This is an optimization exercise on Yosys and OpenROAD, whose aim is small area, a short achievable clock period and few clock cycles per item, not a production implementation.
RTL that was checked went through simulation tests only; none was proved equivalent to the original.
Not every run is shown, and edits may drop behaviour that the tests do not exercise.
No functional check of the RTL was part of runs 8 to 14.
No driver is modelled on the clock port, so clocking that relies on it looks cheaper here than on a real chip.

Figure 1. Selected gate families (run 1).
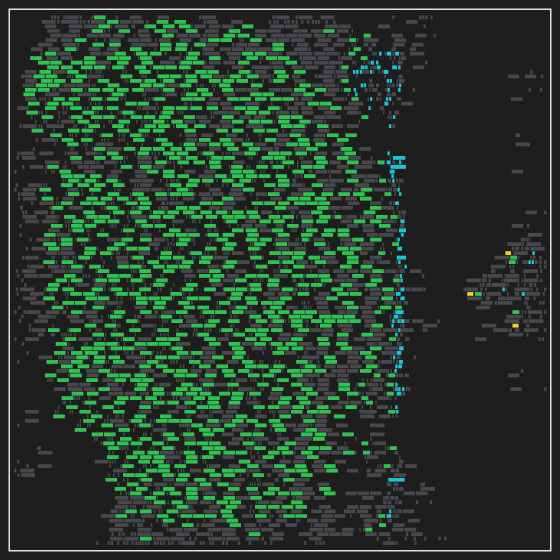
Figure 2. The routed nets (run 1).
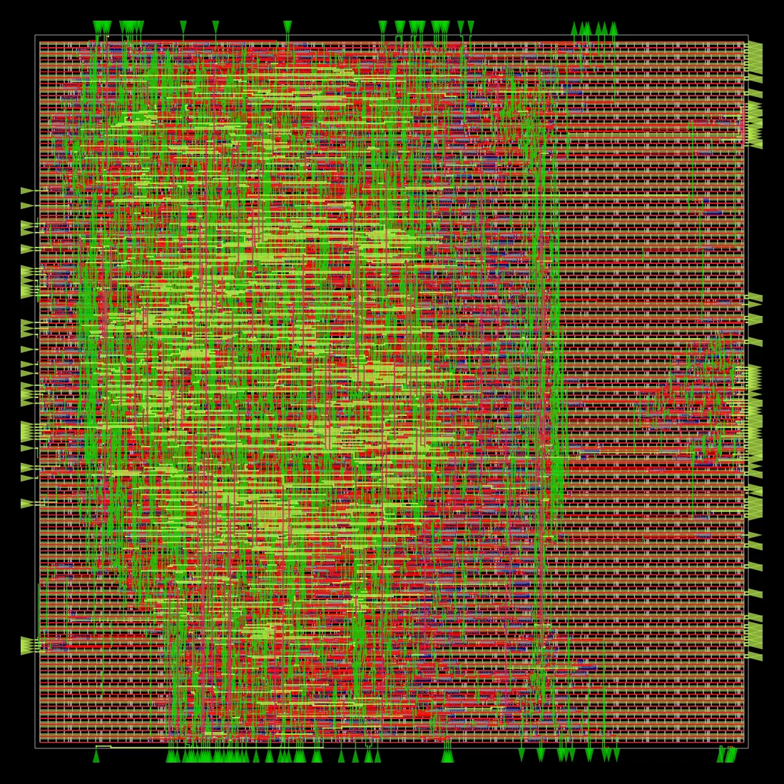
Figure 3. Cells colored by class (run 1).
Scale bar: 100 um.
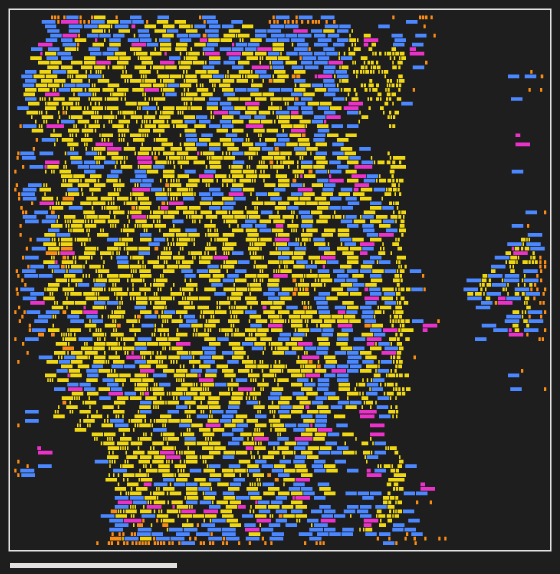
==> flow/design.v, too long to show whole: its modules and the start of the top module <==
// module fa_cell: 4 lines
// module mkMACBuff: 4079 lines
module mkMACBuff (
    input  CLK,
    input  RST_N,
    input  EN_mac,
    output RDY_mac,
    input  [15:0] mac_vectA_0,
    input  [15:0] mac_vectB_0,
    input  [15:0] mac_vectA_1,
    input  [15:0] mac_vectB_1,
    input  [15:0] mac_vectA_2,
    input  [15:0] mac_vectB_2,
    input  [15:0] mac_vectA_3,
    input  [15:0] mac_vectB_3,
    output EN_writeMem,
    output [5:0] writeMem_addr,
    output [33:0] writeMem_val,
    input  EN_blockRead,
    output RDY_blockRead,
    output EN_readMem,
    output [5:0] readMem_addr,
    input  [33:0] readMem_val,
    output VALID_memVal,
    output [33:0] memVal_data
);
  // ...
==> flow/flow/run.sh <==
#!/bin/bash
# The standard layout (standard.sh, standard synthesis unchanged), with
# one change: the port buffers that global placement inserts on every input
# and output are buf_2 cells instead of the default choice.
# Each ORFS step writes its full log under orfs/logs/; make's own output goes
# to standard.log.
bash standard.sh BUFFER_PORTS_ARGS="-buffer_cell sky130_fd_sc_hd__buf_2" finish > standard.log 2>&1
==> flow/standard.sh <==
#!/bin/bash
# synth_recipe.tcl (not shown) runs the flow's synth.tcl, then flattens the netlist and writes it again
# the make line also repeats each setting of config.mk as NAME=value (left out here)
make -C /OpenROAD-flow-scripts/flow DESIGN_CONFIG=/design/flow/config.mk WORK_HOME=/design/flow/orfs CLKGATE_MAP_FILE= SYNTH_SCRIPT=/design/flow/synth_recipe.tcl "${@:-finish}"
==> flow/config.mk <==
export PLATFORM = sky130hd
export DESIGN_NAME = mkMACBuff
export DESIGN_NICKNAME = mkMACBuff
export VERILOG_FILES = /design/flow/design.v
export SDC_FILE = /design/flow/constraint.sdc
export NUM_CORES = 4
export LEC_CHECK = 0
export CAP_MARGIN = 20
export CORE_MARGIN = 2
export CORE_UTILIZATION = 40
export SETUP_SLACK_MARGIN = 2.0
export SLEW_MARGIN = 20
export SYNTH_HIERARCHICAL = 1
export SYNTH_MINIMUM_KEEP_SIZE = 0
==> flow/constraint.sdc <==
create_clock -name core_clock -period 4.5 [get_ports {CLK}]
set_input_delay 0.9000 -clock core_clock [delete_from_list [all_inputs] [get_ports {CLK}]]
set_output_delay 0.9000 -clock core_clock [all_outputs]
set_load 0.01 [all_outputs]
==> results.sh, run 1 <==
export IMPL_status="no timing/DRC/antenna violations"
export IMPL_cts_tree="yes"
export IMPL_final_nets=4567
export IMPL_grt_pass1_vias=27300
export IMPL_tns_ns=0
export IMPL_die_w_um=324
export IMPL_synth_flop_cell="dfxtp_1"
export IMPL_root_buffer="clkbuf_16"
export IMPL_ctsHoldBuffers=0
export IMPL_cts_sinks=693
export IMPL_wl_um=123000
export IMPL_grtUsageMet3_pct=7.62
export IMPL_ant_nets=0
export IMPL_required_ns=5.03
export IMPL_place_area_um2=42500
export IMPL_wl_met1_um=50000
export IMPL_final_cell_mix="1,059 x nand2_1, 960 x fa_1, 540 x dfxtp_1"
export IMPL_grt_met2_usage_pct=35.4
export IMPL_synth_compound_gate_area_share_pct=1.69
export IMPL_muxShareOfSynthArea_pct=0.0794
export IMPL_nFlopsAndLatches=693
export IMPL_core_um2=102000
export IMPL_synth_top_family_by_area="adder cells"
export IMPL_relSlewSlack_pct=60.2
export IMPL_io_pins=251
export IMPL_n_all_inverters=106
export IMPL_num_antenna_cells=1
export IMPL_grtUsageMet1_pct=33.1
export IMPL_post_cts_buffers=2
export IMPL_finalCriticalPeriod_ns=2.51
export IMPL_crit_buf_inv=0
export IMPL_maxUsedRoutingLayer="met4"
export IMPL_ys_top_cells_by_area="fa_1 47%, dfxtp_1 33%, nand2_1 9.7%"
export IMPL_skew_ns=0.0374
export IMPL_portBuffers=182
export IMPL_cts_resized=209
export IMPL_seq_share_pct=31.4
export IMPL_yosysUniqueCellTypes=58
export IMPL_grt_overflow_total=0
export IMPL_hold_slack_ns=0.266
export IMPL_hpwlAfterDp_um=95000
export IMPL_finalHoldViolCount=0
export IMPL_end_kind="flop"
export IMPL_layout_nonclk_buf_share_pct=2.87
export IMPL_synth_top_cell_by_area="fa_1"
export IMPL_antenna_found_initial=2
export IMPL_synth_nets=4561
export IMPL_synthCells=3389
export IMPL_grt_max_degree=28
export IMPL_die_area_um2=105000
export IMPL_worstSetupPathDepth=4
export IMPL_syn_area_um2=41000
export IMPL_preCtsSetupSlack_ns=1.48
export IMPL_slew_viol_final=0
export IMPL_dp_cells=4659
export IMPL_reg2reg_depth=4
export IMPL_drc=0
export IMPL_fin_area_um2=46100
export IMPL_avgSynthCellArea_um2=12.1
export IMPL_taps=1368
export IMPL_multi_input_cells=2288
export IMPL_path_max_fanout=16
export IMPL_grt_busiest_layer="met2"
export IMPL_synth_top_area_share_pct=47.2
export IMPL_numCtsBuffers=80
export IMPL_row_count=117
export IMPL_regArea_um2=14500
export IMPL_buffers_excl_clock=226
export IMPL_top_area_cell_class="multi-input combinational cells"
export IMPL_synth_xor_area_share_pct=0.876
export IMPL_via_per_inst=5.21
export IMPL_clk_share_pct=6.13
export IMPL_clkbuf_count=108
export IMPL_setup_ws_ns=1.99
export IMPL_final_util_pct=45.3
export IMPL_max_slew_worst_pin_slew_ns=0.591
export IMPL_fillers=9129
export IMPL_grt_pass1_wl_um=181000
export IMPL_cts_buffer_depth=3
export IMPL_path_common_cell="fa_1"
export IMPL_synth_adder_area_share_pct=48.4
export IMPL_multiInputGateArea_um2=25400
export IMPL_largest_reg_flops=34
export IMPL_drv_cap=0
export IMPL_cp_slowest_stage_delay_ns=0.68
export IMPL_setup_violations=0
export IMPL_arrival_ns=3.04
Testbench counts for the RTL of run 1, summed over its fixed seeds: cycles 14,464, items 12,288.
## Picture notes: Figure 1
| family | color | cells |
|---|---|---|
| inverting AOI/OAI gates | cyan | 85 |
| adder and majority cells | green | 1,006 |
| multiplexers | yellow | 3 |
fraction of area in multi-input gates: 55.1%
commonest non-fill, non-tap cell in the layout: nand2_1
Cell Count, Final, Fillers Out: 4,825

## Picture notes: Figure 2
DR WL/cell: 25.4 um
via count: 25,100
Total GRT Usage: 23.9%

## Picture notes: Figure 3
| class | color | cells | share of their area |
|---|---|---|---|
| all other logic | yellow | 2,394 | 58% |
| other buffers and delay cells | orange | 226 | 3.0% |
| flip-flops | blue | 693 | 33% |
| clock drivers and dummy loads | magenta | 143 | 6.4% |

Figure 4. Cell density map (run 1).
The die is cut into 32 by 32 equal tiles; black is low, pale yellow is high, 0 to 100% covered.
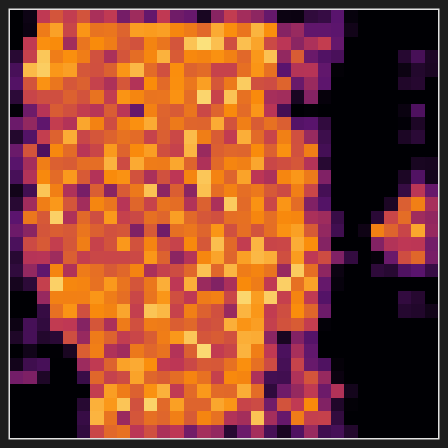

==> run 1 -> run 2 <==
--- a/flow/config.mk
+++ b/flow/config.mk
@@ -10,2 +10,4 @@
 export CORE_UTILIZATION = 40
+export CTS_CLUSTER_DIAMETER = 100
+export CTS_CLUSTER_SIZE = 20
 export SETUP_SLACK_MARGIN = 2.0
Figure 5. Cell density map (run 2).
The die is cut into 32 by 32 equal tiles; black is low, pale yellow is high, 0 to 100% covered.
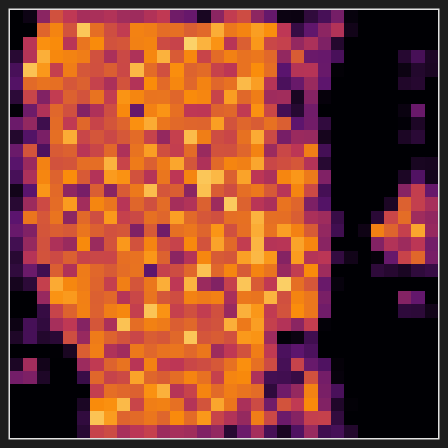
nearly empty tiles: 22%
emptiest ninth of the die: north-east
tiles over 75% full: 8.9%
mean over tiles: 41%
Finished Core Util: 43.7%
Core ar.: 102,000 um^2
Initial Utilization: 40.3%

Figure 6. Port wiring (run 2).
Scale bar: 100 um.
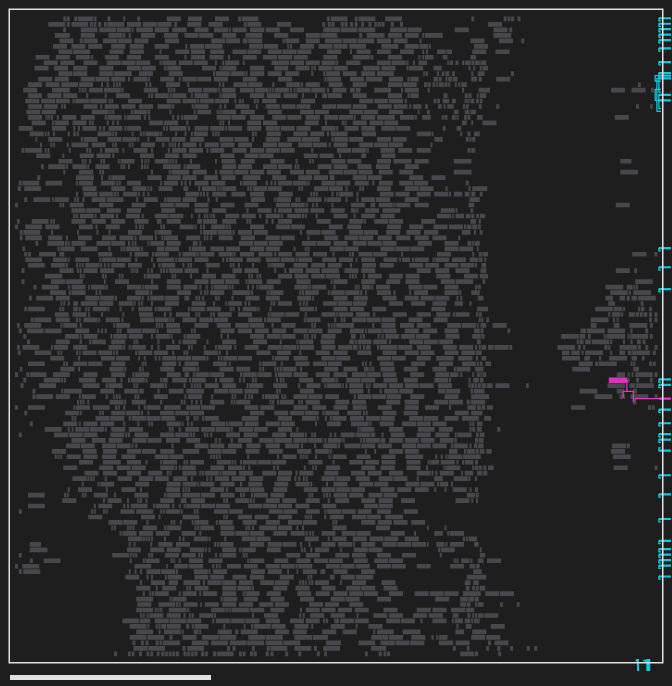
| port | color | bits | direction | edge | end cells | buffers | wire |
|---|---|---|---|---|---|---|---|
| `memVal_data` | cyan | 34 | output | 31 east, 3 south | 0 | 0 | 150 um |
| `EN_writeMem` | magenta | 1 | output | east | 1 | 1 | 33.1 um |
I/O pins: 251
IO Port Bufs: 182

==> results.sh, run 2 <==
export IMPL_clk_share_pct=3.00
export IMPL_post_cts_buffers=0
export IMPL_num_antenna_cells=1
export IMPL_muxShareOfSynthArea_pct=0.0794
export IMPL_buffers_excl_clock=217
export IMPL_clkbuf_count=51
export IMPL_required_ns=5.02
export IMPL_n_all_inverters=106
export IMPL_avgSynthCellArea_um2=12.1
export IMPL_dp_cells=4659
export IMPL_end_kind="flop"
export IMPL_taps=1368
export IMPL_fillers=9270
export IMPL_path_common_cell="fa_1"
export IMPL_setup_ws_ns=2.00
export IMPL_max_slew_worst_pin_slew_ns=0.602
export IMPL_ant_nets=0
export IMPL_grtUsageMet1_pct=32.2
export IMPL_relSlewSlack_pct=59.4
export IMPL_largest_reg_flops=34
export IMPL_synth_seq_cells=693
export IMPL_hold_slack_ns=0.261
export IMPL_setup_violations=0
export IMPL_grtUsageMet3_pct=8.25
export IMPL_ys_top_cells_by_area="fa_1 47%, dfxtp_1 33%, nand2_1 9.7%"
export IMPL_synth_xor_area_share_pct=0.876
export IMPL_rsz0062_at_grt="yes"
export IMPL_track_usage_pct=23.6
export IMPL_avgRoutedWirePerCell_um=25.5
export IMPL_final_common_cell="nand2_1"
export IMPL_regArea_um2=14500
export IMPL_grt_max_degree=28
export IMPL_reg2reg_depth=4
export IMPL_crit_type="reg2reg"
export IMPL_die_w_um=324
export IMPL_top_area_cell_class="multi-input combinational cells"
export IMPL_grt_met2_usage_pct=35.1
export IMPL_numCtsBuffers=45
export IMPL_crit_chain="nand2_1 -> fa_1 -> fa_1 -> fa_1"
export IMPL_area_delta_synth_final_pct=8.60
export IMPL_syn_area_um2=41000
export IMPL_multiInputGateArea_um2=25400
export IMPL_slew_viol_final=0
export IMPL_grt_overflow_total=0
export IMPL_seq_share_pct=32.5
export IMPL_cts_tree="yes"
export IMPL_finalHoldViolCount=0
export IMPL_antenna_found_initial=2
export IMPL_tns_ns=0
export IMPL_path_max_fanout=16
export IMPL_finalCriticalPeriod_ns=2.50
export IMPL_synth_top_family_by_area="adder cells"
export IMPL_die_h_um=324
export IMPL_layout_cells_non_filler=4733
export IMPL_final_cell_mix="1,059 x nand2_1, 963 x fa_1, 540 x dfxtp_1"
export IMPL_cts_buffer_depth=3
export IMPL_status="no timing/DRC/antenna violations"
export IMPL_grt_pass1_wl_um=178000
export IMPL_preCtsSetupSlack_ns=1.48
export IMPL_fmax_mhz=399
export IMPL_synth_flop_cell="dfxtp_1"
export IMPL_synth_top_area_share_pct=47.2
export IMPL_worstSetupPathDepth=4
export IMPL_synth_simple_area_share_pct=10.7
export IMPL_cp_slowest_stage_delay_ns=0.68
export IMPL_route_vias_total=24700
export IMPL_synth_compound_gate_area_share_pct=1.69
export IMPL_grt_pass1_vias=26900
export IMPL_synthCells=3389
export IMPL_root_buffer="clkbuf_16"
export IMPL_grt_busiest_layer="met2"
export IMPL_layout_nonclk_buf_share_pct=2.72
export IMPL_synth_edf_count=0
export IMPL_drv_cap=0
export IMPL_row_count=117
export IMPL_via_per_inst=5.22
export IMPL_cp_top_family="adder cells"
export IMPL_multi_input_area_share_pct=57.0
export IMPL_nFlopsAndLatches=693
export IMPL_firstDrtPassIters=7
export IMPL_wl_met1_um=48500
export IMPL_synth_adder_area_share_pct=48.4
export IMPL_fin_area_um2=44500
export IMPL_wl_um=121000
export IMPL_final_nets=4523
export IMPL_synth_nets=4561
export IMPL_die_area_um2=105000
export IMPL_multi_input_cells=2288
export IMPL_crit_buf_inv=0
export IMPL_wl_met2_um=52400
export IMPL_maxUsedRoutingLayer="met5"
export IMPL_place_area_um2=42500
export IMPL_cts_sinks=693
export IMPL_arrival_ns=3.02
export IMPL_synth_top_cell_by_area="fa_1"
export IMPL_hpwlAfterDp_um=95000
export IMPL_ctsHoldBuffers=0
export IMPL_cts_resized=204
export IMPL_skew_ns=0.0442
export IMPL_yosysUniqueCellTypes=58
export IMPL_drc=0
Figure 7. Selected gate families (run 2).
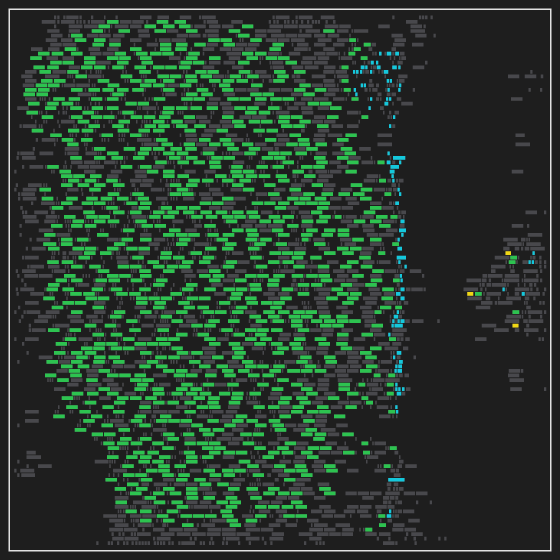

==> run 2 -> run 3 <==
--- a/flow/config.mk
+++ b/flow/config.mk
@@ -12,3 +12,3 @@
 export CTS_CLUSTER_SIZE = 20
-export SETUP_SLACK_MARGIN = 2.0
+export SETUP_SLACK_MARGIN = 1.95
 export SLEW_MARGIN = 20
Figure 8. Selected gate families (run 3).
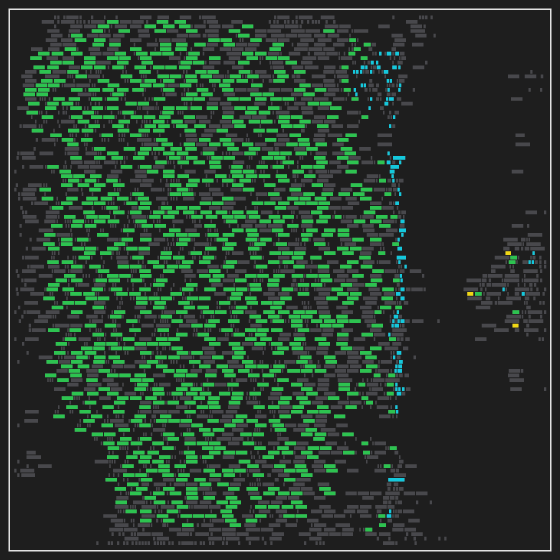
Cell Count, Final, Fillers Out: 4,723
fraction of area in multi-input gates: 57.3%

Figure 9. Cells colored by class (run 3).
Scale bar: 100 um.
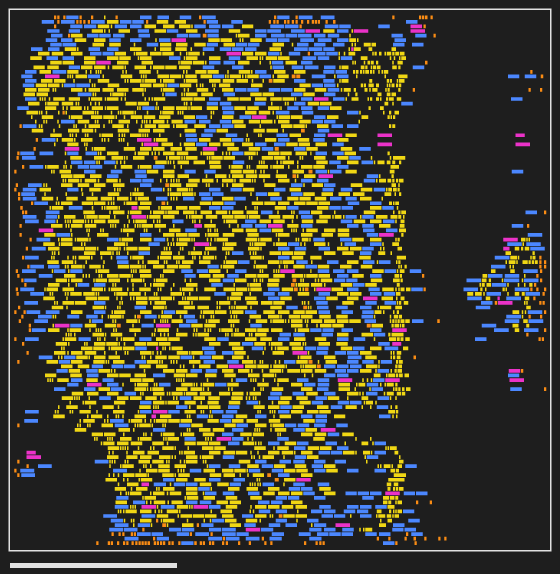
| class | color | cells | share of their area |
|---|---|---|---|
| clock drivers and dummy loads | magenta | 60 | 3.1% |
| all other logic | yellow | 2,394 | 61% |
| flip-flops | blue | 693 | 34% |
| other buffers and delay cells | orange | 207 | 2.6% |
Finished Cell Area: 44,300 um^2
fraction of area in registers: 32.5%

==> results.sh, run 3 <==
export IMPL_status="no timing/DRC/antenna violations"
export IMPL_rsz0062_at_grt="yes"
export IMPL_worstSetupPathDepth=4
export IMPL_hpwlAfterDp_um=95000
export IMPL_synth_nets=4561
export IMPL_finalCriticalPeriod_ns=2.58
export IMPL_die_h_um=324
export IMPL_initial_utilization_pct=40.3
export IMPL_cts_sinks=693
export IMPL_crit_chain="nand2_1 -> fa_1 -> fa_1 -> fa_1"
export IMPL_path_common_cell="fa_1"
export IMPL_grtUsageMet1_pct=32.1
export IMPL_muxShareOfSynthArea_pct=0.0794
export IMPL_post_cts_buffers=0
export IMPL_cp_top_family="adder cells"
export IMPL_drv_cap=0
export IMPL_die_w_um=324
export IMPL_numCtsBuffers=45
export IMPL_slew_viol_final=0
export IMPL_preCtsSetupSlack_ns=1.48
export IMPL_end_kind="flop"
export IMPL_maxUsedRoutingLayer="met5"
export IMPL_skew_ns=0.0467
export IMPL_final_common_cell="nand2_1"
export IMPL_synth_simple_area_share_pct=10.7
export IMPL_fmax_mhz=387
export IMPL_tns_ns=0
export IMPL_multiInputGateArea_um2=25400
export IMPL_setup_ws_ns=1.92
export IMPL_path_max_fanout=16
export IMPL_avgRoutedWirePerCell_um=25.5
export IMPL_syn_area_um2=41000
export IMPL_root_buffer="clkbuf_16"
export IMPL_ant_nets=0
export IMPL_cts_tree="yes"
export IMPL_cts_resized=153
export IMPL_dp_cells=4659
export IMPL_regArea_um2=14400
export IMPL_synthCells=3389
export IMPL_ctsHoldBuffers=0
export IMPL_fillers=9290
export IMPL_synth_xor_area_share_pct=0.876
export IMPL_nFlopsAndLatches=693
export IMPL_num_antenna_cells=1
export IMPL_multi_input_cells=2288
export IMPL_crit_type="reg2reg"
export IMPL_synth_flop_cell="dfxtp_1"
export IMPL_synth_compound_gate_area_share_pct=1.69
export IMPL_avgSynthCellArea_um2=12.1
export IMPL_required_ns=5.01
export IMPL_grt_pass1_wl_um=178000
export IMPL_finalHoldViolCount=0
export IMPL_largest_reg_flops=34
export IMPL_final_nets=4513
export IMPL_grt_pass1_vias=26900
export IMPL_grt_max_degree=28
export IMPL_final_util_pct=43.5
export IMPL_crit_buf_inv=0
export IMPL_place_area_um2=42500
export IMPL_area_delta_synth_final_pct=8.13
export IMPL_arrival_ns=3.09
export IMPL_track_usage_pct=23.6
export IMPL_yosysUniqueCellTypes=58
export IMPL_synth_edf_count=0
export IMPL_route_vias_total=24600
export IMPL_grtUsageMet3_pct=8.24
export IMPL_grt_busiest_layer="met2"
export IMPL_antenna_found_initial=2
export IMPL_clkbuf_count=51
export IMPL_portBuffers=182
export IMPL_die_area_um2=105000
export IMPL_synth_seq_cells=693
export IMPL_drc=0
export IMPL_buffers_excl_clock=207
export IMPL_setup_violations=0
export IMPL_final_cell_mix="1,059 x nand2_1, 964 x fa_1, 540 x dfxtp_1"
export IMPL_clk_share_pct=3.02
export IMPL_wl_um=121000
export IMPL_row_count=117
Figure 10. Cell density map (run 3).
The die is cut into 32 by 32 equal tiles; black is low, pale yellow is high, 0 to 100% covered.
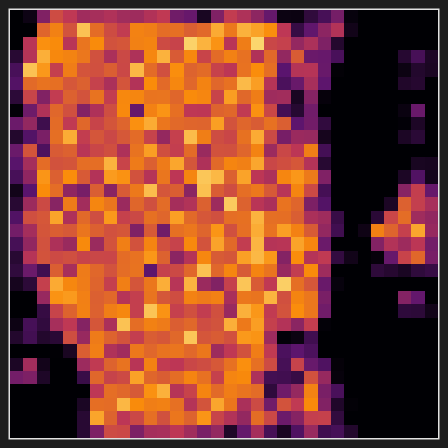

==> run 3 -> run 4 <==
==> flow/flow/run.sh (replaced) <==
#!/bin/bash
# The standard layout (standard.sh, standard synthesis unchanged), with
# two changes:
#  - the port buffers that global placement inserts on every input and output
#    are buf_2 cells instead of the default choice;
#  - timing repair only resizes gates and swaps pins (no new buffers, no
#    cloned gates).
# Each ORFS step writes its full log under orfs/logs/; make's own output goes
# to standard.log.
bash standard.sh BUFFER_PORTS_ARGS="-buffer_cell sky130_fd_sc_hd__buf_2" \
  SETUP_MOVE_SEQUENCE="unbuffer,sizeup,swap" finish > standard.log 2>&1
--- a/flow/config.mk
+++ b/flow/config.mk
@@ -12,3 +12,3 @@
 export CTS_CLUSTER_SIZE = 20
-export SETUP_SLACK_MARGIN = 1.95
+export SETUP_SLACK_MARGIN = 2.2
 export SLEW_MARGIN = 20
Figure 11. Cell density map (run 4).
The die is cut into 32 by 32 equal tiles; black is low, pale yellow is high, 0 to 100% covered.
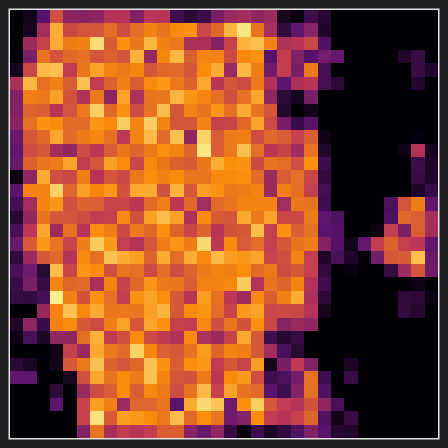
emptiest ninth of the die: north-east
nearly empty tiles: 23%
tiles over 75% full: 14%
mean over tiles: 43%
Finished Core Util: 45.7%

Figure 12. Selected gate families (run 4).
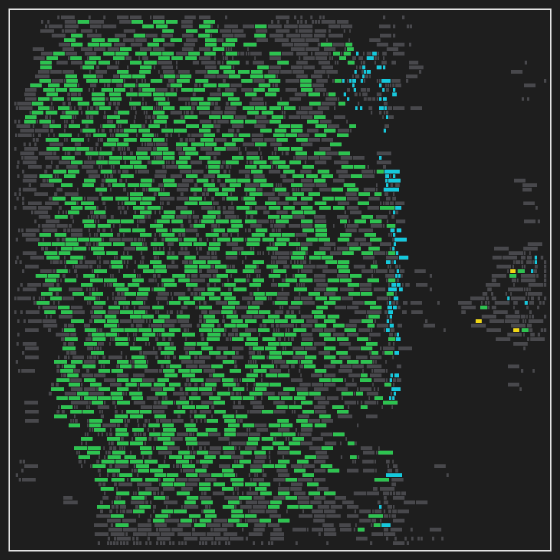
| family | color | cells |
|---|---|---|
| inverting AOI/OAI gates | cyan | 85 |
| adder and majority cells | green | 1,006 |
| multiplexers | yellow | 3 |

==> results.sh, run 4 <==
export IMPL_hpwlAfterDp_um=94600
export IMPL_muxShareOfSynthArea_pct=0.0794
export IMPL_post_cts_buffers=0
export IMPL_grt_pass1_vias=27300
export IMPL_regArea_um2=14500
export IMPL_tns_ns=0
export IMPL_seq_share_pct=31.1
export IMPL_yosysUniqueCellTypes=58
export IMPL_synth_compound_gate_area_share_pct=1.69
export IMPL_die_w_um=324
export IMPL_cts_resized=576
export IMPL_path_common_cell="fa_2"
export IMPL_synth_flop_cell="dfxtp_1"
export IMPL_die_h_um=324
export IMPL_final_common_cell="fa_1"
export IMPL_cp_top_family="adder cells"
export IMPL_ctsHoldBuffers=0
export IMPL_setup_ws_ns=2.02
export IMPL_crit_buf_inv=0
export IMPL_grt_pass1_wl_um=180000
export IMPL_multiInputGateArea_um2=27500
export IMPL_status="no timing/DRC/antenna violations"
export IMPL_fmax_mhz=404
export IMPL_root_buffer="clkbuf_16"
export IMPL_die_area_um2=105000
export IMPL_multi_input_area_share_pct=59.2
export IMPL_numCtsBuffers=44
export IMPL_crit_chain="nand2_2 -> fa_1 -> fa_2 -> fa_2"
export IMPL_area_delta_synth_final_pct=13.6
export IMPL_buffers_excl_clock=202
export IMPL_clk_share_pct=2.70
export IMPL_final_cell_mix="705 x fa_1, 654 x nand2_1, 536 x dfxtp_1"
export IMPL_initial_utilization_pct=40.3
export IMPL_synthCells=3389
export IMPL_worstSetupPathDepth=4
export IMPL_avgSynthCellArea_um2=12.1
export IMPL_synth_edf_count=0
export IMPL_drc=0
export IMPL_multi_input_cells=2288
export IMPL_nFlopsAndLatches=693
export IMPL_layout_cells_non_filler=4712
export IMPL_slew_viol_final=0
export IMPL_largest_reg_flops=34
export IMPL_num_antenna_cells=1
export IMPL_synth_simple_area_share_pct=10.7
export IMPL_finalHoldViolCount=0
export IMPL_ant_nets=0
export IMPL_drv_cap=0
export IMPL_antenna_found_initial=3
export IMPL_grtUsageMet3_pct=7.99
export IMPL_skew_ns=0.0465
export IMPL_grtUsageMet1_pct=32.3
export IMPL_avgRoutedWirePerCell_um=26.0
export IMPL_synth_xor_area_share_pct=0.876
export IMPL_clkbuf_count=45
export IMPL_fin_area_um2=46500
export IMPL_preCtsSetupSlack_ns=1.44
export IMPL_portBuffers=182
export IMPL_place_area_um2=42500
export IMPL_fillers=9174
export IMPL_path_max_fanout=16
export IMPL_arrival_ns=2.99
export IMPL_wl_um=122000
export IMPL_maxUsedRoutingLayer="met5"
export IMPL_route_vias_total=24700
export IMPL_synth_nets=4561
export IMPL_grt_max_degree=28
export IMPL_row_count=117
export IMPL_syn_area_um2=41000
export IMPL_final_nets=4507
export IMPL_end_kind="flop"
Figure 13. Cells colored by class (run 4).
Scale bar: 100 um.
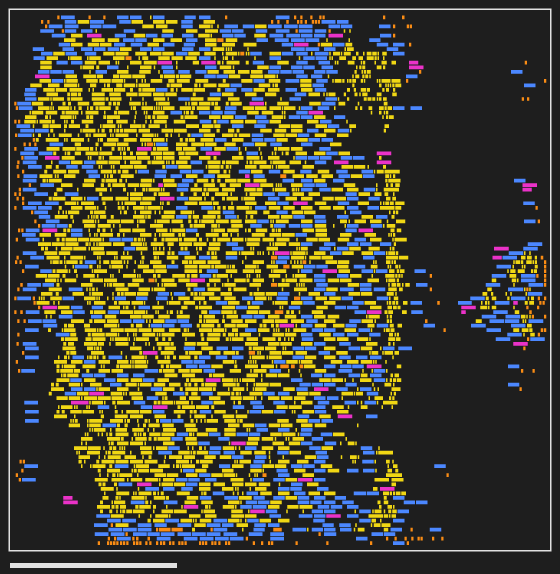

==> run 4 -> run 5 <==
==> flow/flow/run.sh (replaced) <==
#!/bin/bash
# The standard layout (standard.sh, standard synthesis unchanged), with
# two changes:
#  - the port buffers that global placement inserts on every input and output
#    are buf_2 cells instead of the default choice;
#  - before clock tree synthesis, flow/t1_clock.tcl puts the first tree
#    register bank (t1_*) behind one extra clock buffer: useful skew between
#    register banks inside the datapath (no port-facing register is moved).
# Each ORFS step writes its full log under orfs/logs/; make's own output goes
# to standard.log.
bash standard.sh BUFFER_PORTS_ARGS="-buffer_cell sky130_fd_sc_hd__buf_2" \
  PRE_CTS_TCL="$PWD/flow/t1_clock.tcl" finish > standard.log 2>&1
==> flow/flow/t1_clock.tcl (new file) <==
# Hook run before clock tree synthesis: the first tree register bank (t1_*)
# gets its clock through one extra clock buffer, so its clock arrives a
# little later than the other registers' (useful skew between the input
# registers, whose paths to t1 are the longest register-to-register paths,
# and the t2 registers). Only paths between registers are affected: t1
# registers neither take inputs from ports nor drive outputs.
set block [ord::get_db_block]
set clk_net [$block findNet CLK]
set master [[ord::get_db] findMaster sky130_fd_sc_hd__clkbuf_16]
set buf [odb::dbInst_create $block $master skew_t1_clkbuf]
set net [odb::dbNet_create $block skew_t1_clk]
$net setSigType CLOCK
[$buf findITerm A] connect $clk_net
[$buf findITerm X] connect $net
set n 0
set sx 0
set sy 0
foreach inst [$block getInsts] {
  if {[string match "t1_*" [$inst getName]] && [string match "sky130_fd_sc_hd__df*" [[$inst getMaster] getName]]} {
    set it [$inst findITerm CLK]
    $it disconnect
    $it connect $net
    set loc [$inst getLocation]
    incr sx [lindex $loc 0]
    incr sy [lindex $loc 1]
    incr n
  }
}
$buf setLocation [expr {$sx / $n}] [expr {$sy / $n}]
$buf setPlacementStatus PLACED
puts "t1_clock.tcl: moved $n t1 registers to clock net skew_t1_clk"
--- a/flow/config.mk
+++ b/flow/config.mk
@@ -12,3 +12,3 @@
 export CTS_CLUSTER_SIZE = 20
-export SETUP_SLACK_MARGIN = 2.2
+export SETUP_SLACK_MARGIN = 2.0
 export SLEW_MARGIN = 20
Figure 14. Cells colored by class (run 5).
Scale bar: 100 um.
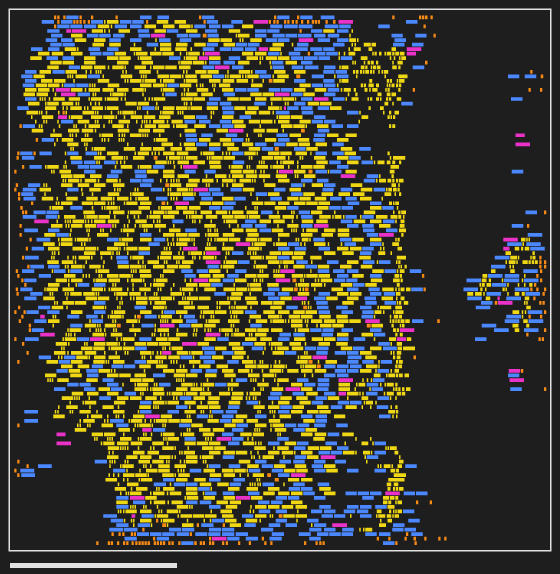
| class | color | cells | share of their area |
|---|---|---|---|
| all other logic | yellow | 2,394 | 60% |
| flip-flops | blue | 693 | 33% |
| clock drivers and dummy loads | magenta | 71 | 3.7% |
| other buffers and delay cells | orange | 204 | 2.5% |
# rows: 117
Finished Cell Area: 44,400 um^2
fraction of area in registers: 32.1%

Figure 15. Selected gate families (run 5).
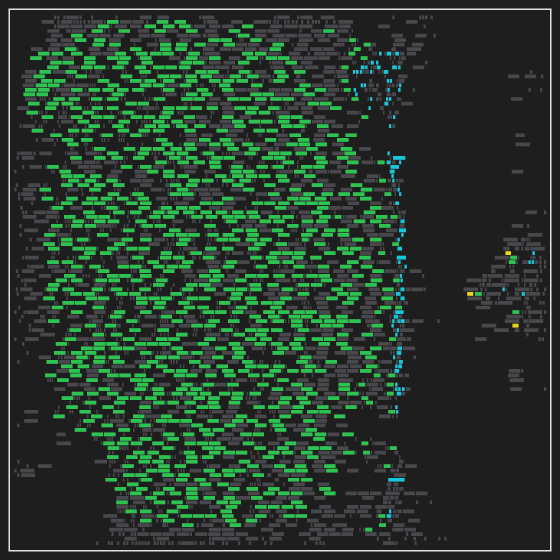
| family | color | cells |
|---|---|---|
| multiplexers | yellow | 3 |
| inverting AOI/OAI gates | cyan | 85 |
| adder and majority cells | green | 1,006 |

==> results.sh, run 5 <==
export IMPL_status="no timing/DRC/antenna violations"
export IMPL_drive_gt1_share_pct=12.5
export IMPL_met3_length_um=16100
export IMPL_core_um2=102000
export IMPL_ant_nets=0
export IMPL_grt_max_degree=28
export IMPL_die_h_um=324
export IMPL_yosysMostFrequentCell="nand2_1"
export IMPL_crit_buf_inv=0
export IMPL_setup_violations=0
export IMPL_path_common_cell="fa_1"
export IMPL_tns_ns=0
export IMPL_wl_met2_um=52600
export IMPL_portBuffers=182
export IMPL_muxShareOfSynthArea_pct=0.0794
export IMPL_drv_cap=0
export IMPL_maxUsedRoutingLayer="met5"
export IMPL_hold_path_class="in2async"
export IMPL_nFlopsAndLatches=693
export IMPL_final_cell_mix="1,059 x nand2_1, 965 x fa_1, 541 x dfxtp_1"
export IMPL_fin_crit_sh_pct=55.1
export IMPL_grtUsageMet3_pct=7.84
export IMPL_drc=0
export IMPL_post_cts_buffers=0
export IMPL_route_vias_total=24800
export IMPL_final_common_cell="nand2_1"
export IMPL_synth_edf_count=0
export IMPL_synth_nets=4561
export IMPL_cts_resized=134
export IMPL_io_pins=251
export IMPL_hpwlAfterDp_um=95000
export IMPL_crit_type="reg2reg"
export IMPL_grtUsageMet1_pct=32.8
export IMPL_num_antenna_cells=1
export IMPL_routabilityCongestion=0.955
export IMPL_firstDrtPassIters=6
export IMPL_antenna_found_initial=3
export IMPL_relSlewSlack_pct=59.7
export IMPL_grt_overflow_total=0
export IMPL_die_area_um2=105000
export IMPL_cp_slowest_stage_delay_ns=0.70
export IMPL_fillers=9278
export IMPL_cp_top_family="adder cells"
export IMPL_dr_first_iter_drc_count=2287
export IMPL_reg2reg_depth=4
export IMPL_synth_seq_cells=693
export IMPL_grt_pass1_vias=26900
export IMPL_avgSynthCellArea_um2=12.1
export IMPL_slew_viol_final=0
export IMPL_area_delta_synth_final_pct=8.31
export IMPL_taps=1368
export IMPL_skew_ns=0.186
export IMPL_regArea_um2=14200
export IMPL_multi_input_area_share_pct=57.2
export IMPL_finalHoldViolCount=0
export IMPL_grt_busiest_layer="met2"
export IMPL_synth_flop_cell="dfxtp_1"
export IMPL_path_max_fanout=16
export IMPL_die_w_um=324
export IMPL_multi_input_cells=2288
export IMPL_synth_simple_area_share_pct=10.7
export IMPL_crit_path_start_kind="flop"
export IMPL_max_slew_worst_pin_slew_ns=0.604
export IMPL_yosysUniqueCellTypes=58
export IMPL_avgRoutedWirePerCell_um=25.7
export IMPL_cts_tree="yes"
export IMPL_synthTopCellsByCount="1,059 x nand2_1, 965 x fa_1, 666 x dfxtp_1"
export IMPL_syn_area_um2=41000
export IMPL_layout_cells_non_filler=4731
export IMPL_finalCriticalPeriod_ns=2.48
export IMPL_synth_top_area_share_pct=47.2
export IMPL_worstSetupPathDepth=4
export IMPL_synth_xor_area_share_pct=0.876
export IMPL_wl_um=122000
export IMPL_preCtsSetupSlack_ns=1.48
export IMPL_synth_compound_gate_area_share_pct=1.69
export IMPL_yosys_warnings=7
export IMPL_grt_pass1_wl_um=180000
export IMPL_ctsHoldBuffers=0
export IMPL_synthCells=3389
export IMPL_synth_adder_area_share_pct=48.4
export IMPL_final_util_pct=43.6
export IMPL_largest_reg_flops=34
export IMPL_end_kind="flop"
export IMPL_top_area_cell_class="multi-input combinational cells"
export IMPL_wl_met1_um=48800
export IMPL_synth_top_cell_by_area="fa_1"
export IMPL_grt_met2_usage_pct=35.2
export IMPL_fmax_mhz=403
export IMPL_arrival_ns=3.25
export IMPL_final_nets=4518
export IMPL_track_usage_pct=23.7
export IMPL_multiInputGateArea_um2=25400
export IMPL_setup_ws_ns=2.02
export IMPL_crit_chain="nand2_1 -> fa_1 -> fa_1 -> fa_1"
export IMPL_dp_cells=4659
export IMPL_n_all_inverters=106
export IMPL_initial_utilization_pct=40.3
export IMPL_place_area_um2=42500
Figure 16. Cell density map (run 5).
The die is cut into 32 by 32 equal tiles; black is low, pale yellow is high, 0 to 100% covered.
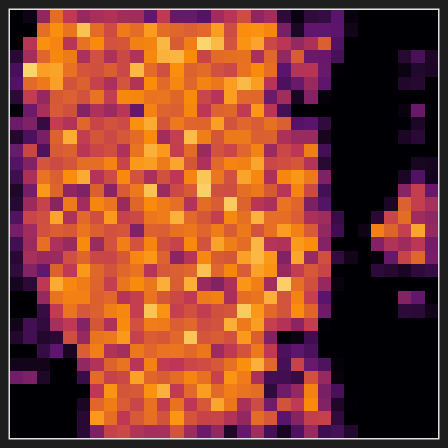

==> run 5 -> run 6 <==
--- a/flow/config.mk
+++ b/flow/config.mk
@@ -12,3 +12,3 @@
 export CTS_CLUSTER_SIZE = 20
-export SETUP_SLACK_MARGIN = 2.0
+export SETUP_SLACK_MARGIN = 2.3
 export SLEW_MARGIN = 20
Figure 17. Cell density map (run 6).
The die is cut into 32 by 32 equal tiles; black is low, pale yellow is high, 0 to 100% covered.
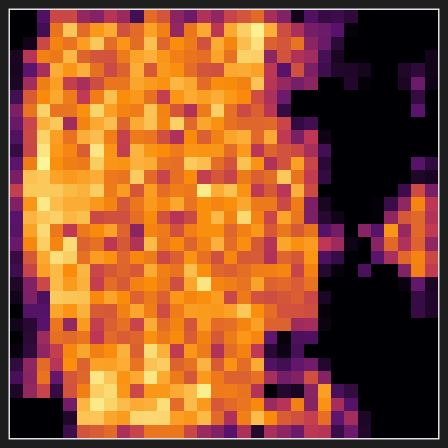
tiles over 75% full: 24%
nearly empty tiles: 21%
fullest tile: 98%
emptiest ninth of the die: north-east
mean over tiles: 47%
Finished Core Util: 50.4%

==> results.sh, run 6 <==
export IMPL_status="no timing/DRC/antenna violations"
export IMPL_cts_tree="yes"
export IMPL_portBuffers=182
export IMPL_drc=0
export IMPL_fmax_mhz=431
export IMPL_grt_busiest_layer="met2"
export IMPL_synth_flop_cell="dfxtp_1"
export IMPL_row_count=117
export IMPL_setup_violations=0
export IMPL_regArea_um2=14500
export IMPL_relSlewSlack_pct=60.1
export IMPL_finalCriticalPeriod_ns=2.32
export IMPL_multi_input_area_share_pct=51.7
export IMPL_grt_met2_usage_pct=39.4
export IMPL_drv_cap=0
export IMPL_grt_pass1_wl_um=197000
export IMPL_dp_cells=4648
export IMPL_die_h_um=324
export IMPL_route_vias_total=27800
export IMPL_hold_path_class="in2async"
export IMPL_synth_top_area_share_pct=47.2
export IMPL_synth_xor_area_share_pct=0.876
export IMPL_path_max_fanout=2
export IMPL_final_common_cell="nand2_1"
export IMPL_reg2reg_depth=5
export IMPL_max_slew_worst_pin_slew_ns=0.598
export IMPL_nFlopsAndLatches=693
export IMPL_grt_max_degree=28
export IMPL_avgSynthCellArea_um2=12.1
export IMPL_top_area_cell_class="multi-input combinational cells"
export IMPL_wl_met1_um=53300
export IMPL_end_kind="output pin"
export IMPL_drive_gt1_share_pct=31.0
export IMPL_grtUsageMet1_pct=35.5
export IMPL_largest_reg_flops=34
export IMPL_worstSetupPathDepth=1
export IMPL_syn_area_um2=41000
export IMPL_synth_top_cell_by_area="fa_1"
export IMPL_synth_seq_cells=693
export IMPL_yosysUniqueCellTypes=58
export IMPL_cts_resized=376
export IMPL_fin_crit_sh_pct=51.5
export IMPL_cp_top_family="flip-flops"
export IMPL_maxUsedRoutingLayer="met5"
export IMPL_hpwlAfterDp_um=95400
export IMPL_area_delta_synth_final_pct=25.1
export IMPL_met3_length_um=19200
export IMPL_n_all_inverters=106
export IMPL_antenna_found_initial=9
export IMPL_synth_nets=4561
export IMPL_ant_nets=0
export IMPL_setup_ws_ns=2.18
export IMPL_seq_share_pct=28.3
export IMPL_yosys_warnings=7
export IMPL_multi_input_cells=2288
export IMPL_crit_type="reg2out"
Figure 18. The routed nets (run 6).
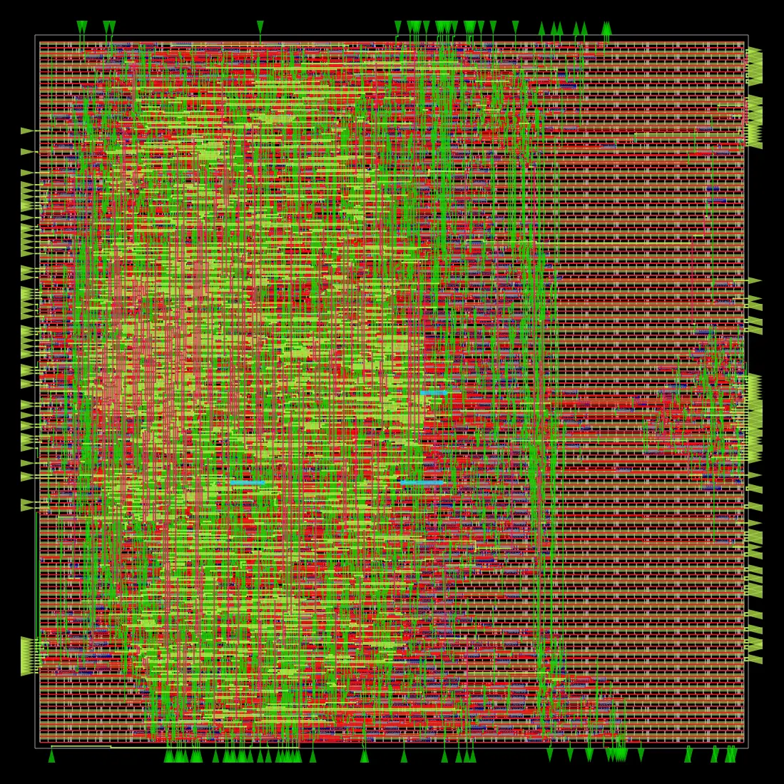
WL final: 145,000 um
DR WL/cell: 28.0 um
metal2 WL: 62,300 um

Figure 19. Cells colored by class (run 6).
Scale bar: 100 um.
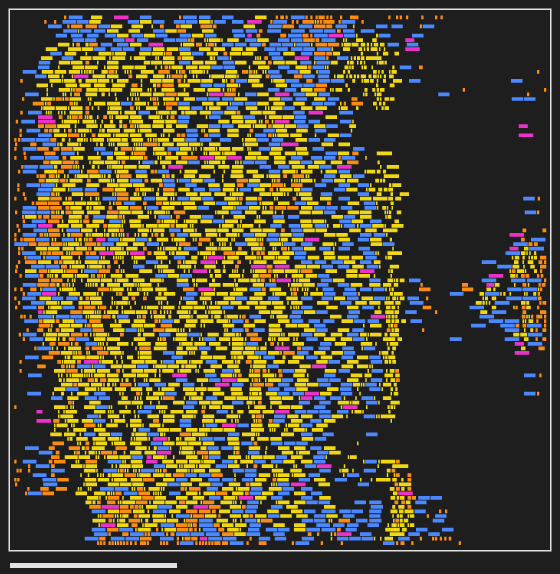

==> run 6 -> run 7 <==
--- a/flow/config.mk
+++ b/flow/config.mk
@@ -12,3 +12,3 @@
 export CTS_CLUSTER_SIZE = 20
-export SETUP_SLACK_MARGIN = 2.3
+export SETUP_SLACK_MARGIN = 2.15
 export SLEW_MARGIN = 20
Figure 20. Cells colored by class (run 7).
Scale bar: 100 um.
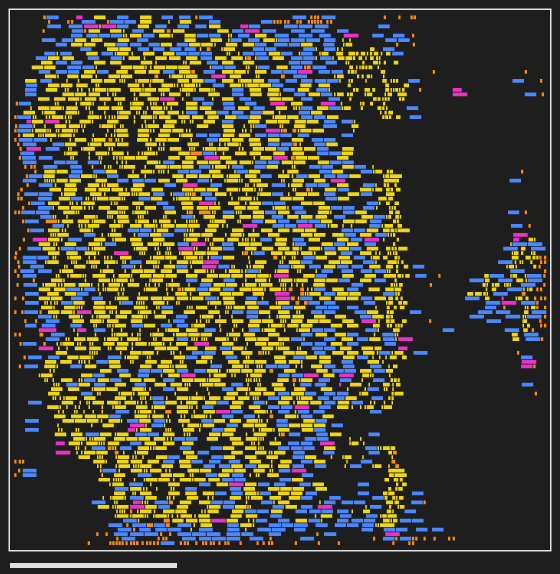
| class | color | cells | share of their area |
|---|---|---|---|
| flip-flops | blue | 693 | 34% |
| all other logic | yellow | 2,394 | 60% |
| clock drivers and dummy loads | magenta | 66 | 3.5% |
| other buffers and delay cells | orange | 226 | 3.0% |

==> results.sh, run 7 <==
export IMPL_max_slew_worst_pin_slew_ns=0.596
export IMPL_synthCells=3389
export IMPL_path_max_fanout=1
export IMPL_grt_pass1_vias=27100
export IMPL_routabilityCongestion=0.947
export IMPL_ant_nets=0
export IMPL_dr_first_iter_drc_count=2245
export IMPL_grtUsageMet1_pct=32.1
export IMPL_n_all_inverters=106
export IMPL_fin_area_um2=44800
export IMPL_cts_tree="yes"
export IMPL_syn_area_um2=41000
export IMPL_grt_overflow_total=0
export IMPL_die_w_um=324
export IMPL_finalHoldViolCount=0
export IMPL_final_common_cell="nand2_1"
export IMPL_initial_utilization_pct=40.3
export IMPL_final_util_pct=44.0
export IMPL_drc=0
export IMPL_hpwlAfterDp_um=94900
export IMPL_synth_flop_cell="dfxtp_1"
export IMPL_maxUsedRoutingLayer="met4"
export IMPL_grtUsageMet3_pct=9.02
export IMPL_row_count=117
export IMPL_dp_cells=4662
export IMPL_wl_met1_um=49200
export IMPL_place_area_um2=42500
export IMPL_clkLatencyLatePin_ns=0.93
export IMPL_cts_resized=226
export IMPL_skew_ns=0.230
export IMPL_reg2reg_depth=3
export IMPL_avgRoutedWirePerCell_um=26.1
export IMPL_ctsHoldBuffers=0
export IMPL_antenna_found_initial=2
export IMPL_met3_length_um=16700
export IMPL_track_usage_pct=24.0
export IMPL_grt_pass1_wl_um=181000
export IMPL_synth_top_cell_by_area="fa_1"
export IMPL_firstDrtPassIters=5
export IMPL_multiInputGateArea_um2=25500
export IMPL_muxShareOfSynthArea_pct=0.0794
export IMPL_drive_gt1_share_pct=13.2
export IMPL_crit_buf_inv=0
export IMPL_yosysMostFrequentCell="nand2_1"
export IMPL_multi_input_area_share_pct=56.8
export IMPL_setup_ws_ns=2.16
export IMPL_synth_nets=4561
export IMPL_cp_slowest_stage_delay_ns=0.54
export IMPL_fmax_mhz=427
export IMPL_portBuffers=182
export IMPL_crit_path_top_delay_cell="fa_1"
export IMPL_final_cell_mix="1,058 x nand2_1, 958 x fa_1, 544 x dfxtp_1"
export IMPL_top_area_cell_class="multi-input combinational cells"
export IMPL_fin_crit_sh_pct=52.1
export IMPL_final_nets=4537
export IMPL_synth_edf_count=0
export IMPL_area_delta_synth_final_pct=9.38
export IMPL_avgSynthCellArea_um2=12.1
export IMPL_seq_area_frac_synth_pct=34.2
export IMPL_regArea_um2=14400
export IMPL_grt_met2_usage_pct=35.9
export IMPL_drv_cap=0
export IMPL_path_common_cell="fa_1"
export IMPL_grt_busiest_layer="met2"
export IMPL_clkTransAtPathRegs_ns=0.12
export IMPL_wl_met2_um=53500
export IMPL_multi_input_cells=2288
export IMPL_io_pins=251
export IMPL_synth_simple_area_share_pct=10.7
export IMPL_relSlewSlack_pct=60.3
export IMPL_route_vias_total=24900
export IMPL_layout_cells_non_filler=4748
export IMPL_synth_seq_cells=693
export IMPL_core_um2=102000
export IMPL_fillers=9229
export IMPL_die_area_um2=105000
export IMPL_crit_path_start_kind="flop"
export IMPL_seq_share_pct=32.2
export IMPL_post_cts_buffers=4
export IMPL_worstSetupPathDepth=3
export IMPL_synth_top_area_share_pct=47.2
export IMPL_nFlopsAndLatches=693
export IMPL_yosysUniqueCellTypes=58
export IMPL_yosys_warnings=7
export IMPL_tns_ns=0
export IMPL_die_h_um=324
export IMPL_synthTopCellsByCount="1,059 x nand2_1, 965 x fa_1, 666 x dfxtp_1"
export IMPL_rrSetupSlack_ns=2.16
export IMPL_status="no timing/DRC/antenna violations"
export IMPL_grt_max_degree=28
export IMPL_synth_adder_area_share_pct=48.4
export IMPL_hold_slack_ns=0.155
export IMPL_taps=1368
export IMPL_required_ns=5.13
export IMPL_async_reset_ff_share_pct=3.90
export IMPL_via_per_inst=5.24
export IMPL_preCtsSetupSlack_ns=1.50
export IMPL_setup_violations=0
export IMPL_synth_xor_area_share_pct=0.876
export IMPL_rsz0062_at_grt="yes"
export IMPL_ys_top_cells_by_area="fa_1 47%, dfxtp_1 33%, nand2_1 9.7%"
export IMPL_num_antenna_cells=1
export IMPL_hold_path_class="in2async"
export IMPL_largest_reg_flops=34
export IMPL_wl_um=124000
export IMPL_end_kind="flop"
export IMPL_finalCriticalPeriod_ns=2.34
export IMPL_arrival_ns=2.97
export IMPL_synth_compound_gate_area_share_pct=1.69
export IMPL_cp_top_family="adder cells"
export IMPL_crit_chain="fa_1 -> fa_1 -> fa_1"
export IMPL_crit_type="reg2reg"
export IMPL_slew_viol_final=0
export IMPL_synth_top_family_by_area="adder cells"
Figure 21. Port wiring (run 7).
Scale bar: 100 um.
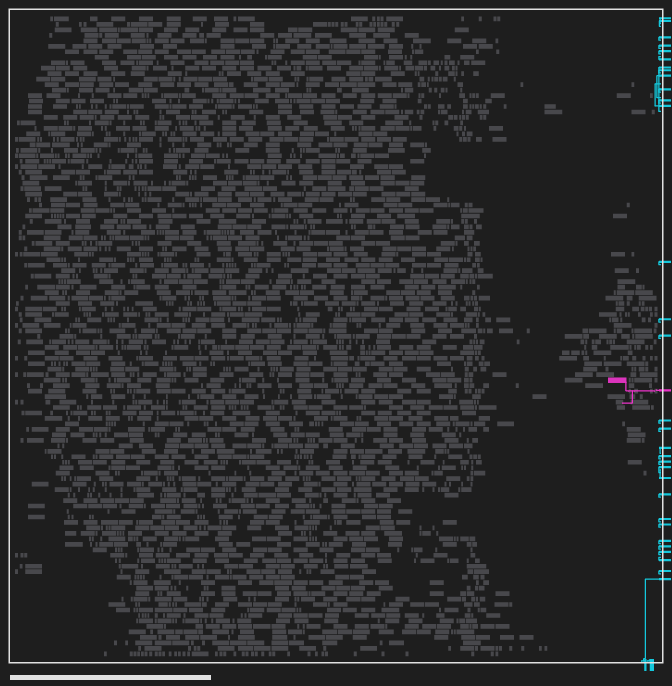

Figure 22. Cell density map (run 7).
The die is cut into 32 by 32 equal tiles; black is low, pale yellow is high, 0 to 100% covered.
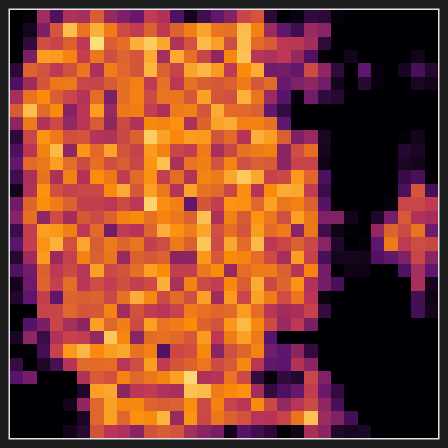

==> run 7 -> run 8 <==
--- a/flow/design.v
+++ b/flow/design.v
@@ -4031,3 +4031,3 @@
     logic [5:0] mac_cnt;
-    logic       rdy;
+    logic       rdy_n;
     logic [5-1:0] vpipe;
@@ -4038,3 +4038,3 @@
     logic       ren;
-    wire accept    = EN_mac && rdy;
+    wire accept    = EN_mac && !rdy_n;
     wire handshake = EN_blockRead && full;
@@ -4047,3 +4047,3 @@
             mac_cnt  <= 6'd0;
-            rdy      <= 1'b1;
+            rdy_n    <= 1'b0;
             vpipe    <= '0;
@@ -4058,5 +4058,5 @@
             if (handshake)
-                rdy <= 1'b1;
+                rdy_n <= 1'b0;
             else if (accept && mac_cnt == 6'd63)
-                rdy <= 1'b0;
+                rdy_n <= 1'b1;
             vpipe <= {vpipe[5-2:0], accept};
@@ -4073,3 +4073,3 @@
     end
-    assign RDY_mac       = rdy;
+    assign RDY_mac       = !rdy_n;
     assign RDY_blockRead = full;
--- a/flow/config.mk
+++ b/flow/config.mk
@@ -12,3 +12,3 @@
 export CTS_CLUSTER_SIZE = 20
-export SETUP_SLACK_MARGIN = 2.15
+export SETUP_SLACK_MARGIN = 2.2
 export SLEW_MARGIN = 20
Figure 23. Cell density map (run 8).
The die is cut into 32 by 32 equal tiles; black is low, pale yellow is high, 0 to 100% covered.
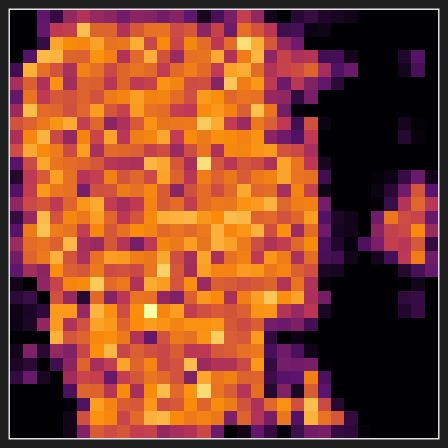
tiles over 75% full: 13%
fullest tile: 100%
densest ninth of the die: center
emptiest ninth of the die: north-east
mean over tiles: 42%

==> results.sh, run 8 <==
export IMPL_final_util_pct=44.6
export IMPL_fin_crit_sh_pct=51.4
export IMPL_clkTransAtPathRegs_ns=0.09
export IMPL_reg2reg_depth=3
export IMPL_area_delta_synth_final_pct=10.7
export IMPL_layout_cells_non_filler=4783
export IMPL_grt_pass1_wl_um=182000
export IMPL_preCtsSetupSlack_ns=1.48
export IMPL_cp_top_family="adder cells"
export IMPL_place_area_um2=42500
export IMPL_final_nets=4572
export IMPL_route_vias_total=25300
export IMPL_rsz0062_at_grt="yes"
export IMPL_drive_gt1_share_pct=15.3
export IMPL_final_common_cell="nand2_1"
export IMPL_die_w_um=324
export IMPL_fin_area_um2=45400
export IMPL_wl_um=125000
export IMPL_synth_seq_cells=693
export IMPL_rrSetupSlack_ns=2.19
export IMPL_hpwlAfterDp_um=95400
export IMPL_ant_nets=0
export IMPL_cts_resized=252
export IMPL_grt_pass1_vias=27500
export IMPL_max_slew_worst_pin_slew_ns=0.593
export IMPL_cp_slowest_stage_delay_ns=0.56
export IMPL_final_cell_mix="1,057 x nand2_1, 951 x fa_1, 530 x dfxtp_1"
export IMPL_multi_input_area_share_pct=56.4
export IMPL_fmax_mhz=432
export IMPL_grt_busiest_layer="met2"
export IMPL_ys_top_cells_by_area="fa_1 47%, dfxtp_1 33%, nand2_1 9.7%"
export IMPL_row_count=117
export IMPL_fillers=9243
export IMPL_synthTopCellsByCount="1,058 x nand2_1, 965 x fa_1, 666 x dfxtp_1"
export IMPL_synth_simple_area_share_pct=10.7
export IMPL_grtUsageMet1_pct=32.4
export IMPL_taps=1368
export IMPL_required_ns=5.10
export IMPL_drv_cap=0
export IMPL_synth_adder_area_share_pct=48.4
export IMPL_largest_reg_flops=34
export IMPL_multiInputGateArea_um2=25600
export IMPL_async_reset_ff_share_pct=3.90
export IMPL_grt_met2_usage_pct=36.0
export IMPL_die_area_um2=105000
export IMPL_synth_edf_count=0
export IMPL_nFlopsAndLatches=693
export IMPL_path_max_fanout=1
export IMPL_synth_xor_area_share_pct=0.876
export IMPL_crit_buf_inv=0
export IMPL_arrival_ns=2.91
export IMPL_firstDrtPassIters=5
export IMPL_core_um2=102000
export IMPL_worstSetupPathDepth=3
export IMPL_finalCriticalPeriod_ns=2.31
export IMPL_status="no timing/DRC/antenna violations"
export IMPL_n_all_inverters=106
export IMPL_regArea_um2=14500
export IMPL_yosys_warnings=7
export IMPL_post_cts_buffers=17
export IMPL_synth_flop_cell="dfxtp_1"
export IMPL_met3_length_um=17200
export IMPL_crit_chain="fa_1 -> fa_1 -> fa_1"
export IMPL_yosysMostFrequentCell="nand2_1"
export IMPL_synth_compound_gate_area_share_pct=1.66
export IMPL_io_pins=251
export IMPL_avgSynthCellArea_um2=12.1
export IMPL_clkLatencyLatePin_ns=0.92
export IMPL_num_antenna_cells=0
export IMPL_crit_path_start_kind="flop"
export IMPL_end_kind="flop"
export IMPL_routabilityCongestion=0.942
export IMPL_syn_area_um2=41000
export IMPL_yosysUniqueCellTypes=58
export IMPL_crit_type="reg2reg"
export IMPL_antenna_found_initial=2
export IMPL_initial_utilization_pct=40.3
export IMPL_skew_ns=0.209
export IMPL_setup_violations=0
export IMPL_crit_path_top_delay_cell="fa_1"
export IMPL_grt_max_degree=28
export IMPL_cts_tree="yes"
export IMPL_setup_ws_ns=2.19
export IMPL_slew_viol_final=0
export IMPL_muxShareOfSynthArea_pct=0.0794
export IMPL_synth_top_family_by_area="adder cells"
export IMPL_synth_nets=4566
export IMPL_grt_overflow_total=0
export IMPL_dp_cells=4659
export IMPL_finalHoldViolCount=0
export IMPL_hold_slack_ns=0.160
export IMPL_hold_path_class="in2async"
export IMPL_dr_first_iter_drc_count=2579
export IMPL_synth_top_cell_by_area="fa_1"
export IMPL_portBuffers=182
export IMPL_synthCells=3394
export IMPL_die_h_um=324
export IMPL_multi_input_cells=2289
export IMPL_seq_share_pct=31.9
export IMPL_seq_area_frac_synth_pct=34.2
export IMPL_synth_top_area_share_pct=47.1
export IMPL_top_area_cell_class="multi-input combinational cells"
export IMPL_tns_ns=0
export IMPL_relSlewSlack_pct=60.5
export IMPL_grtUsageMet3_pct=9.25
export IMPL_drc=0
export IMPL_path_common_cell="fa_1"
export IMPL_ctsHoldBuffers=0
export IMPL_wl_met1_um=49600
export IMPL_via_per_inst=5.29
Figure 24. The routed nets (run 8).
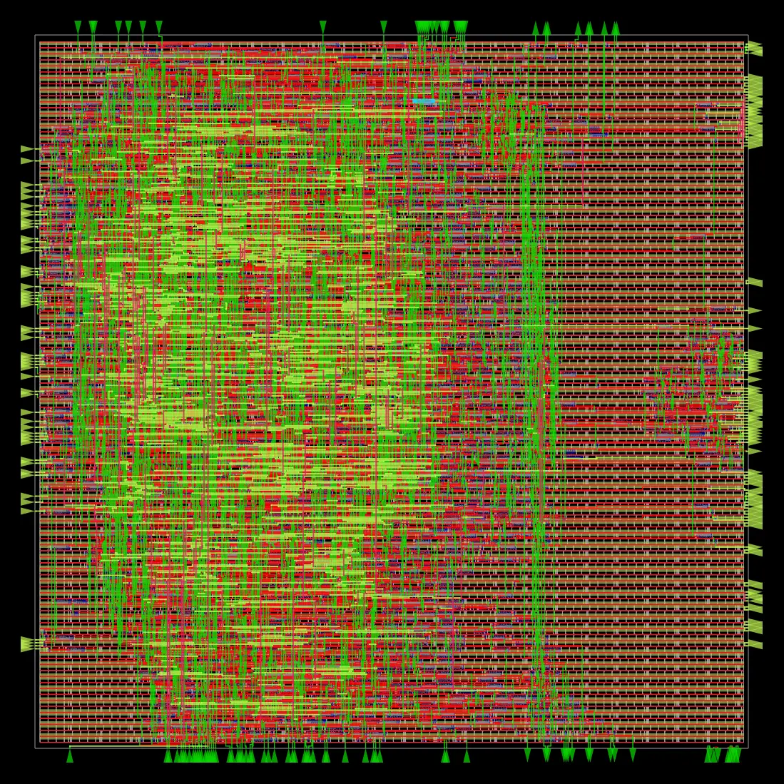
Max Used Layer: met5
metal2 WL: 54,000 um
DR WL/cell: 26.1 um
Total GRT Usage: 24.1%

Figure 25. Selected gate families (run 8).
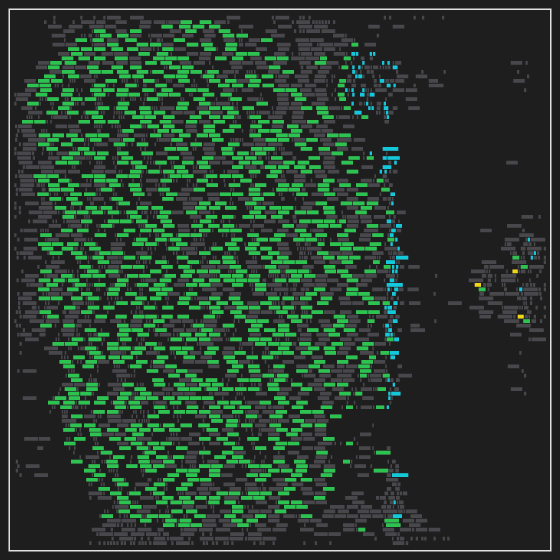

--- run 9: outline of the changes from run 8 ---
flow/design.v: 4083 -> 4758 lines; modules unchanged: 1
  ks_nor: new, 1 lines
  ks_nand: new, 1 lines
  ks_xor: new, 1 lines
  ks_aoi: new, 1 lines
  ks_oai: new, 1 lines
  mkMACBuff: edited, 4079 -> 4749 lines
==> module ks_nor as of run 9 <==
module ks_nor (input a, input b, output y); assign y = ~(a | b); endmodule
==> module ks_xor as of run 9 <==
module ks_xor (input a, input b, output y); assign y = a ^ b; endmodule
==> module ks_nand as of run 9 <==
module ks_nand (input a, input b, output y); assign y = ~(a & b); endmodule
==> module ks_oai as of run 9 <==
module ks_oai (input g, input p, input c, output y); assign y = ~(g & (p | c)); endmodule
==> module ks_aoi as of run 9 <==
module ks_aoi (input g, input p, input c, output y); assign y = ~(g | (p & c)); endmodule
==> flow/run.sh (new file) <==
#!/bin/bash
# synth_recipe.tcl (not shown) runs the flow's synth.tcl, then flattens the netlist and writes it again
# the make line also repeats each setting of config.mk as NAME=value (left out here)
make -C /OpenROAD-flow-scripts/flow DESIGN_CONFIG=/design/flow/config.mk WORK_HOME=/design/flow/orfs CLKGATE_MAP_FILE= SYNTH_SCRIPT=/design/flow/synth_recipe.tcl finish
--- a/flow/config.mk
+++ b/flow/config.mk
@@ -11,5 +11,5 @@
 export CTS_CLUSTER_DIAMETER = 100
 export CTS_CLUSTER_SIZE = 20
-export SETUP_SLACK_MARGIN = 2.2
+export SETUP_SLACK_MARGIN = 2.0
 export SLEW_MARGIN = 20
 export SYNTH_HIERARCHICAL = 1
removed: flow/flow/run.sh
removed: flow/flow/t1_clock.tcl
removed: flow/standard.sh
Figure 26. Selected gate families (run 9).
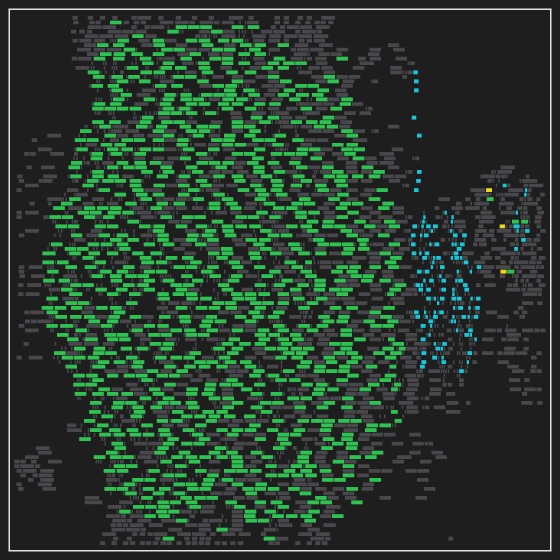
| family | color | cells |
|---|---|---|
| inverting AOI/OAI gates | cyan | 122 |
| adder and majority cells | green | 979 |
| multiplexers | yellow | 3 |

Figure 27. Cell density map (run 9).
The die is cut into 32 by 32 equal tiles; black is low, pale yellow is high, 0 to 100% covered.
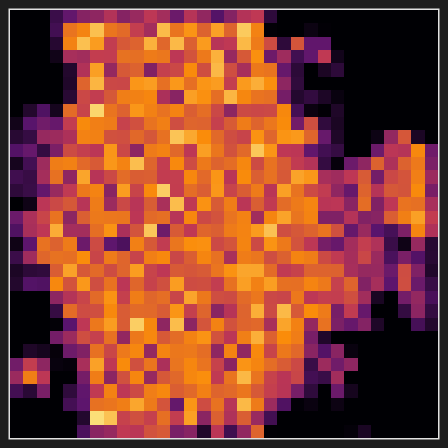
fullest tile: 93%
mean over tiles: 42%
emptiest ninth of the die: north-east
densest ninth of the die: center

==> results.sh, run 9 <==
export IMPL_status="no timing/DRC/antenna violations"
export IMPL_wl_met2_um=51100
export IMPL_wl_met1_um=49700
export IMPL_fin_crit_sh_pct=55.5
export IMPL_synth_top_area_share_pct=47.0
export IMPL_seq_area_frac_synth_pct=34.1
export IMPL_largest_reg_flops=34
export IMPL_num_antenna_cells=0
export IMPL_end_kind="flop"
export IMPL_multi_input_area_share_pct=56.1
export IMPL_synth_simple_area_share_pct=11.0
export IMPL_cp_top_family="adder cells"
export IMPL_grt_pass1_wl_um=179000
export IMPL_die_area_um2=105000
export IMPL_clkLatencyLatePin_ns=0.65
export IMPL_multiInputGateArea_um2=25600
export IMPL_grtUsageMet3_pct=8.95
export IMPL_preCtsSetupSlack_ns=1.53
export IMPL_layout_cells_non_filler=4798
export IMPL_maxUsedRoutingLayer="met5"
export IMPL_synth_compound_gate_area_share_pct=2.16
export IMPL_grt_max_degree=25
export IMPL_synth_seq_cells=693
export IMPL_drive_gt1_share_pct=9.42
export IMPL_setup_ws_ns=2.00
export IMPL_final_common_cell="nand2_1"
export IMPL_crit_type="reg2reg"
export IMPL_fillers=9208
export IMPL_route_vias_total=24400
export IMPL_synth_adder_area_share_pct=47.5
export IMPL_hpwlAfterDp_um=98200
export IMPL_synth_xor_area_share_pct=1.49
export IMPL_arrival_ns=2.99
export IMPL_path_common_cell="fa_1"
export IMPL_muxShareOfSynthArea_pct=0.0792
export IMPL_reg2reg_depth=4
export IMPL_initial_utilization_pct=40.4
export IMPL_slew_viol_final=0
export IMPL_yosysUniqueCellTypes=33
export IMPL_synth_nets=4573
export IMPL_yosys_warnings=7
export IMPL_regArea_um2=14400
export IMPL_finalHoldViolCount=0
export IMPL_final_nets=4561
export IMPL_relSlewSlack_pct=52.3
export IMPL_crit_buf_inv=0
export IMPL_yosysMostFrequentCell="nand2_1"
export IMPL_synth_top_cell_by_area="fa_1"
export IMPL_fin_area_um2=45600
export IMPL_setup_violations=0
export IMPL_wl_um=118000
export IMPL_antenna_found_initial=2
export IMPL_die_h_um=324
export IMPL_ctsHoldBuffers=0
export IMPL_synth_flop_cell="dfxtp_1"
export IMPL_taps=1368
export IMPL_multi_input_cells=2371
export IMPL_drv_cap=0
export IMPL_hold_slack_ns=0.232
export IMPL_post_cts_buffers=14
export IMPL_crit_path_top_delay_cell="dfxtp_2"
export IMPL_worstSetupPathDepth=4
export IMPL_final_util_pct=44.8
export IMPL_drc=0
export IMPL_core_um2=102000
export IMPL_grt_pass1_vias=26900
export IMPL_via_per_inst=5.08
export IMPL_required_ns=4.99
export IMPL_io_pins=251
export IMPL_clkTransAtPathRegs_ns=0.08
export IMPL_hold_path_class="in2async"
export IMPL_tns_ns=0
export IMPL_synth_top_family_by_area="adder cells"
export IMPL_rrSetupSlack_ns=2.00
export IMPL_area_delta_synth_final_pct=11.0
export IMPL_grtUsageMet1_pct=31.9
export IMPL_cp_slowest_stage_delay_ns=0.60
export IMPL_grt_overflow_total=0
export IMPL_cts_resized=174
export IMPL_synthCells=3428
export IMPL_grt_met2_usage_pct=34.1
export IMPL_dr_first_iter_drc_count=1751
export IMPL_ys_top_cells_by_area="fa_1 47%, dfxtp_1 32%, nand2_1 10%"
export IMPL_top_area_cell_class="multi-input combinational cells"
export IMPL_n_all_inverters=73
export IMPL_dp_cells=4707
export IMPL_synth_edf_count=0
export IMPL_max_slew_worst_pin_slew_ns=0.713
Figure 28. Port wiring (run 9).
Scale bar: 100 um.
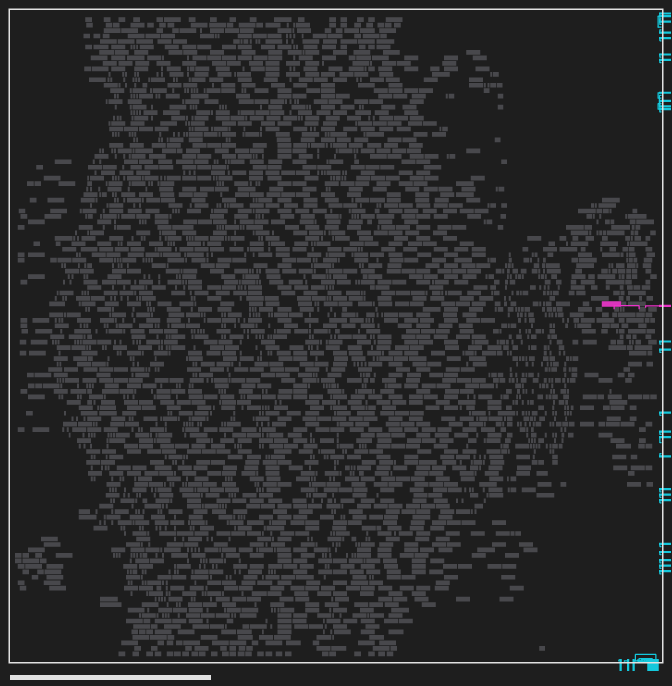

==> run 9 -> run 10 <==
==> flow/flow/run.sh (new file) <==
#!/bin/bash
# The standard layout (standard.sh, standard synthesis unchanged), with
# one change: the port buffers that global placement inserts on every input
# and output are buf_2 cells instead of the default choice.
# Each ORFS step writes its full log under orfs/logs/; make's own output goes
# to standard.log.
bash standard.sh BUFFER_PORTS_ARGS="-buffer_cell sky130_fd_sc_hd__buf_2" finish > standard.log 2>&1
==> flow/standard.sh (new file) <==
#!/bin/bash
# synth_recipe.tcl (not shown) runs the flow's synth.tcl, then flattens the netlist and writes it again
# the make line also repeats each setting of config.mk as NAME=value (left out here)
make -C /OpenROAD-flow-scripts/flow DESIGN_CONFIG=/design/flow/config.mk WORK_HOME=/design/flow/orfs CLKGATE_MAP_FILE= SYNTH_SCRIPT=/design/flow/synth_recipe.tcl "${@:-finish}"
removed: flow/run.sh
Figure 29. Port wiring (run 10).
Scale bar: 100 um.
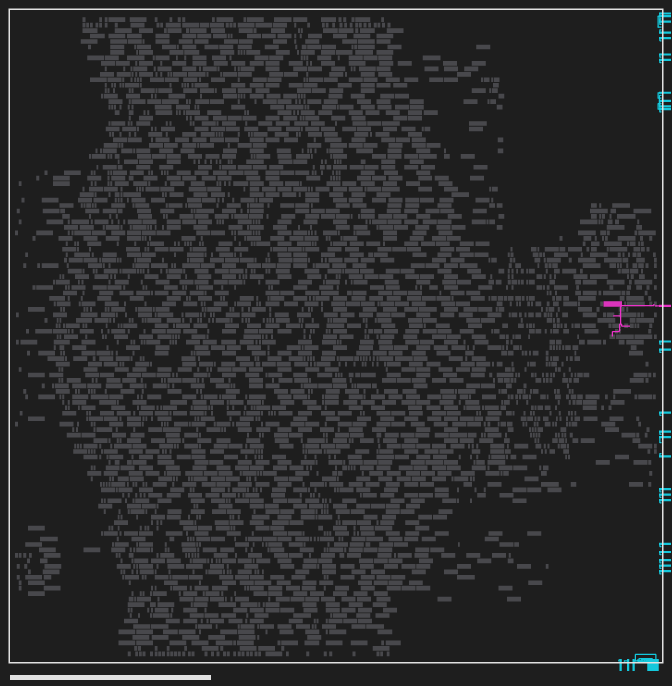
| port | color | bits | direction | edge | end cells | buffers | wire |
|---|---|---|---|---|---|---|---|
| `EN_writeMem` | magenta | 1 | output | east | 1 | 1 | 48.8 um |
| `memVal_data` | cyan | 34 | output | 25 east, 9 south | 0 | 0 | 153 um |

Figure 30. Cells colored by class (run 10).
Scale bar: 100 um.
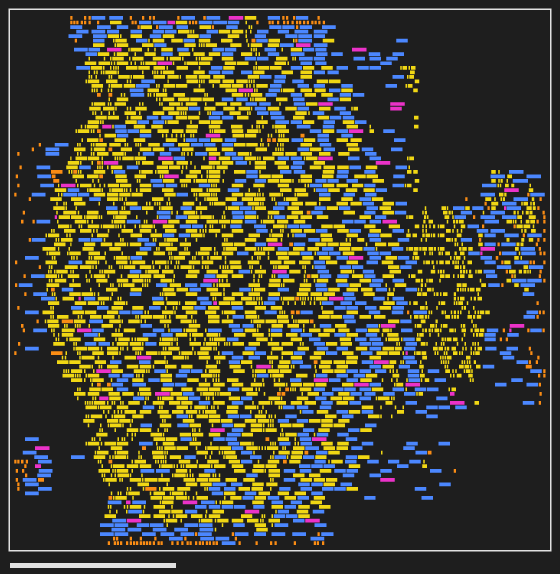
Finished Cell Area: 44,600 um^2
fraction of area in registers: 32.4%

==> results.sh, run 10 <==
export IMPL_rrSetupSlack_ns=1.98
export IMPL_via_per_inst=5.11
export IMPL_fillers=9311
export IMPL_yosys_warnings=7
export IMPL_dr_first_iter_drc_count=2063
export IMPL_clkLatencyLatePin_ns=0.64
export IMPL_synth_flop_cell="dfxtp_1"
export IMPL_crit_buf_inv=0
export IMPL_die_area_um2=105000
export IMPL_path_common_cell="fa_1"
export IMPL_taps=1368
export IMPL_grtUsageMet3_pct=7.82
export IMPL_post_cts_buffers=1
export IMPL_grtUsageMet1_pct=31.7
export IMPL_synth_compound_gate_area_share_pct=2.16
export IMPL_initial_utilization_pct=40.4
export IMPL_grt_pass1_wl_um=177000
export IMPL_wl_met2_um=51500
export IMPL_n_all_inverters=73
export IMPL_end_kind="flop"
export IMPL_crit_path_top_delay_cell="fa_1"
export IMPL_drv_cap=0
export IMPL_num_antenna_cells=1
export IMPL_synth_simple_area_share_pct=11.0
export IMPL_antenna_found_initial=5
export IMPL_die_h_um=324
export IMPL_area_delta_synth_final_pct=8.50
export IMPL_synth_top_cell_by_area="fa_1"
export IMPL_ctsHoldBuffers=0
export IMPL_synthCells=3428
export IMPL_cp_slowest_stage_delay_ns=0.70
export IMPL_wl_um=119000
export IMPL_clkTransAtPathRegs_ns=0.09
export IMPL_cp_top_family="adder cells"
export IMPL_hpwlAfterDp_um=98700
export IMPL_synth_edf_count=0
export IMPL_io_pins=251
export IMPL_yosysMostFrequentCell="nand2_1"
export IMPL_synth_top_area_share_pct=47.0
export IMPL_seq_area_frac_synth_pct=34.1
export IMPL_final_nets=4551
export IMPL_status="no timing/DRC/antenna violations"
export IMPL_layout_cells_non_filler=4789
export IMPL_grt_max_degree=28
export IMPL_top_area_cell_class="multi-input combinational cells"
export IMPL_muxShareOfSynthArea_pct=0.0792
export IMPL_tns_ns=0
export IMPL_multiInputGateArea_um2=25600
export IMPL_multi_input_cells=2371
export IMPL_largest_reg_flops=34
export IMPL_slew_viol_final=0
export IMPL_regArea_um2=14400
export IMPL_synth_nets=4573
export IMPL_wl_met1_um=49600
export IMPL_relSlewSlack_pct=54.1
export IMPL_fin_crit_sh_pct=55.9
export IMPL_setup_ws_ns=1.98
export IMPL_preCtsSetupSlack_ns=1.58
export IMPL_yosysUniqueCellTypes=33
export IMPL_cts_resized=175
export IMPL_grt_overflow_total=0
export IMPL_route_vias_total=24500
export IMPL_grt_pass1_vias=26800
export IMPL_hold_slack_ns=0.284
export IMPL_grt_met2_usage_pct=34.4
export IMPL_drive_gt1_share_pct=14.3
export IMPL_hold_path_class="in2async"
export IMPL_arrival_ns=3.01
export IMPL_synth_xor_area_share_pct=1.49
export IMPL_dp_cells=4708
export IMPL_worstSetupPathDepth=4
export IMPL_ys_top_cells_by_area="fa_1 47%, dfxtp_1 32%, nand2_1 10%"
Figure 31. Selected gate families (run 10).
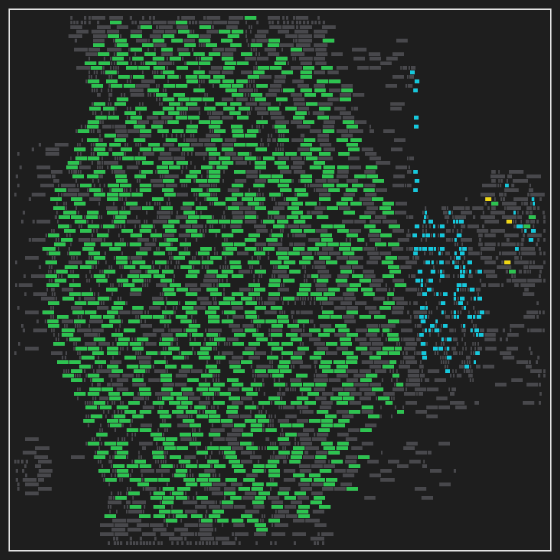

==> run 10 -> run 11 <==
--- a/flow/config.mk
+++ b/flow/config.mk
@@ -12,2 +12,3 @@
 export CTS_CLUSTER_SIZE = 20
+export PLACE_DENSITY = 0.75
 export SETUP_SLACK_MARGIN = 2.0
Figure 32. Selected gate families (run 11).
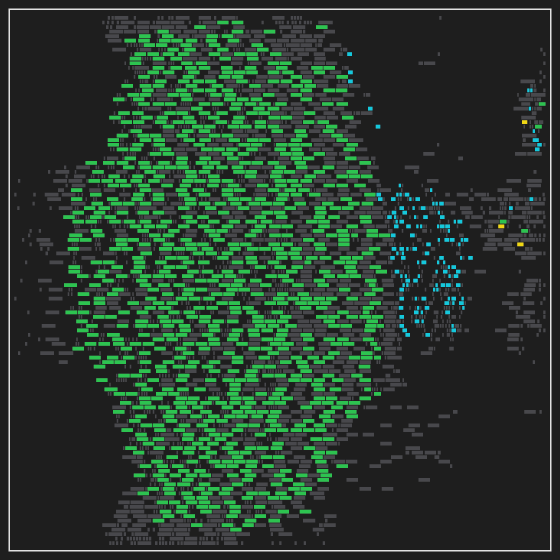
fraction of area in multi-input gates: 57.7%
Cell Count, Final, Fillers Out: 4,768

Figure 33. Cells colored by class (run 11).
Scale bar: 100 um.
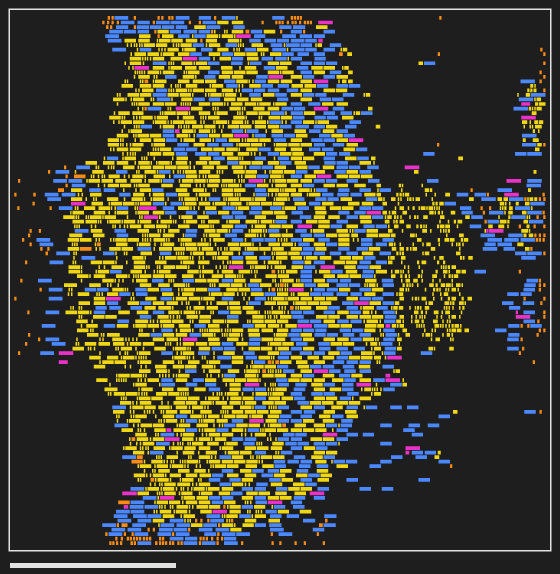
| class | color | cells | share of their area |
|---|---|---|---|
| flip-flops | blue | 693 | 34% |
| other buffers and delay cells | orange | 204 | 2.7% |
| clock drivers and dummy loads | magenta | 56 | 2.9% |
| all other logic | yellow | 2,444 | 61% |
fraction of area in registers: 32.5%
Finished Core Util: 43.6%
Finished Cell Area: 44,400 um^2

==> results.sh, run 11 <==
export IMPL_wl_um=117000
export IMPL_synth_xor_area_share_pct=1.49
export IMPL_path_common_cell="fa_1"
export IMPL_slew_viol_final=0
export IMPL_cp_slowest_stage_delay_ns=0.58
export IMPL_final_nets=4531
export IMPL_crit_buf_inv=1
export IMPL_antenna_found_initial=5
export IMPL_hpwlAfterDp_um=95200
export IMPL_via_per_inst=5.24
export IMPL_ys_top_cells_by_area="fa_1 47%, dfxtp_1 32%, nand2_1 10%"
export IMPL_top_area_cell_class="multi-input combinational cells"
export IMPL_grt_pass1_wl_um=177000
export IMPL_arrival_ns=3.04
export IMPL_route_vias_total=25000
export IMPL_worstSetupPathDepth=5
export IMPL_synth_compound_gate_area_share_pct=2.16
export IMPL_seq_area_frac_synth_pct=34.1
export IMPL_tns_ns=0
export IMPL_status="no timing/DRC/antenna violations"
export IMPL_synth_simple_area_share_pct=11.0
export IMPL_hold_slack_ns=0.271
export IMPL_grtUsageMet1_pct=27.8
export IMPL_cts_resized=179
export IMPL_multiInputGateArea_um2=25600
export IMPL_hold_path_class="in2async"
export IMPL_relSlewSlack_pct=49.7
export IMPL_finalHoldViolCount=0
export IMPL_end_kind="flop"
export IMPL_n_all_inverters=73
export IMPL_area_delta_synth_final_pct=8.03
export IMPL_fillers=9072
export IMPL_fin_crit_sh_pct=56.3
export IMPL_io_pins=251
export IMPL_post_cts_buffers=0
export IMPL_yosysMostFrequentCell="nand2_1"
export IMPL_grt_pass1_vias=28100
export IMPL_initial_utilization_pct=40.4
export IMPL_grt_met2_usage_pct=35.2
export IMPL_yosys_warnings=7
export IMPL_wl_met2_um=52700
export IMPL_clkTransAtPathRegs_ns=0.09
export IMPL_drv_cap=0
export IMPL_yosysUniqueCellTypes=33
export IMPL_avgSynthCellArea_um2=12.0
export IMPL_cp_top_family="adder cells"
export IMPL_crit_path_top_delay_cell="dfxtp_2"
export IMPL_synthCells=3428
export IMPL_taps=1368
export IMPL_grt_overflow_total=0
export IMPL_wl_met1_um=43700
export IMPL_preCtsSetupSlack_ns=1.55
export IMPL_ctsHoldBuffers=0
export IMPL_dp_cells=4698
export IMPL_synth_edf_count=0
export IMPL_largest_reg_flops=34
export IMPL_setup_ws_ns=1.97
export IMPL_clkLatencyLatePin_ns=0.66
export IMPL_rrSetupSlack_ns=1.97
export IMPL_synth_top_cell_by_area="fa_1"
export IMPL_dr_first_iter_drc_count=2337
export IMPL_die_area_um2=105000
export IMPL_muxShareOfSynthArea_pct=0.0792
Figure 34. The routed nets (run 11).
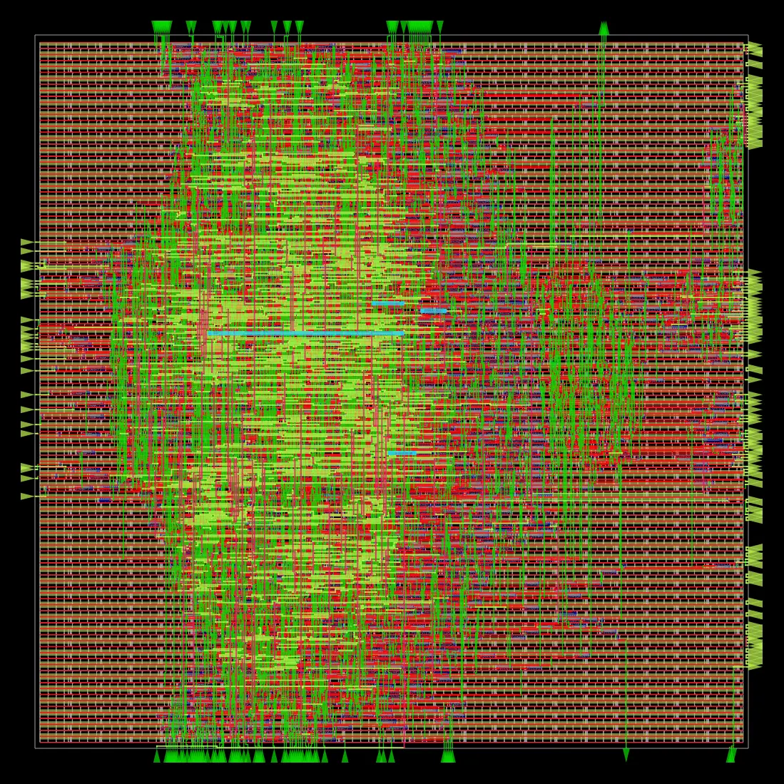

==> run 11 -> run 12 <==
==> flow/flow/run.sh (replaced) <==
#!/bin/bash
# The standard layout (standard.sh, standard synthesis unchanged), with
# two changes:
#  - the port buffers that global placement inserts on every input and output
#    are buf_2 cells instead of the default choice;
#  - before detailed placement, flow/upsize_inputs.tcl gives the input
#    registers (fanout 16 each) the dfxtp_4 drive strength.
# Each ORFS step writes its full log under orfs/logs/; make's own output goes
# to standard.log.
bash standard.sh BUFFER_PORTS_ARGS="-buffer_cell sky130_fd_sc_hd__buf_2" \
  PRE_DETAIL_PLACE_TCL="$PWD/flow/upsize_inputs.tcl" finish > standard.log 2>&1
==> flow/flow/upsize_inputs.tcl (new file) <==
set n 0
foreach inst [get_cells {a*_r* b*_r*}] {
  set m [get_property [get_lib_cells -of_objects $inst] name]
  if {$m ne "sky130_fd_sc_hd__dfxtp_4"} {
    replace_cell $inst sky130_fd_sc_hd__dfxtp_4
    incr n
  }
}
puts "upsize_inputs.tcl: resized $n input registers to sky130_fd_sc_hd__dfxtp_4"
--- a/flow/config.mk
+++ b/flow/config.mk
@@ -12,3 +12,2 @@
 export CTS_CLUSTER_SIZE = 20
-export PLACE_DENSITY = 0.75
 export SETUP_SLACK_MARGIN = 2.0
Figure 35. The routed nets (run 12).
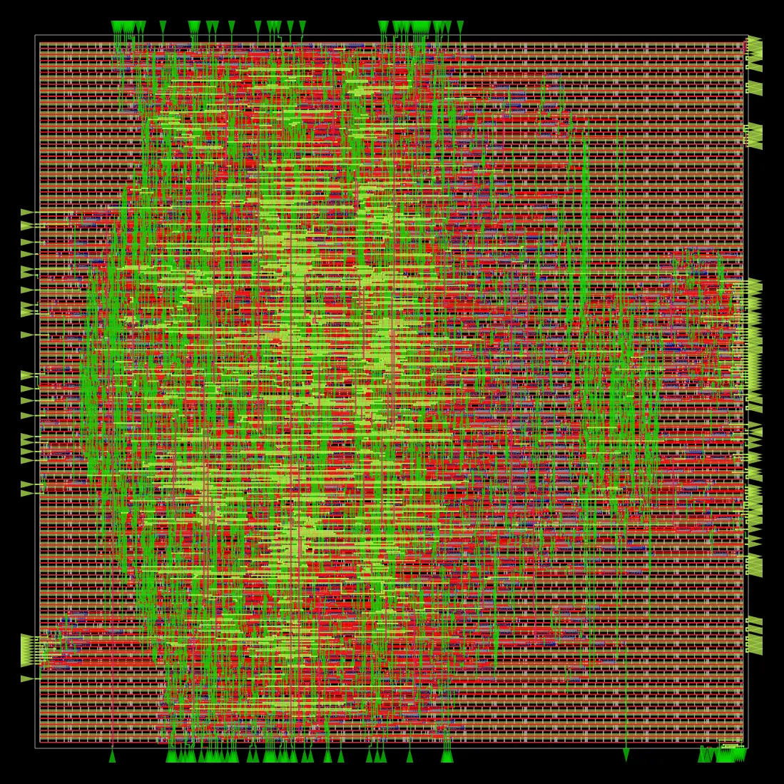
M1 WL: 50,500 um
WL final: 119,000 um
metal2 WL: 51,800 um

Figure 36. Cell density map (run 12).
The die is cut into 32 by 32 equal tiles; black is low, pale yellow is high, 0 to 100% covered.
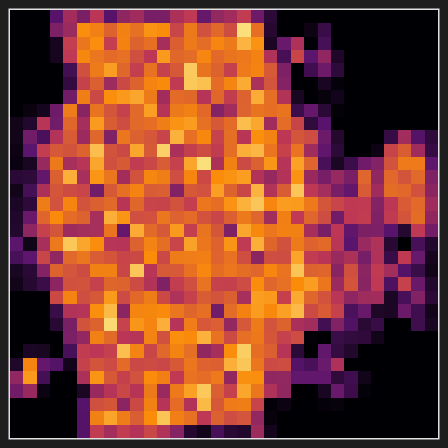
Finished Core Util: 43.8%
Initial Utilization: 40.4%

==> results.sh, run 12 <==
export IMPL_cts_tree="yes"
export IMPL_die_w_um=324
export IMPL_path_max_fanout=9
export IMPL_clk_share_pct=2.95
export IMPL_arrival_ns=3.06
export IMPL_hold_slack_ns=0.238
export IMPL_final_cell_mix="1,093 x nand2_1, 955 x fa_1, 538 x dfxtp_1"
export IMPL_rrSetupSlack_ns=1.96
export IMPL_n_all_inverters=73
export IMPL_ctsHoldBuffers=0
export IMPL_yosysMostFrequentCell="nand2_1"
export IMPL_cts_sinks=693
export IMPL_layout_cells_non_filler=4792
export IMPL_yosysUniqueCellTypes=33
export IMPL_dr_first_iter_drc_count=2031
export IMPL_required_ns=5.02
export IMPL_synthTopCellsByCount="1,093 x nand2_1, 965 x fa_1, 666 x dfxtp_1"
export IMPL_route_vias_total=24500
export IMPL_crit_buf_inv=1
export IMPL_synth_top_cell_by_area="fa_1"
export IMPL_portBuffers=182
export IMPL_largest_reg_flops=34
export IMPL_syn_area_um2=41100
export IMPL_die_area_um2=105000
export IMPL_hpwlAfterDp_um=99000
export IMPL_antenna_found_initial=7
export IMPL_synth_xor_area_share_pct=1.49
export IMPL_taps=1368
export IMPL_area_delta_synth_final_pct=8.51
export IMPL_status="no timing/DRC/antenna violations"
export IMPL_hold_path_class="in2async"
export IMPL_synth_compound_gate_area_share_pct=2.16
export IMPL_final_common_cell="nand2_1"
export IMPL_drv_cap=0
export IMPL_setup_violations=0
export IMPL_synth_top_family_by_area="adder cells"
export IMPL_path_common_cell="fa_1"
export IMPL_setup_ws_ns=1.96
export IMPL_io_pins=251
export IMPL_grt_pass1_vias=26800
export IMPL_preCtsSetupSlack_ns=1.97
export IMPL_clkTransAtPathRegs_ns=0.09
export IMPL_muxShareOfSynthArea_pct=0.0792
export IMPL_worstSetupPathDepth=5
export IMPL_synth_seq_cells=693
export IMPL_fin_area_um2=44600
export IMPL_top_area_cell_class="multi-input combinational cells"
export IMPL_place_area_um2=43100
export IMPL_ys_top_cells_by_area="fa_1 47%, dfxtp_1 32%, nand2_1 10%"
export IMPL_synth_simple_area_share_pct=11.0
export IMPL_fillers=9283
export IMPL_core_um2=102000
export IMPL_grt_max_degree=28
export IMPL_synth_nets=4573
export IMPL_skew_ns=0.0269
export IMPL_post_cts_buffers=0
export IMPL_grt_overflow_total=0
export IMPL_cp_top_family="adder cells"
export IMPL_multi_input_area_share_pct=57.4
export IMPL_finalHoldViolCount=0
export IMPL_clkLatencyLatePin_ns=0.66
export IMPL_multiInputGateArea_um2=25600
export IMPL_grt_pass1_wl_um=177000
export IMPL_routabilityCongestion=0.939
export IMPL_dp_cells=4708
export IMPL_synthCells=3428
export IMPL_end_kind="flop"
export IMPL_drive_gt1_share_pct=13.9
export IMPL_crit_path_top_delay_cell="fa_1"
export IMPL_final_nets=4536
export IMPL_cts_resized=2
export IMPL_cp_slowest_stage_delay_ns=0.67
export IMPL_yosys_warnings=7
export IMPL_via_per_inst=5.12
export IMPL_grt_met2_usage_pct=34.3
export IMPL_synth_edf_count=0
export IMPL_seq_area_frac_synth_pct=34.1
export IMPL_root_buffer="clkbuf_16"
export IMPL_grtUsageMet1_pct=32.3
export IMPL_layout_nonclk_buf_share_pct=2.63
export IMPL_slew_viol_final=0
export IMPL_met3_length_um=14400
export IMPL_buffers_excl_clock=209
export IMPL_seq_share_pct=32.5
export IMPL_avgSynthCellArea_um2=12.0
export IMPL_fin_crit_sh_pct=56.5
export IMPL_tns_ns=0
export IMPL_relSlewSlack_pct=55.2
Figure 37. Port wiring (run 12).
Scale bar: 100 um.
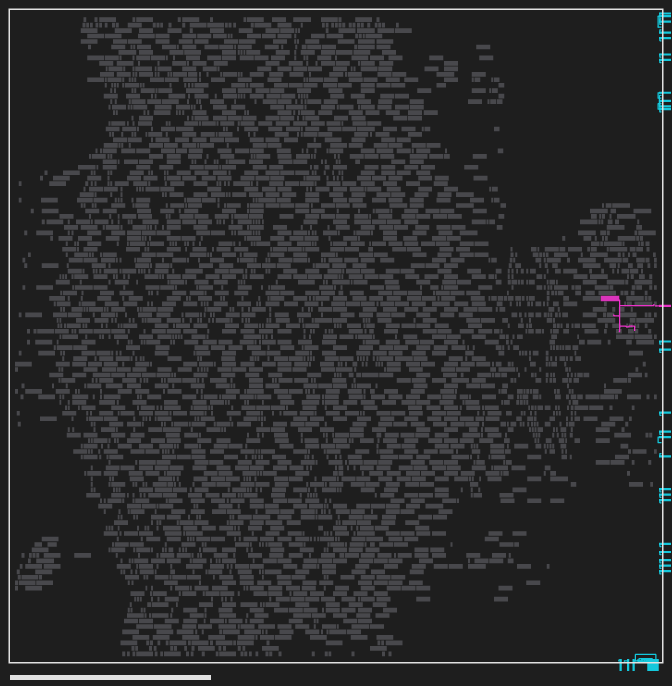

==> run 12 -> run 13 <==
==> flow/flow/run.sh (replaced) <==
#!/bin/bash
# The standard layout (standard.sh, standard synthesis unchanged), with
# two changes:
#  - the port buffers that global placement inserts on every input and output
#    are buf_2 cells instead of the default choice;
#  - before clock tree synthesis, flow/t1_clock.tcl puts the first tree
#    register bank (t1_*) behind one extra clock buffer: useful skew between
#    register banks inside the datapath (no port-facing register is moved).
# Each ORFS step writes its full log under orfs/logs/; make's own output goes
# to standard.log.
bash standard.sh BUFFER_PORTS_ARGS="-buffer_cell sky130_fd_sc_hd__buf_2" \
  PRE_CTS_TCL="$PWD/flow/t1_clock.tcl" finish > standard.log 2>&1
==> flow/flow/t1_clock.tcl (new file) <==
# Hook run before clock tree synthesis: the first tree register bank (t1_*)
# gets its clock through one extra clock buffer, so its clock arrives a
# little later than the other registers' (useful skew between the input
# registers, whose paths to t1 are the longest register-to-register paths,
# and the t2 registers). Only paths between registers are affected: t1
# registers neither take inputs from ports nor drive outputs.
set block [ord::get_db_block]
set clk_net [$block findNet CLK]
set master [[ord::get_db] findMaster sky130_fd_sc_hd__clkbuf_16]
set buf [odb::dbInst_create $block $master skew_t1_clkbuf]
set net [odb::dbNet_create $block skew_t1_clk]
$net setSigType CLOCK
[$buf findITerm A] connect $clk_net
[$buf findITerm X] connect $net
set n 0
set sx 0
set sy 0
foreach inst [$block getInsts] {
  if {[string match "t1_*" [$inst getName]] && [string match "sky130_fd_sc_hd__df*" [[$inst getMaster] getName]]} {
    set it [$inst findITerm CLK]
    $it disconnect
    $it connect $net
    set loc [$inst getLocation]
    incr sx [lindex $loc 0]
    incr sy [lindex $loc 1]
    incr n
  }
}
$buf setLocation [expr {$sx / $n}] [expr {$sy / $n}]
$buf setPlacementStatus PLACED
puts "t1_clock.tcl: moved $n t1 registers to clock net skew_t1_clk"
--- a/flow/config.mk
+++ b/flow/config.mk
@@ -12,3 +12,3 @@
 export CTS_CLUSTER_SIZE = 20
-export SETUP_SLACK_MARGIN = 2.0
+export SETUP_SLACK_MARGIN = 2.15
 export SLEW_MARGIN = 20
removed: flow/flow/upsize_inputs.tcl
Figure 38. Port wiring (run 13).
Scale bar: 100 um.
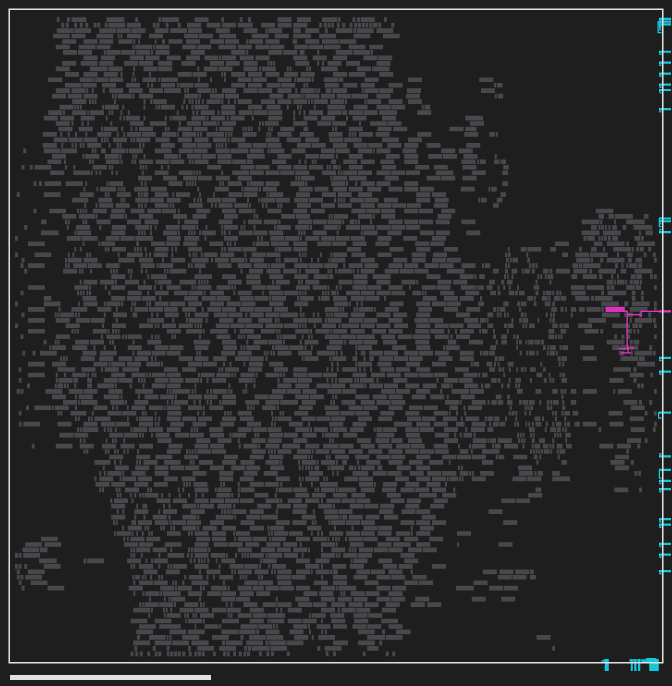
| port | color | bits | direction | edge | end cells | buffers | wire |
|---|---|---|---|---|---|---|---|
| `EN_writeMem` | magenta | 1 | output | east | 1 | 1 | 55.1 um |
| `memVal_data` | cyan | 34 | output | 24 east, 10 south | 0 | 0 | 125 um |

Figure 39. Cell density map (run 13).
The die is cut into 32 by 32 equal tiles; black is low, pale yellow is high, 0 to 100% covered.
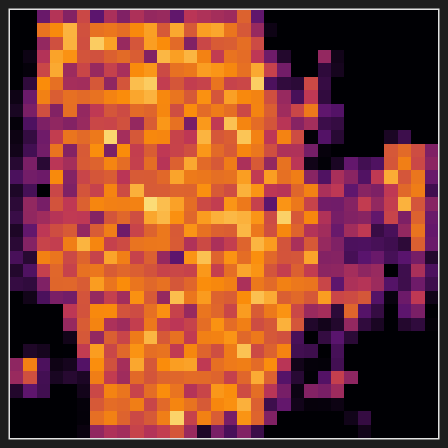
tiles over 75% full: 11%
emptiest ninth of the die: north-east
densest ninth of the die: center
Finished Core Util: 44.2%

==> results.sh, run 13 <==
export IMPL_grtUsageMet3_pct=8.47
export IMPL_rrSetupSlack_ns=2.15
export IMPL_ant_nets=0
export IMPL_grt_max_degree=28
export IMPL_grt_met2_usage_pct=35.4
export IMPL_crit_chain="nand2_1 -> fa_2 -> fa_2 -> fa_1"
export IMPL_fin_crit_sh_pct=52.3
export IMPL_crit_path_top_delay_cell="fa_2"
export IMPL_muxShareOfSynthArea_pct=0.0792
export IMPL_place_area_um2=42600
export IMPL_routabilityCongestion=0.943
export IMPL_die_area_um2=105000
export IMPL_antenna_found_initial=9
export IMPL_synth_edf_count=0
export IMPL_grt_pass1_wl_um=183000
export IMPL_ys_top_cells_by_area="fa_1 47%, dfxtp_1 32%, nand2_1 10%"
export IMPL_die_h_um=324
export IMPL_initial_utilization_pct=40.4
export IMPL_top_area_cell_class="multi-input combinational cells"
export IMPL_maxUsedRoutingLayer="met4"
export IMPL_multi_input_area_share_pct=57.0
export IMPL_path_max_fanout=16
export IMPL_track_usage_pct=23.6
export IMPL_synth_top_area_share_pct=47.0
export IMPL_max_slew_worst_pin_slew_ns=0.691
export IMPL_firstDrtPassIters=5
export IMPL_path_common_cell="fa_2"
export IMPL_area_delta_synth_final_pct=9.40
export IMPL_clkLatencyLatePin_ns=0.92
export IMPL_regArea_um2=14500
export IMPL_reg2reg_depth=4
export IMPL_final_common_cell="nand2_1"
export IMPL_route_vias_total=24600
export IMPL_grt_busiest_layer="met2"
export IMPL_layout_cells_non_filler=4802
export IMPL_yosysUniqueCellTypes=33
export IMPL_post_cts_buffers=6
export IMPL_crit_buf_inv=0
export IMPL_drc=0
export IMPL_synth_top_cell_by_area="fa_1"
export IMPL_avgSynthCellArea_um2=12.0
export IMPL_grtUsageMet1_pct=32.4
export IMPL_synth_compound_gate_area_share_pct=2.16
export IMPL_cts_tree="yes"
export IMPL_hold_slack_ns=0.134
export IMPL_drv_cap=0
export IMPL_final_nets=4553
export IMPL_io_pins=251
export IMPL_synth_flop_cell="dfxtp_1"
export IMPL_dp_cells=4707
export IMPL_portBuffers=182
export IMPL_clkTransAtPathRegs_ns=0.08
export IMPL_nFlopsAndLatches=693
export IMPL_n_all_inverters=73
export IMPL_synth_adder_area_share_pct=47.5
export IMPL_final_cell_mix="1,093 x nand2_1, 944 x fa_1, 538 x dfxtp_1"
export IMPL_seq_share_pct=32.2
export IMPL_synth_seq_cells=693
export IMPL_synthCells=3428
export IMPL_end_kind="flop"
export IMPL_setup_violations=0
export IMPL_slew_viol_final=0
export IMPL_yosys_warnings=7
export IMPL_finalHoldViolCount=0
export IMPL_grt_overflow_total=0
export IMPL_tns_ns=0
export IMPL_status="no timing/DRC/antenna violations"
export IMPL_num_antenna_cells=3
export IMPL_wl_met1_um=50200
export IMPL_ctsHoldBuffers=0
export IMPL_core_um2=102000
export IMPL_hpwlAfterDp_um=99100
export IMPL_largest_reg_flops=34
export IMPL_crit_path_start_kind="flop"
export IMPL_finalCriticalPeriod_ns=2.35
export IMPL_die_w_um=324
export IMPL_cts_resized=223
export IMPL_multiInputGateArea_um2=25600
export IMPL_synthTopCellsByCount="1,093 x nand2_1, 965 x fa_1, 666 x dfxtp_1"
export IMPL_synth_top_family_by_area="adder cells"
export IMPL_avgRoutedWirePerCell_um=25.5
export IMPL_fmax_mhz=425
export IMPL_fin_area_um2=44900
export IMPL_synth_simple_area_share_pct=11.0
export IMPL_wl_um=122000
export IMPL_preCtsSetupSlack_ns=1.52
export IMPL_dr_first_iter_drc_count=2190
export IMPL_worstSetupPathDepth=4
export IMPL_seq_area_frac_synth_pct=34.1
export IMPL_arrival_ns=3.22
export IMPL_via_per_inst=5.13
export IMPL_fillers=9289
export IMPL_drive_gt1_share_pct=15.0
export IMPL_crit_type="reg2reg"
export IMPL_wl_met2_um=53100
export IMPL_cp_slowest_stage_delay_ns=0.71
export IMPL_rsz0062_at_grt="yes"
export IMPL_async_reset_ff_share_pct=3.90
export IMPL_required_ns=5.37
export IMPL_syn_area_um2=41100
export IMPL_setup_ws_ns=2.15
export IMPL_taps=1368
export IMPL_row_count=117
export IMPL_yosysMostFrequentCell="nand2_1"
export IMPL_multi_input_cells=2371
export IMPL_synth_nets=4573
export IMPL_synth_xor_area_share_pct=1.49
export IMPL_met3_length_um=15700
export IMPL_relSlewSlack_pct=53.8
export IMPL_grt_pass1_vias=27200
export IMPL_cp_top_family="adder cells"
export IMPL_skew_ns=0.180
export IMPL_hold_path_class="in2async"
Figure 40. Cells colored by class (run 13).
Scale bar: 100 um.
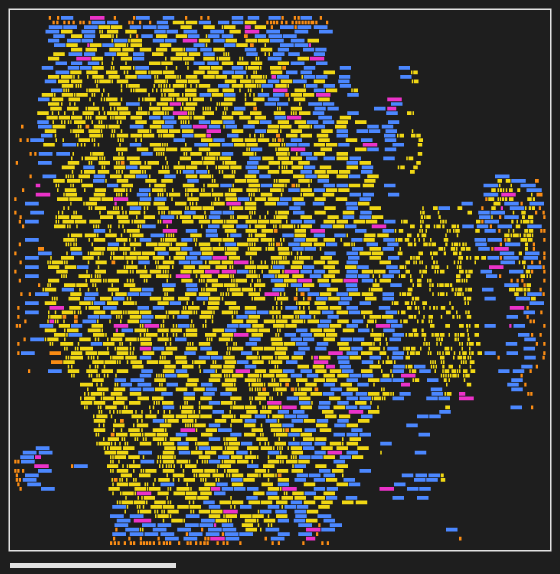

==> run 14: too many edits to list; what changed since run 13 <==
flow/design.v: 4758 -> 4679 lines; modules unchanged: 3
  ks_and: new, 1 lines
  ks_ao: new, 1 lines
  mkMACBuff: edited, 4749 -> 4671 lines
  removed: ks_nand, ks_aoi, ks_oai
==> module ks_ao as of run 14 <==
module ks_ao (input g, input p, input c, output y); assign y = g | (p & c); endmodule
==> module ks_and as of run 14 <==
module ks_and (input a, input b, output y); assign y = a & b; endmodule
==> flow/flow/run.sh (replaced) <==
#!/bin/bash
# The standard layout (standard.sh, standard synthesis unchanged), with
# one change: the port buffers that global placement inserts on every input
# and output are buf_2 cells instead of the default choice.
# Each ORFS step writes its full log under orfs/logs/; make's own output goes
# to standard.log.
bash standard.sh BUFFER_PORTS_ARGS="-buffer_cell sky130_fd_sc_hd__buf_2" finish > standard.log 2>&1
--- a/flow/config.mk
+++ b/flow/config.mk
@@ -11,5 +11,5 @@
 export CTS_CLUSTER_DIAMETER = 100
 export CTS_CLUSTER_SIZE = 20
-export SETUP_SLACK_MARGIN = 2.15
+export SETUP_SLACK_MARGIN = 2.0
 export SLEW_MARGIN = 20
 export SYNTH_HIERARCHICAL = 1
removed: flow/flow/t1_clock.tcl
Figure 41. Cells colored by class (run 14).
Scale bar: 100 um.
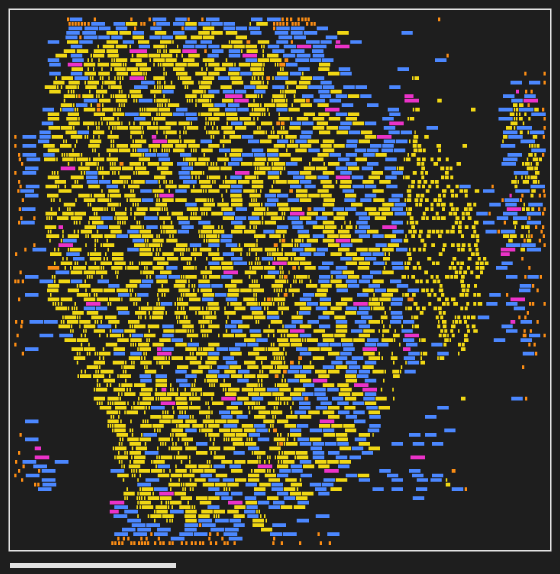
fraction of area in registers: 32.3%
Finished Core Util: 43.8%
Core ar.: 102,000 um^2
Finished Cell Area: 44,700 um^2

Figure 42. Selected gate families (run 14).
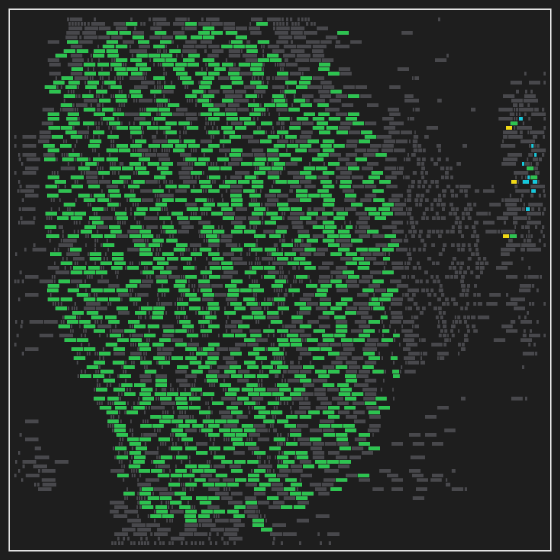
| family | color | cells |
|---|---|---|
| adder and majority cells | green | 979 |
| inverting AOI/OAI gates | cyan | 9 |
| multiplexers | yellow | 3 |
Cell Count, Final, Fillers Out: 4,755
fraction of area in multi-input gates: 57.9%

==> results.sh, run 14 <==
export IMPL_grt_met2_usage_pct=35.3
export IMPL_maxUsedRoutingLayer="met4"
export IMPL_synthTopCellsByCount="1,036 x nand2_1, 965 x fa_1, 666 x dfxtp_1"
export IMPL_post_cts_buffers=0
export IMPL_place_area_um2=42900
export IMPL_largest_reg_flops=34
export IMPL_io_pins=251
export IMPL_die_area_um2=106000
export IMPL_synth_flop_cell="dfxtp_1"
export IMPL_rrSetupSlack_ns=1.97
export IMPL_relSlewSlack_pct=60.3
export IMPL_muxShareOfSynthArea_pct=0.0788
export IMPL_synth_top_family_by_area="adder cells"
export IMPL_multi_input_cells=2371
export IMPL_reg2reg_depth=4
export IMPL_synth_top_cell_by_area="fa_1"
export IMPL_setup_violations=0
export IMPL_multiInputGateArea_um2=25900
export IMPL_grt_busiest_layer="met2"
export IMPL_ant_nets=0
export IMPL_synth_edf_count=0
export IMPL_crit_chain="nand2_1 -> fa_1 -> fa_1 -> fa_1"
export IMPL_finalHoldViolCount=0
export IMPL_top_area_cell_class="multi-input combinational cells"
export IMPL_firstDrtPassIters=8
export IMPL_avgRoutedWirePerCell_um=25.7
export IMPL_drv_cap=0
export IMPL_grtUsageMet1_pct=32.3
export IMPL_required_ns=5.11
export IMPL_antenna_found_initial=3
export IMPL_cp_slowest_stage_delay_ns=0.72
export IMPL_rsz0062_at_grt="yes"
export IMPL_track_usage_pct=23.4
export IMPL_initial_utilization_pct=40.5
export IMPL_avgSynthCellArea_um2=12.1
export IMPL_n_all_inverters=50
export IMPL_wl_met1_um=50700
export IMPL_fmax_mhz=395
export IMPL_syn_area_um2=41300
export IMPL_max_slew_worst_pin_slew_ns=0.595
export IMPL_grtUsageMet3_pct=8.45
export IMPL_cts_resized=177
export IMPL_path_common_cell="fa_1"
export IMPL_synth_xor_area_share_pct=1.48
export IMPL_hpwlAfterDp_um=100000
export IMPL_grt_overflow_total=0
export IMPL_fillers=9484
export IMPL_synth_top_area_share_pct=46.8
export IMPL_path_max_fanout=16
export IMPL_crit_buf_inv=0
export IMPL_status="no timing/DRC/antenna violations"
export IMPL_synth_compound_gate_area_share_pct=2.23
export IMPL_drc=0
export IMPL_clkTransAtPathRegs_ns=0.09
export IMPL_synth_seq_cells=693
export IMPL_grt_max_degree=28
export IMPL_final_common_cell="nand2_1"
export IMPL_nFlopsAndLatches=693
export IMPL_via_per_inst=5.17
export IMPL_yosys_warnings=7
export IMPL_ctsHoldBuffers=0
export IMPL_taps=1368
export IMPL_die_w_um=325
export IMPL_routabilityCongestion=0.964
export IMPL_preCtsSetupSlack_ns=1.54
export IMPL_regArea_um2=14400
export IMPL_wl_um=122000
export IMPL_tns_ns=0
export IMPL_dr_first_iter_drc_count=2207
export IMPL_worstSetupPathDepth=4
export IMPL_grt_pass1_wl_um=182000
export IMPL_drive_gt1_share_pct=12.0
export IMPL_area_delta_synth_final_pct=8.22
export IMPL_met3_length_um=15300
export IMPL_crit_path_top_delay_cell="fa_1"
export IMPL_arrival_ns=3.14
export IMPL_grt_pass1_vias=27100
export IMPL_cts_tree="yes"
export IMPL_portBuffers=182
export IMPL_synth_adder_area_share_pct=47.2

what the ideal ports hide:
Ports are ideal in the flow. The routed layouts listed here were re-timed in OpenROAD. Step 1 assumes that a clkbuf_16 drives the clock port and a buf_2 every other input. Step 2 also shifts input and output timing later by t, the mid clock arrival at the registers, as if the neighbouring blocks saw the same clock. Slacks: ideal / step 1 / step 2; pairs: ideal / step 1.
run | t, ns | setup WS [ns] | worst setup path at the end | latest minus earliest clock arrival (ns)
run 1 | 0.713 | 1.987 / 1.987 / 1.987 | register to register | 0.038 / 0.038
run 2 | 0.708 | 1.995 / 1.995 / 1.995 | register to register | 0.053 / 0.053
run 3 | 0.708 | 1.916 / 1.916 / 1.916 | register to register | 0.056 / 0.056
run 4 | 0.699 | 2.022 / 2.022 / 2.022 | register to register | 0.052 / 0.053
run 5 | 0.905 | 2.018 / 2.018 / 2.018 | register to register | 0.194 / 0.194
run 6 | 0.924 | 2.182 / 2.100 / 2.184 | register to register | 0.190 / 0.190
run 7 | 0.898 | 2.157 / 2.145 / 2.157 | register to register | 0.233 / 0.232
run 8 | 0.896 | 2.187 / 2.187 / 2.187 | register to register | 0.210 / 0.209
run 9 | 0.702 | 2.005 / 2.005 / 2.005 | register to register | 0.031 / 0.031
run 10 | 0.680 | 1.984 / 1.984 / 1.984 | register to register | 0.054 / 0.053
run 11 | 0.700 | 1.965 / 1.965 / 1.965 | register to register | 0.052 / 0.052
run 12 | 0.716 | 1.958 / 1.958 / 1.958 | register to register | 0.029 / 0.030
run 13 | 0.920 | 2.148 / 2.114 / 2.148 | register to register | 0.187 / 0.187
run 14 | 0.711 | 1.971 / 1.971 / 1.971 | register to register | 0.038 / 0.038
After both steps setup and hold are still met in every run listed.
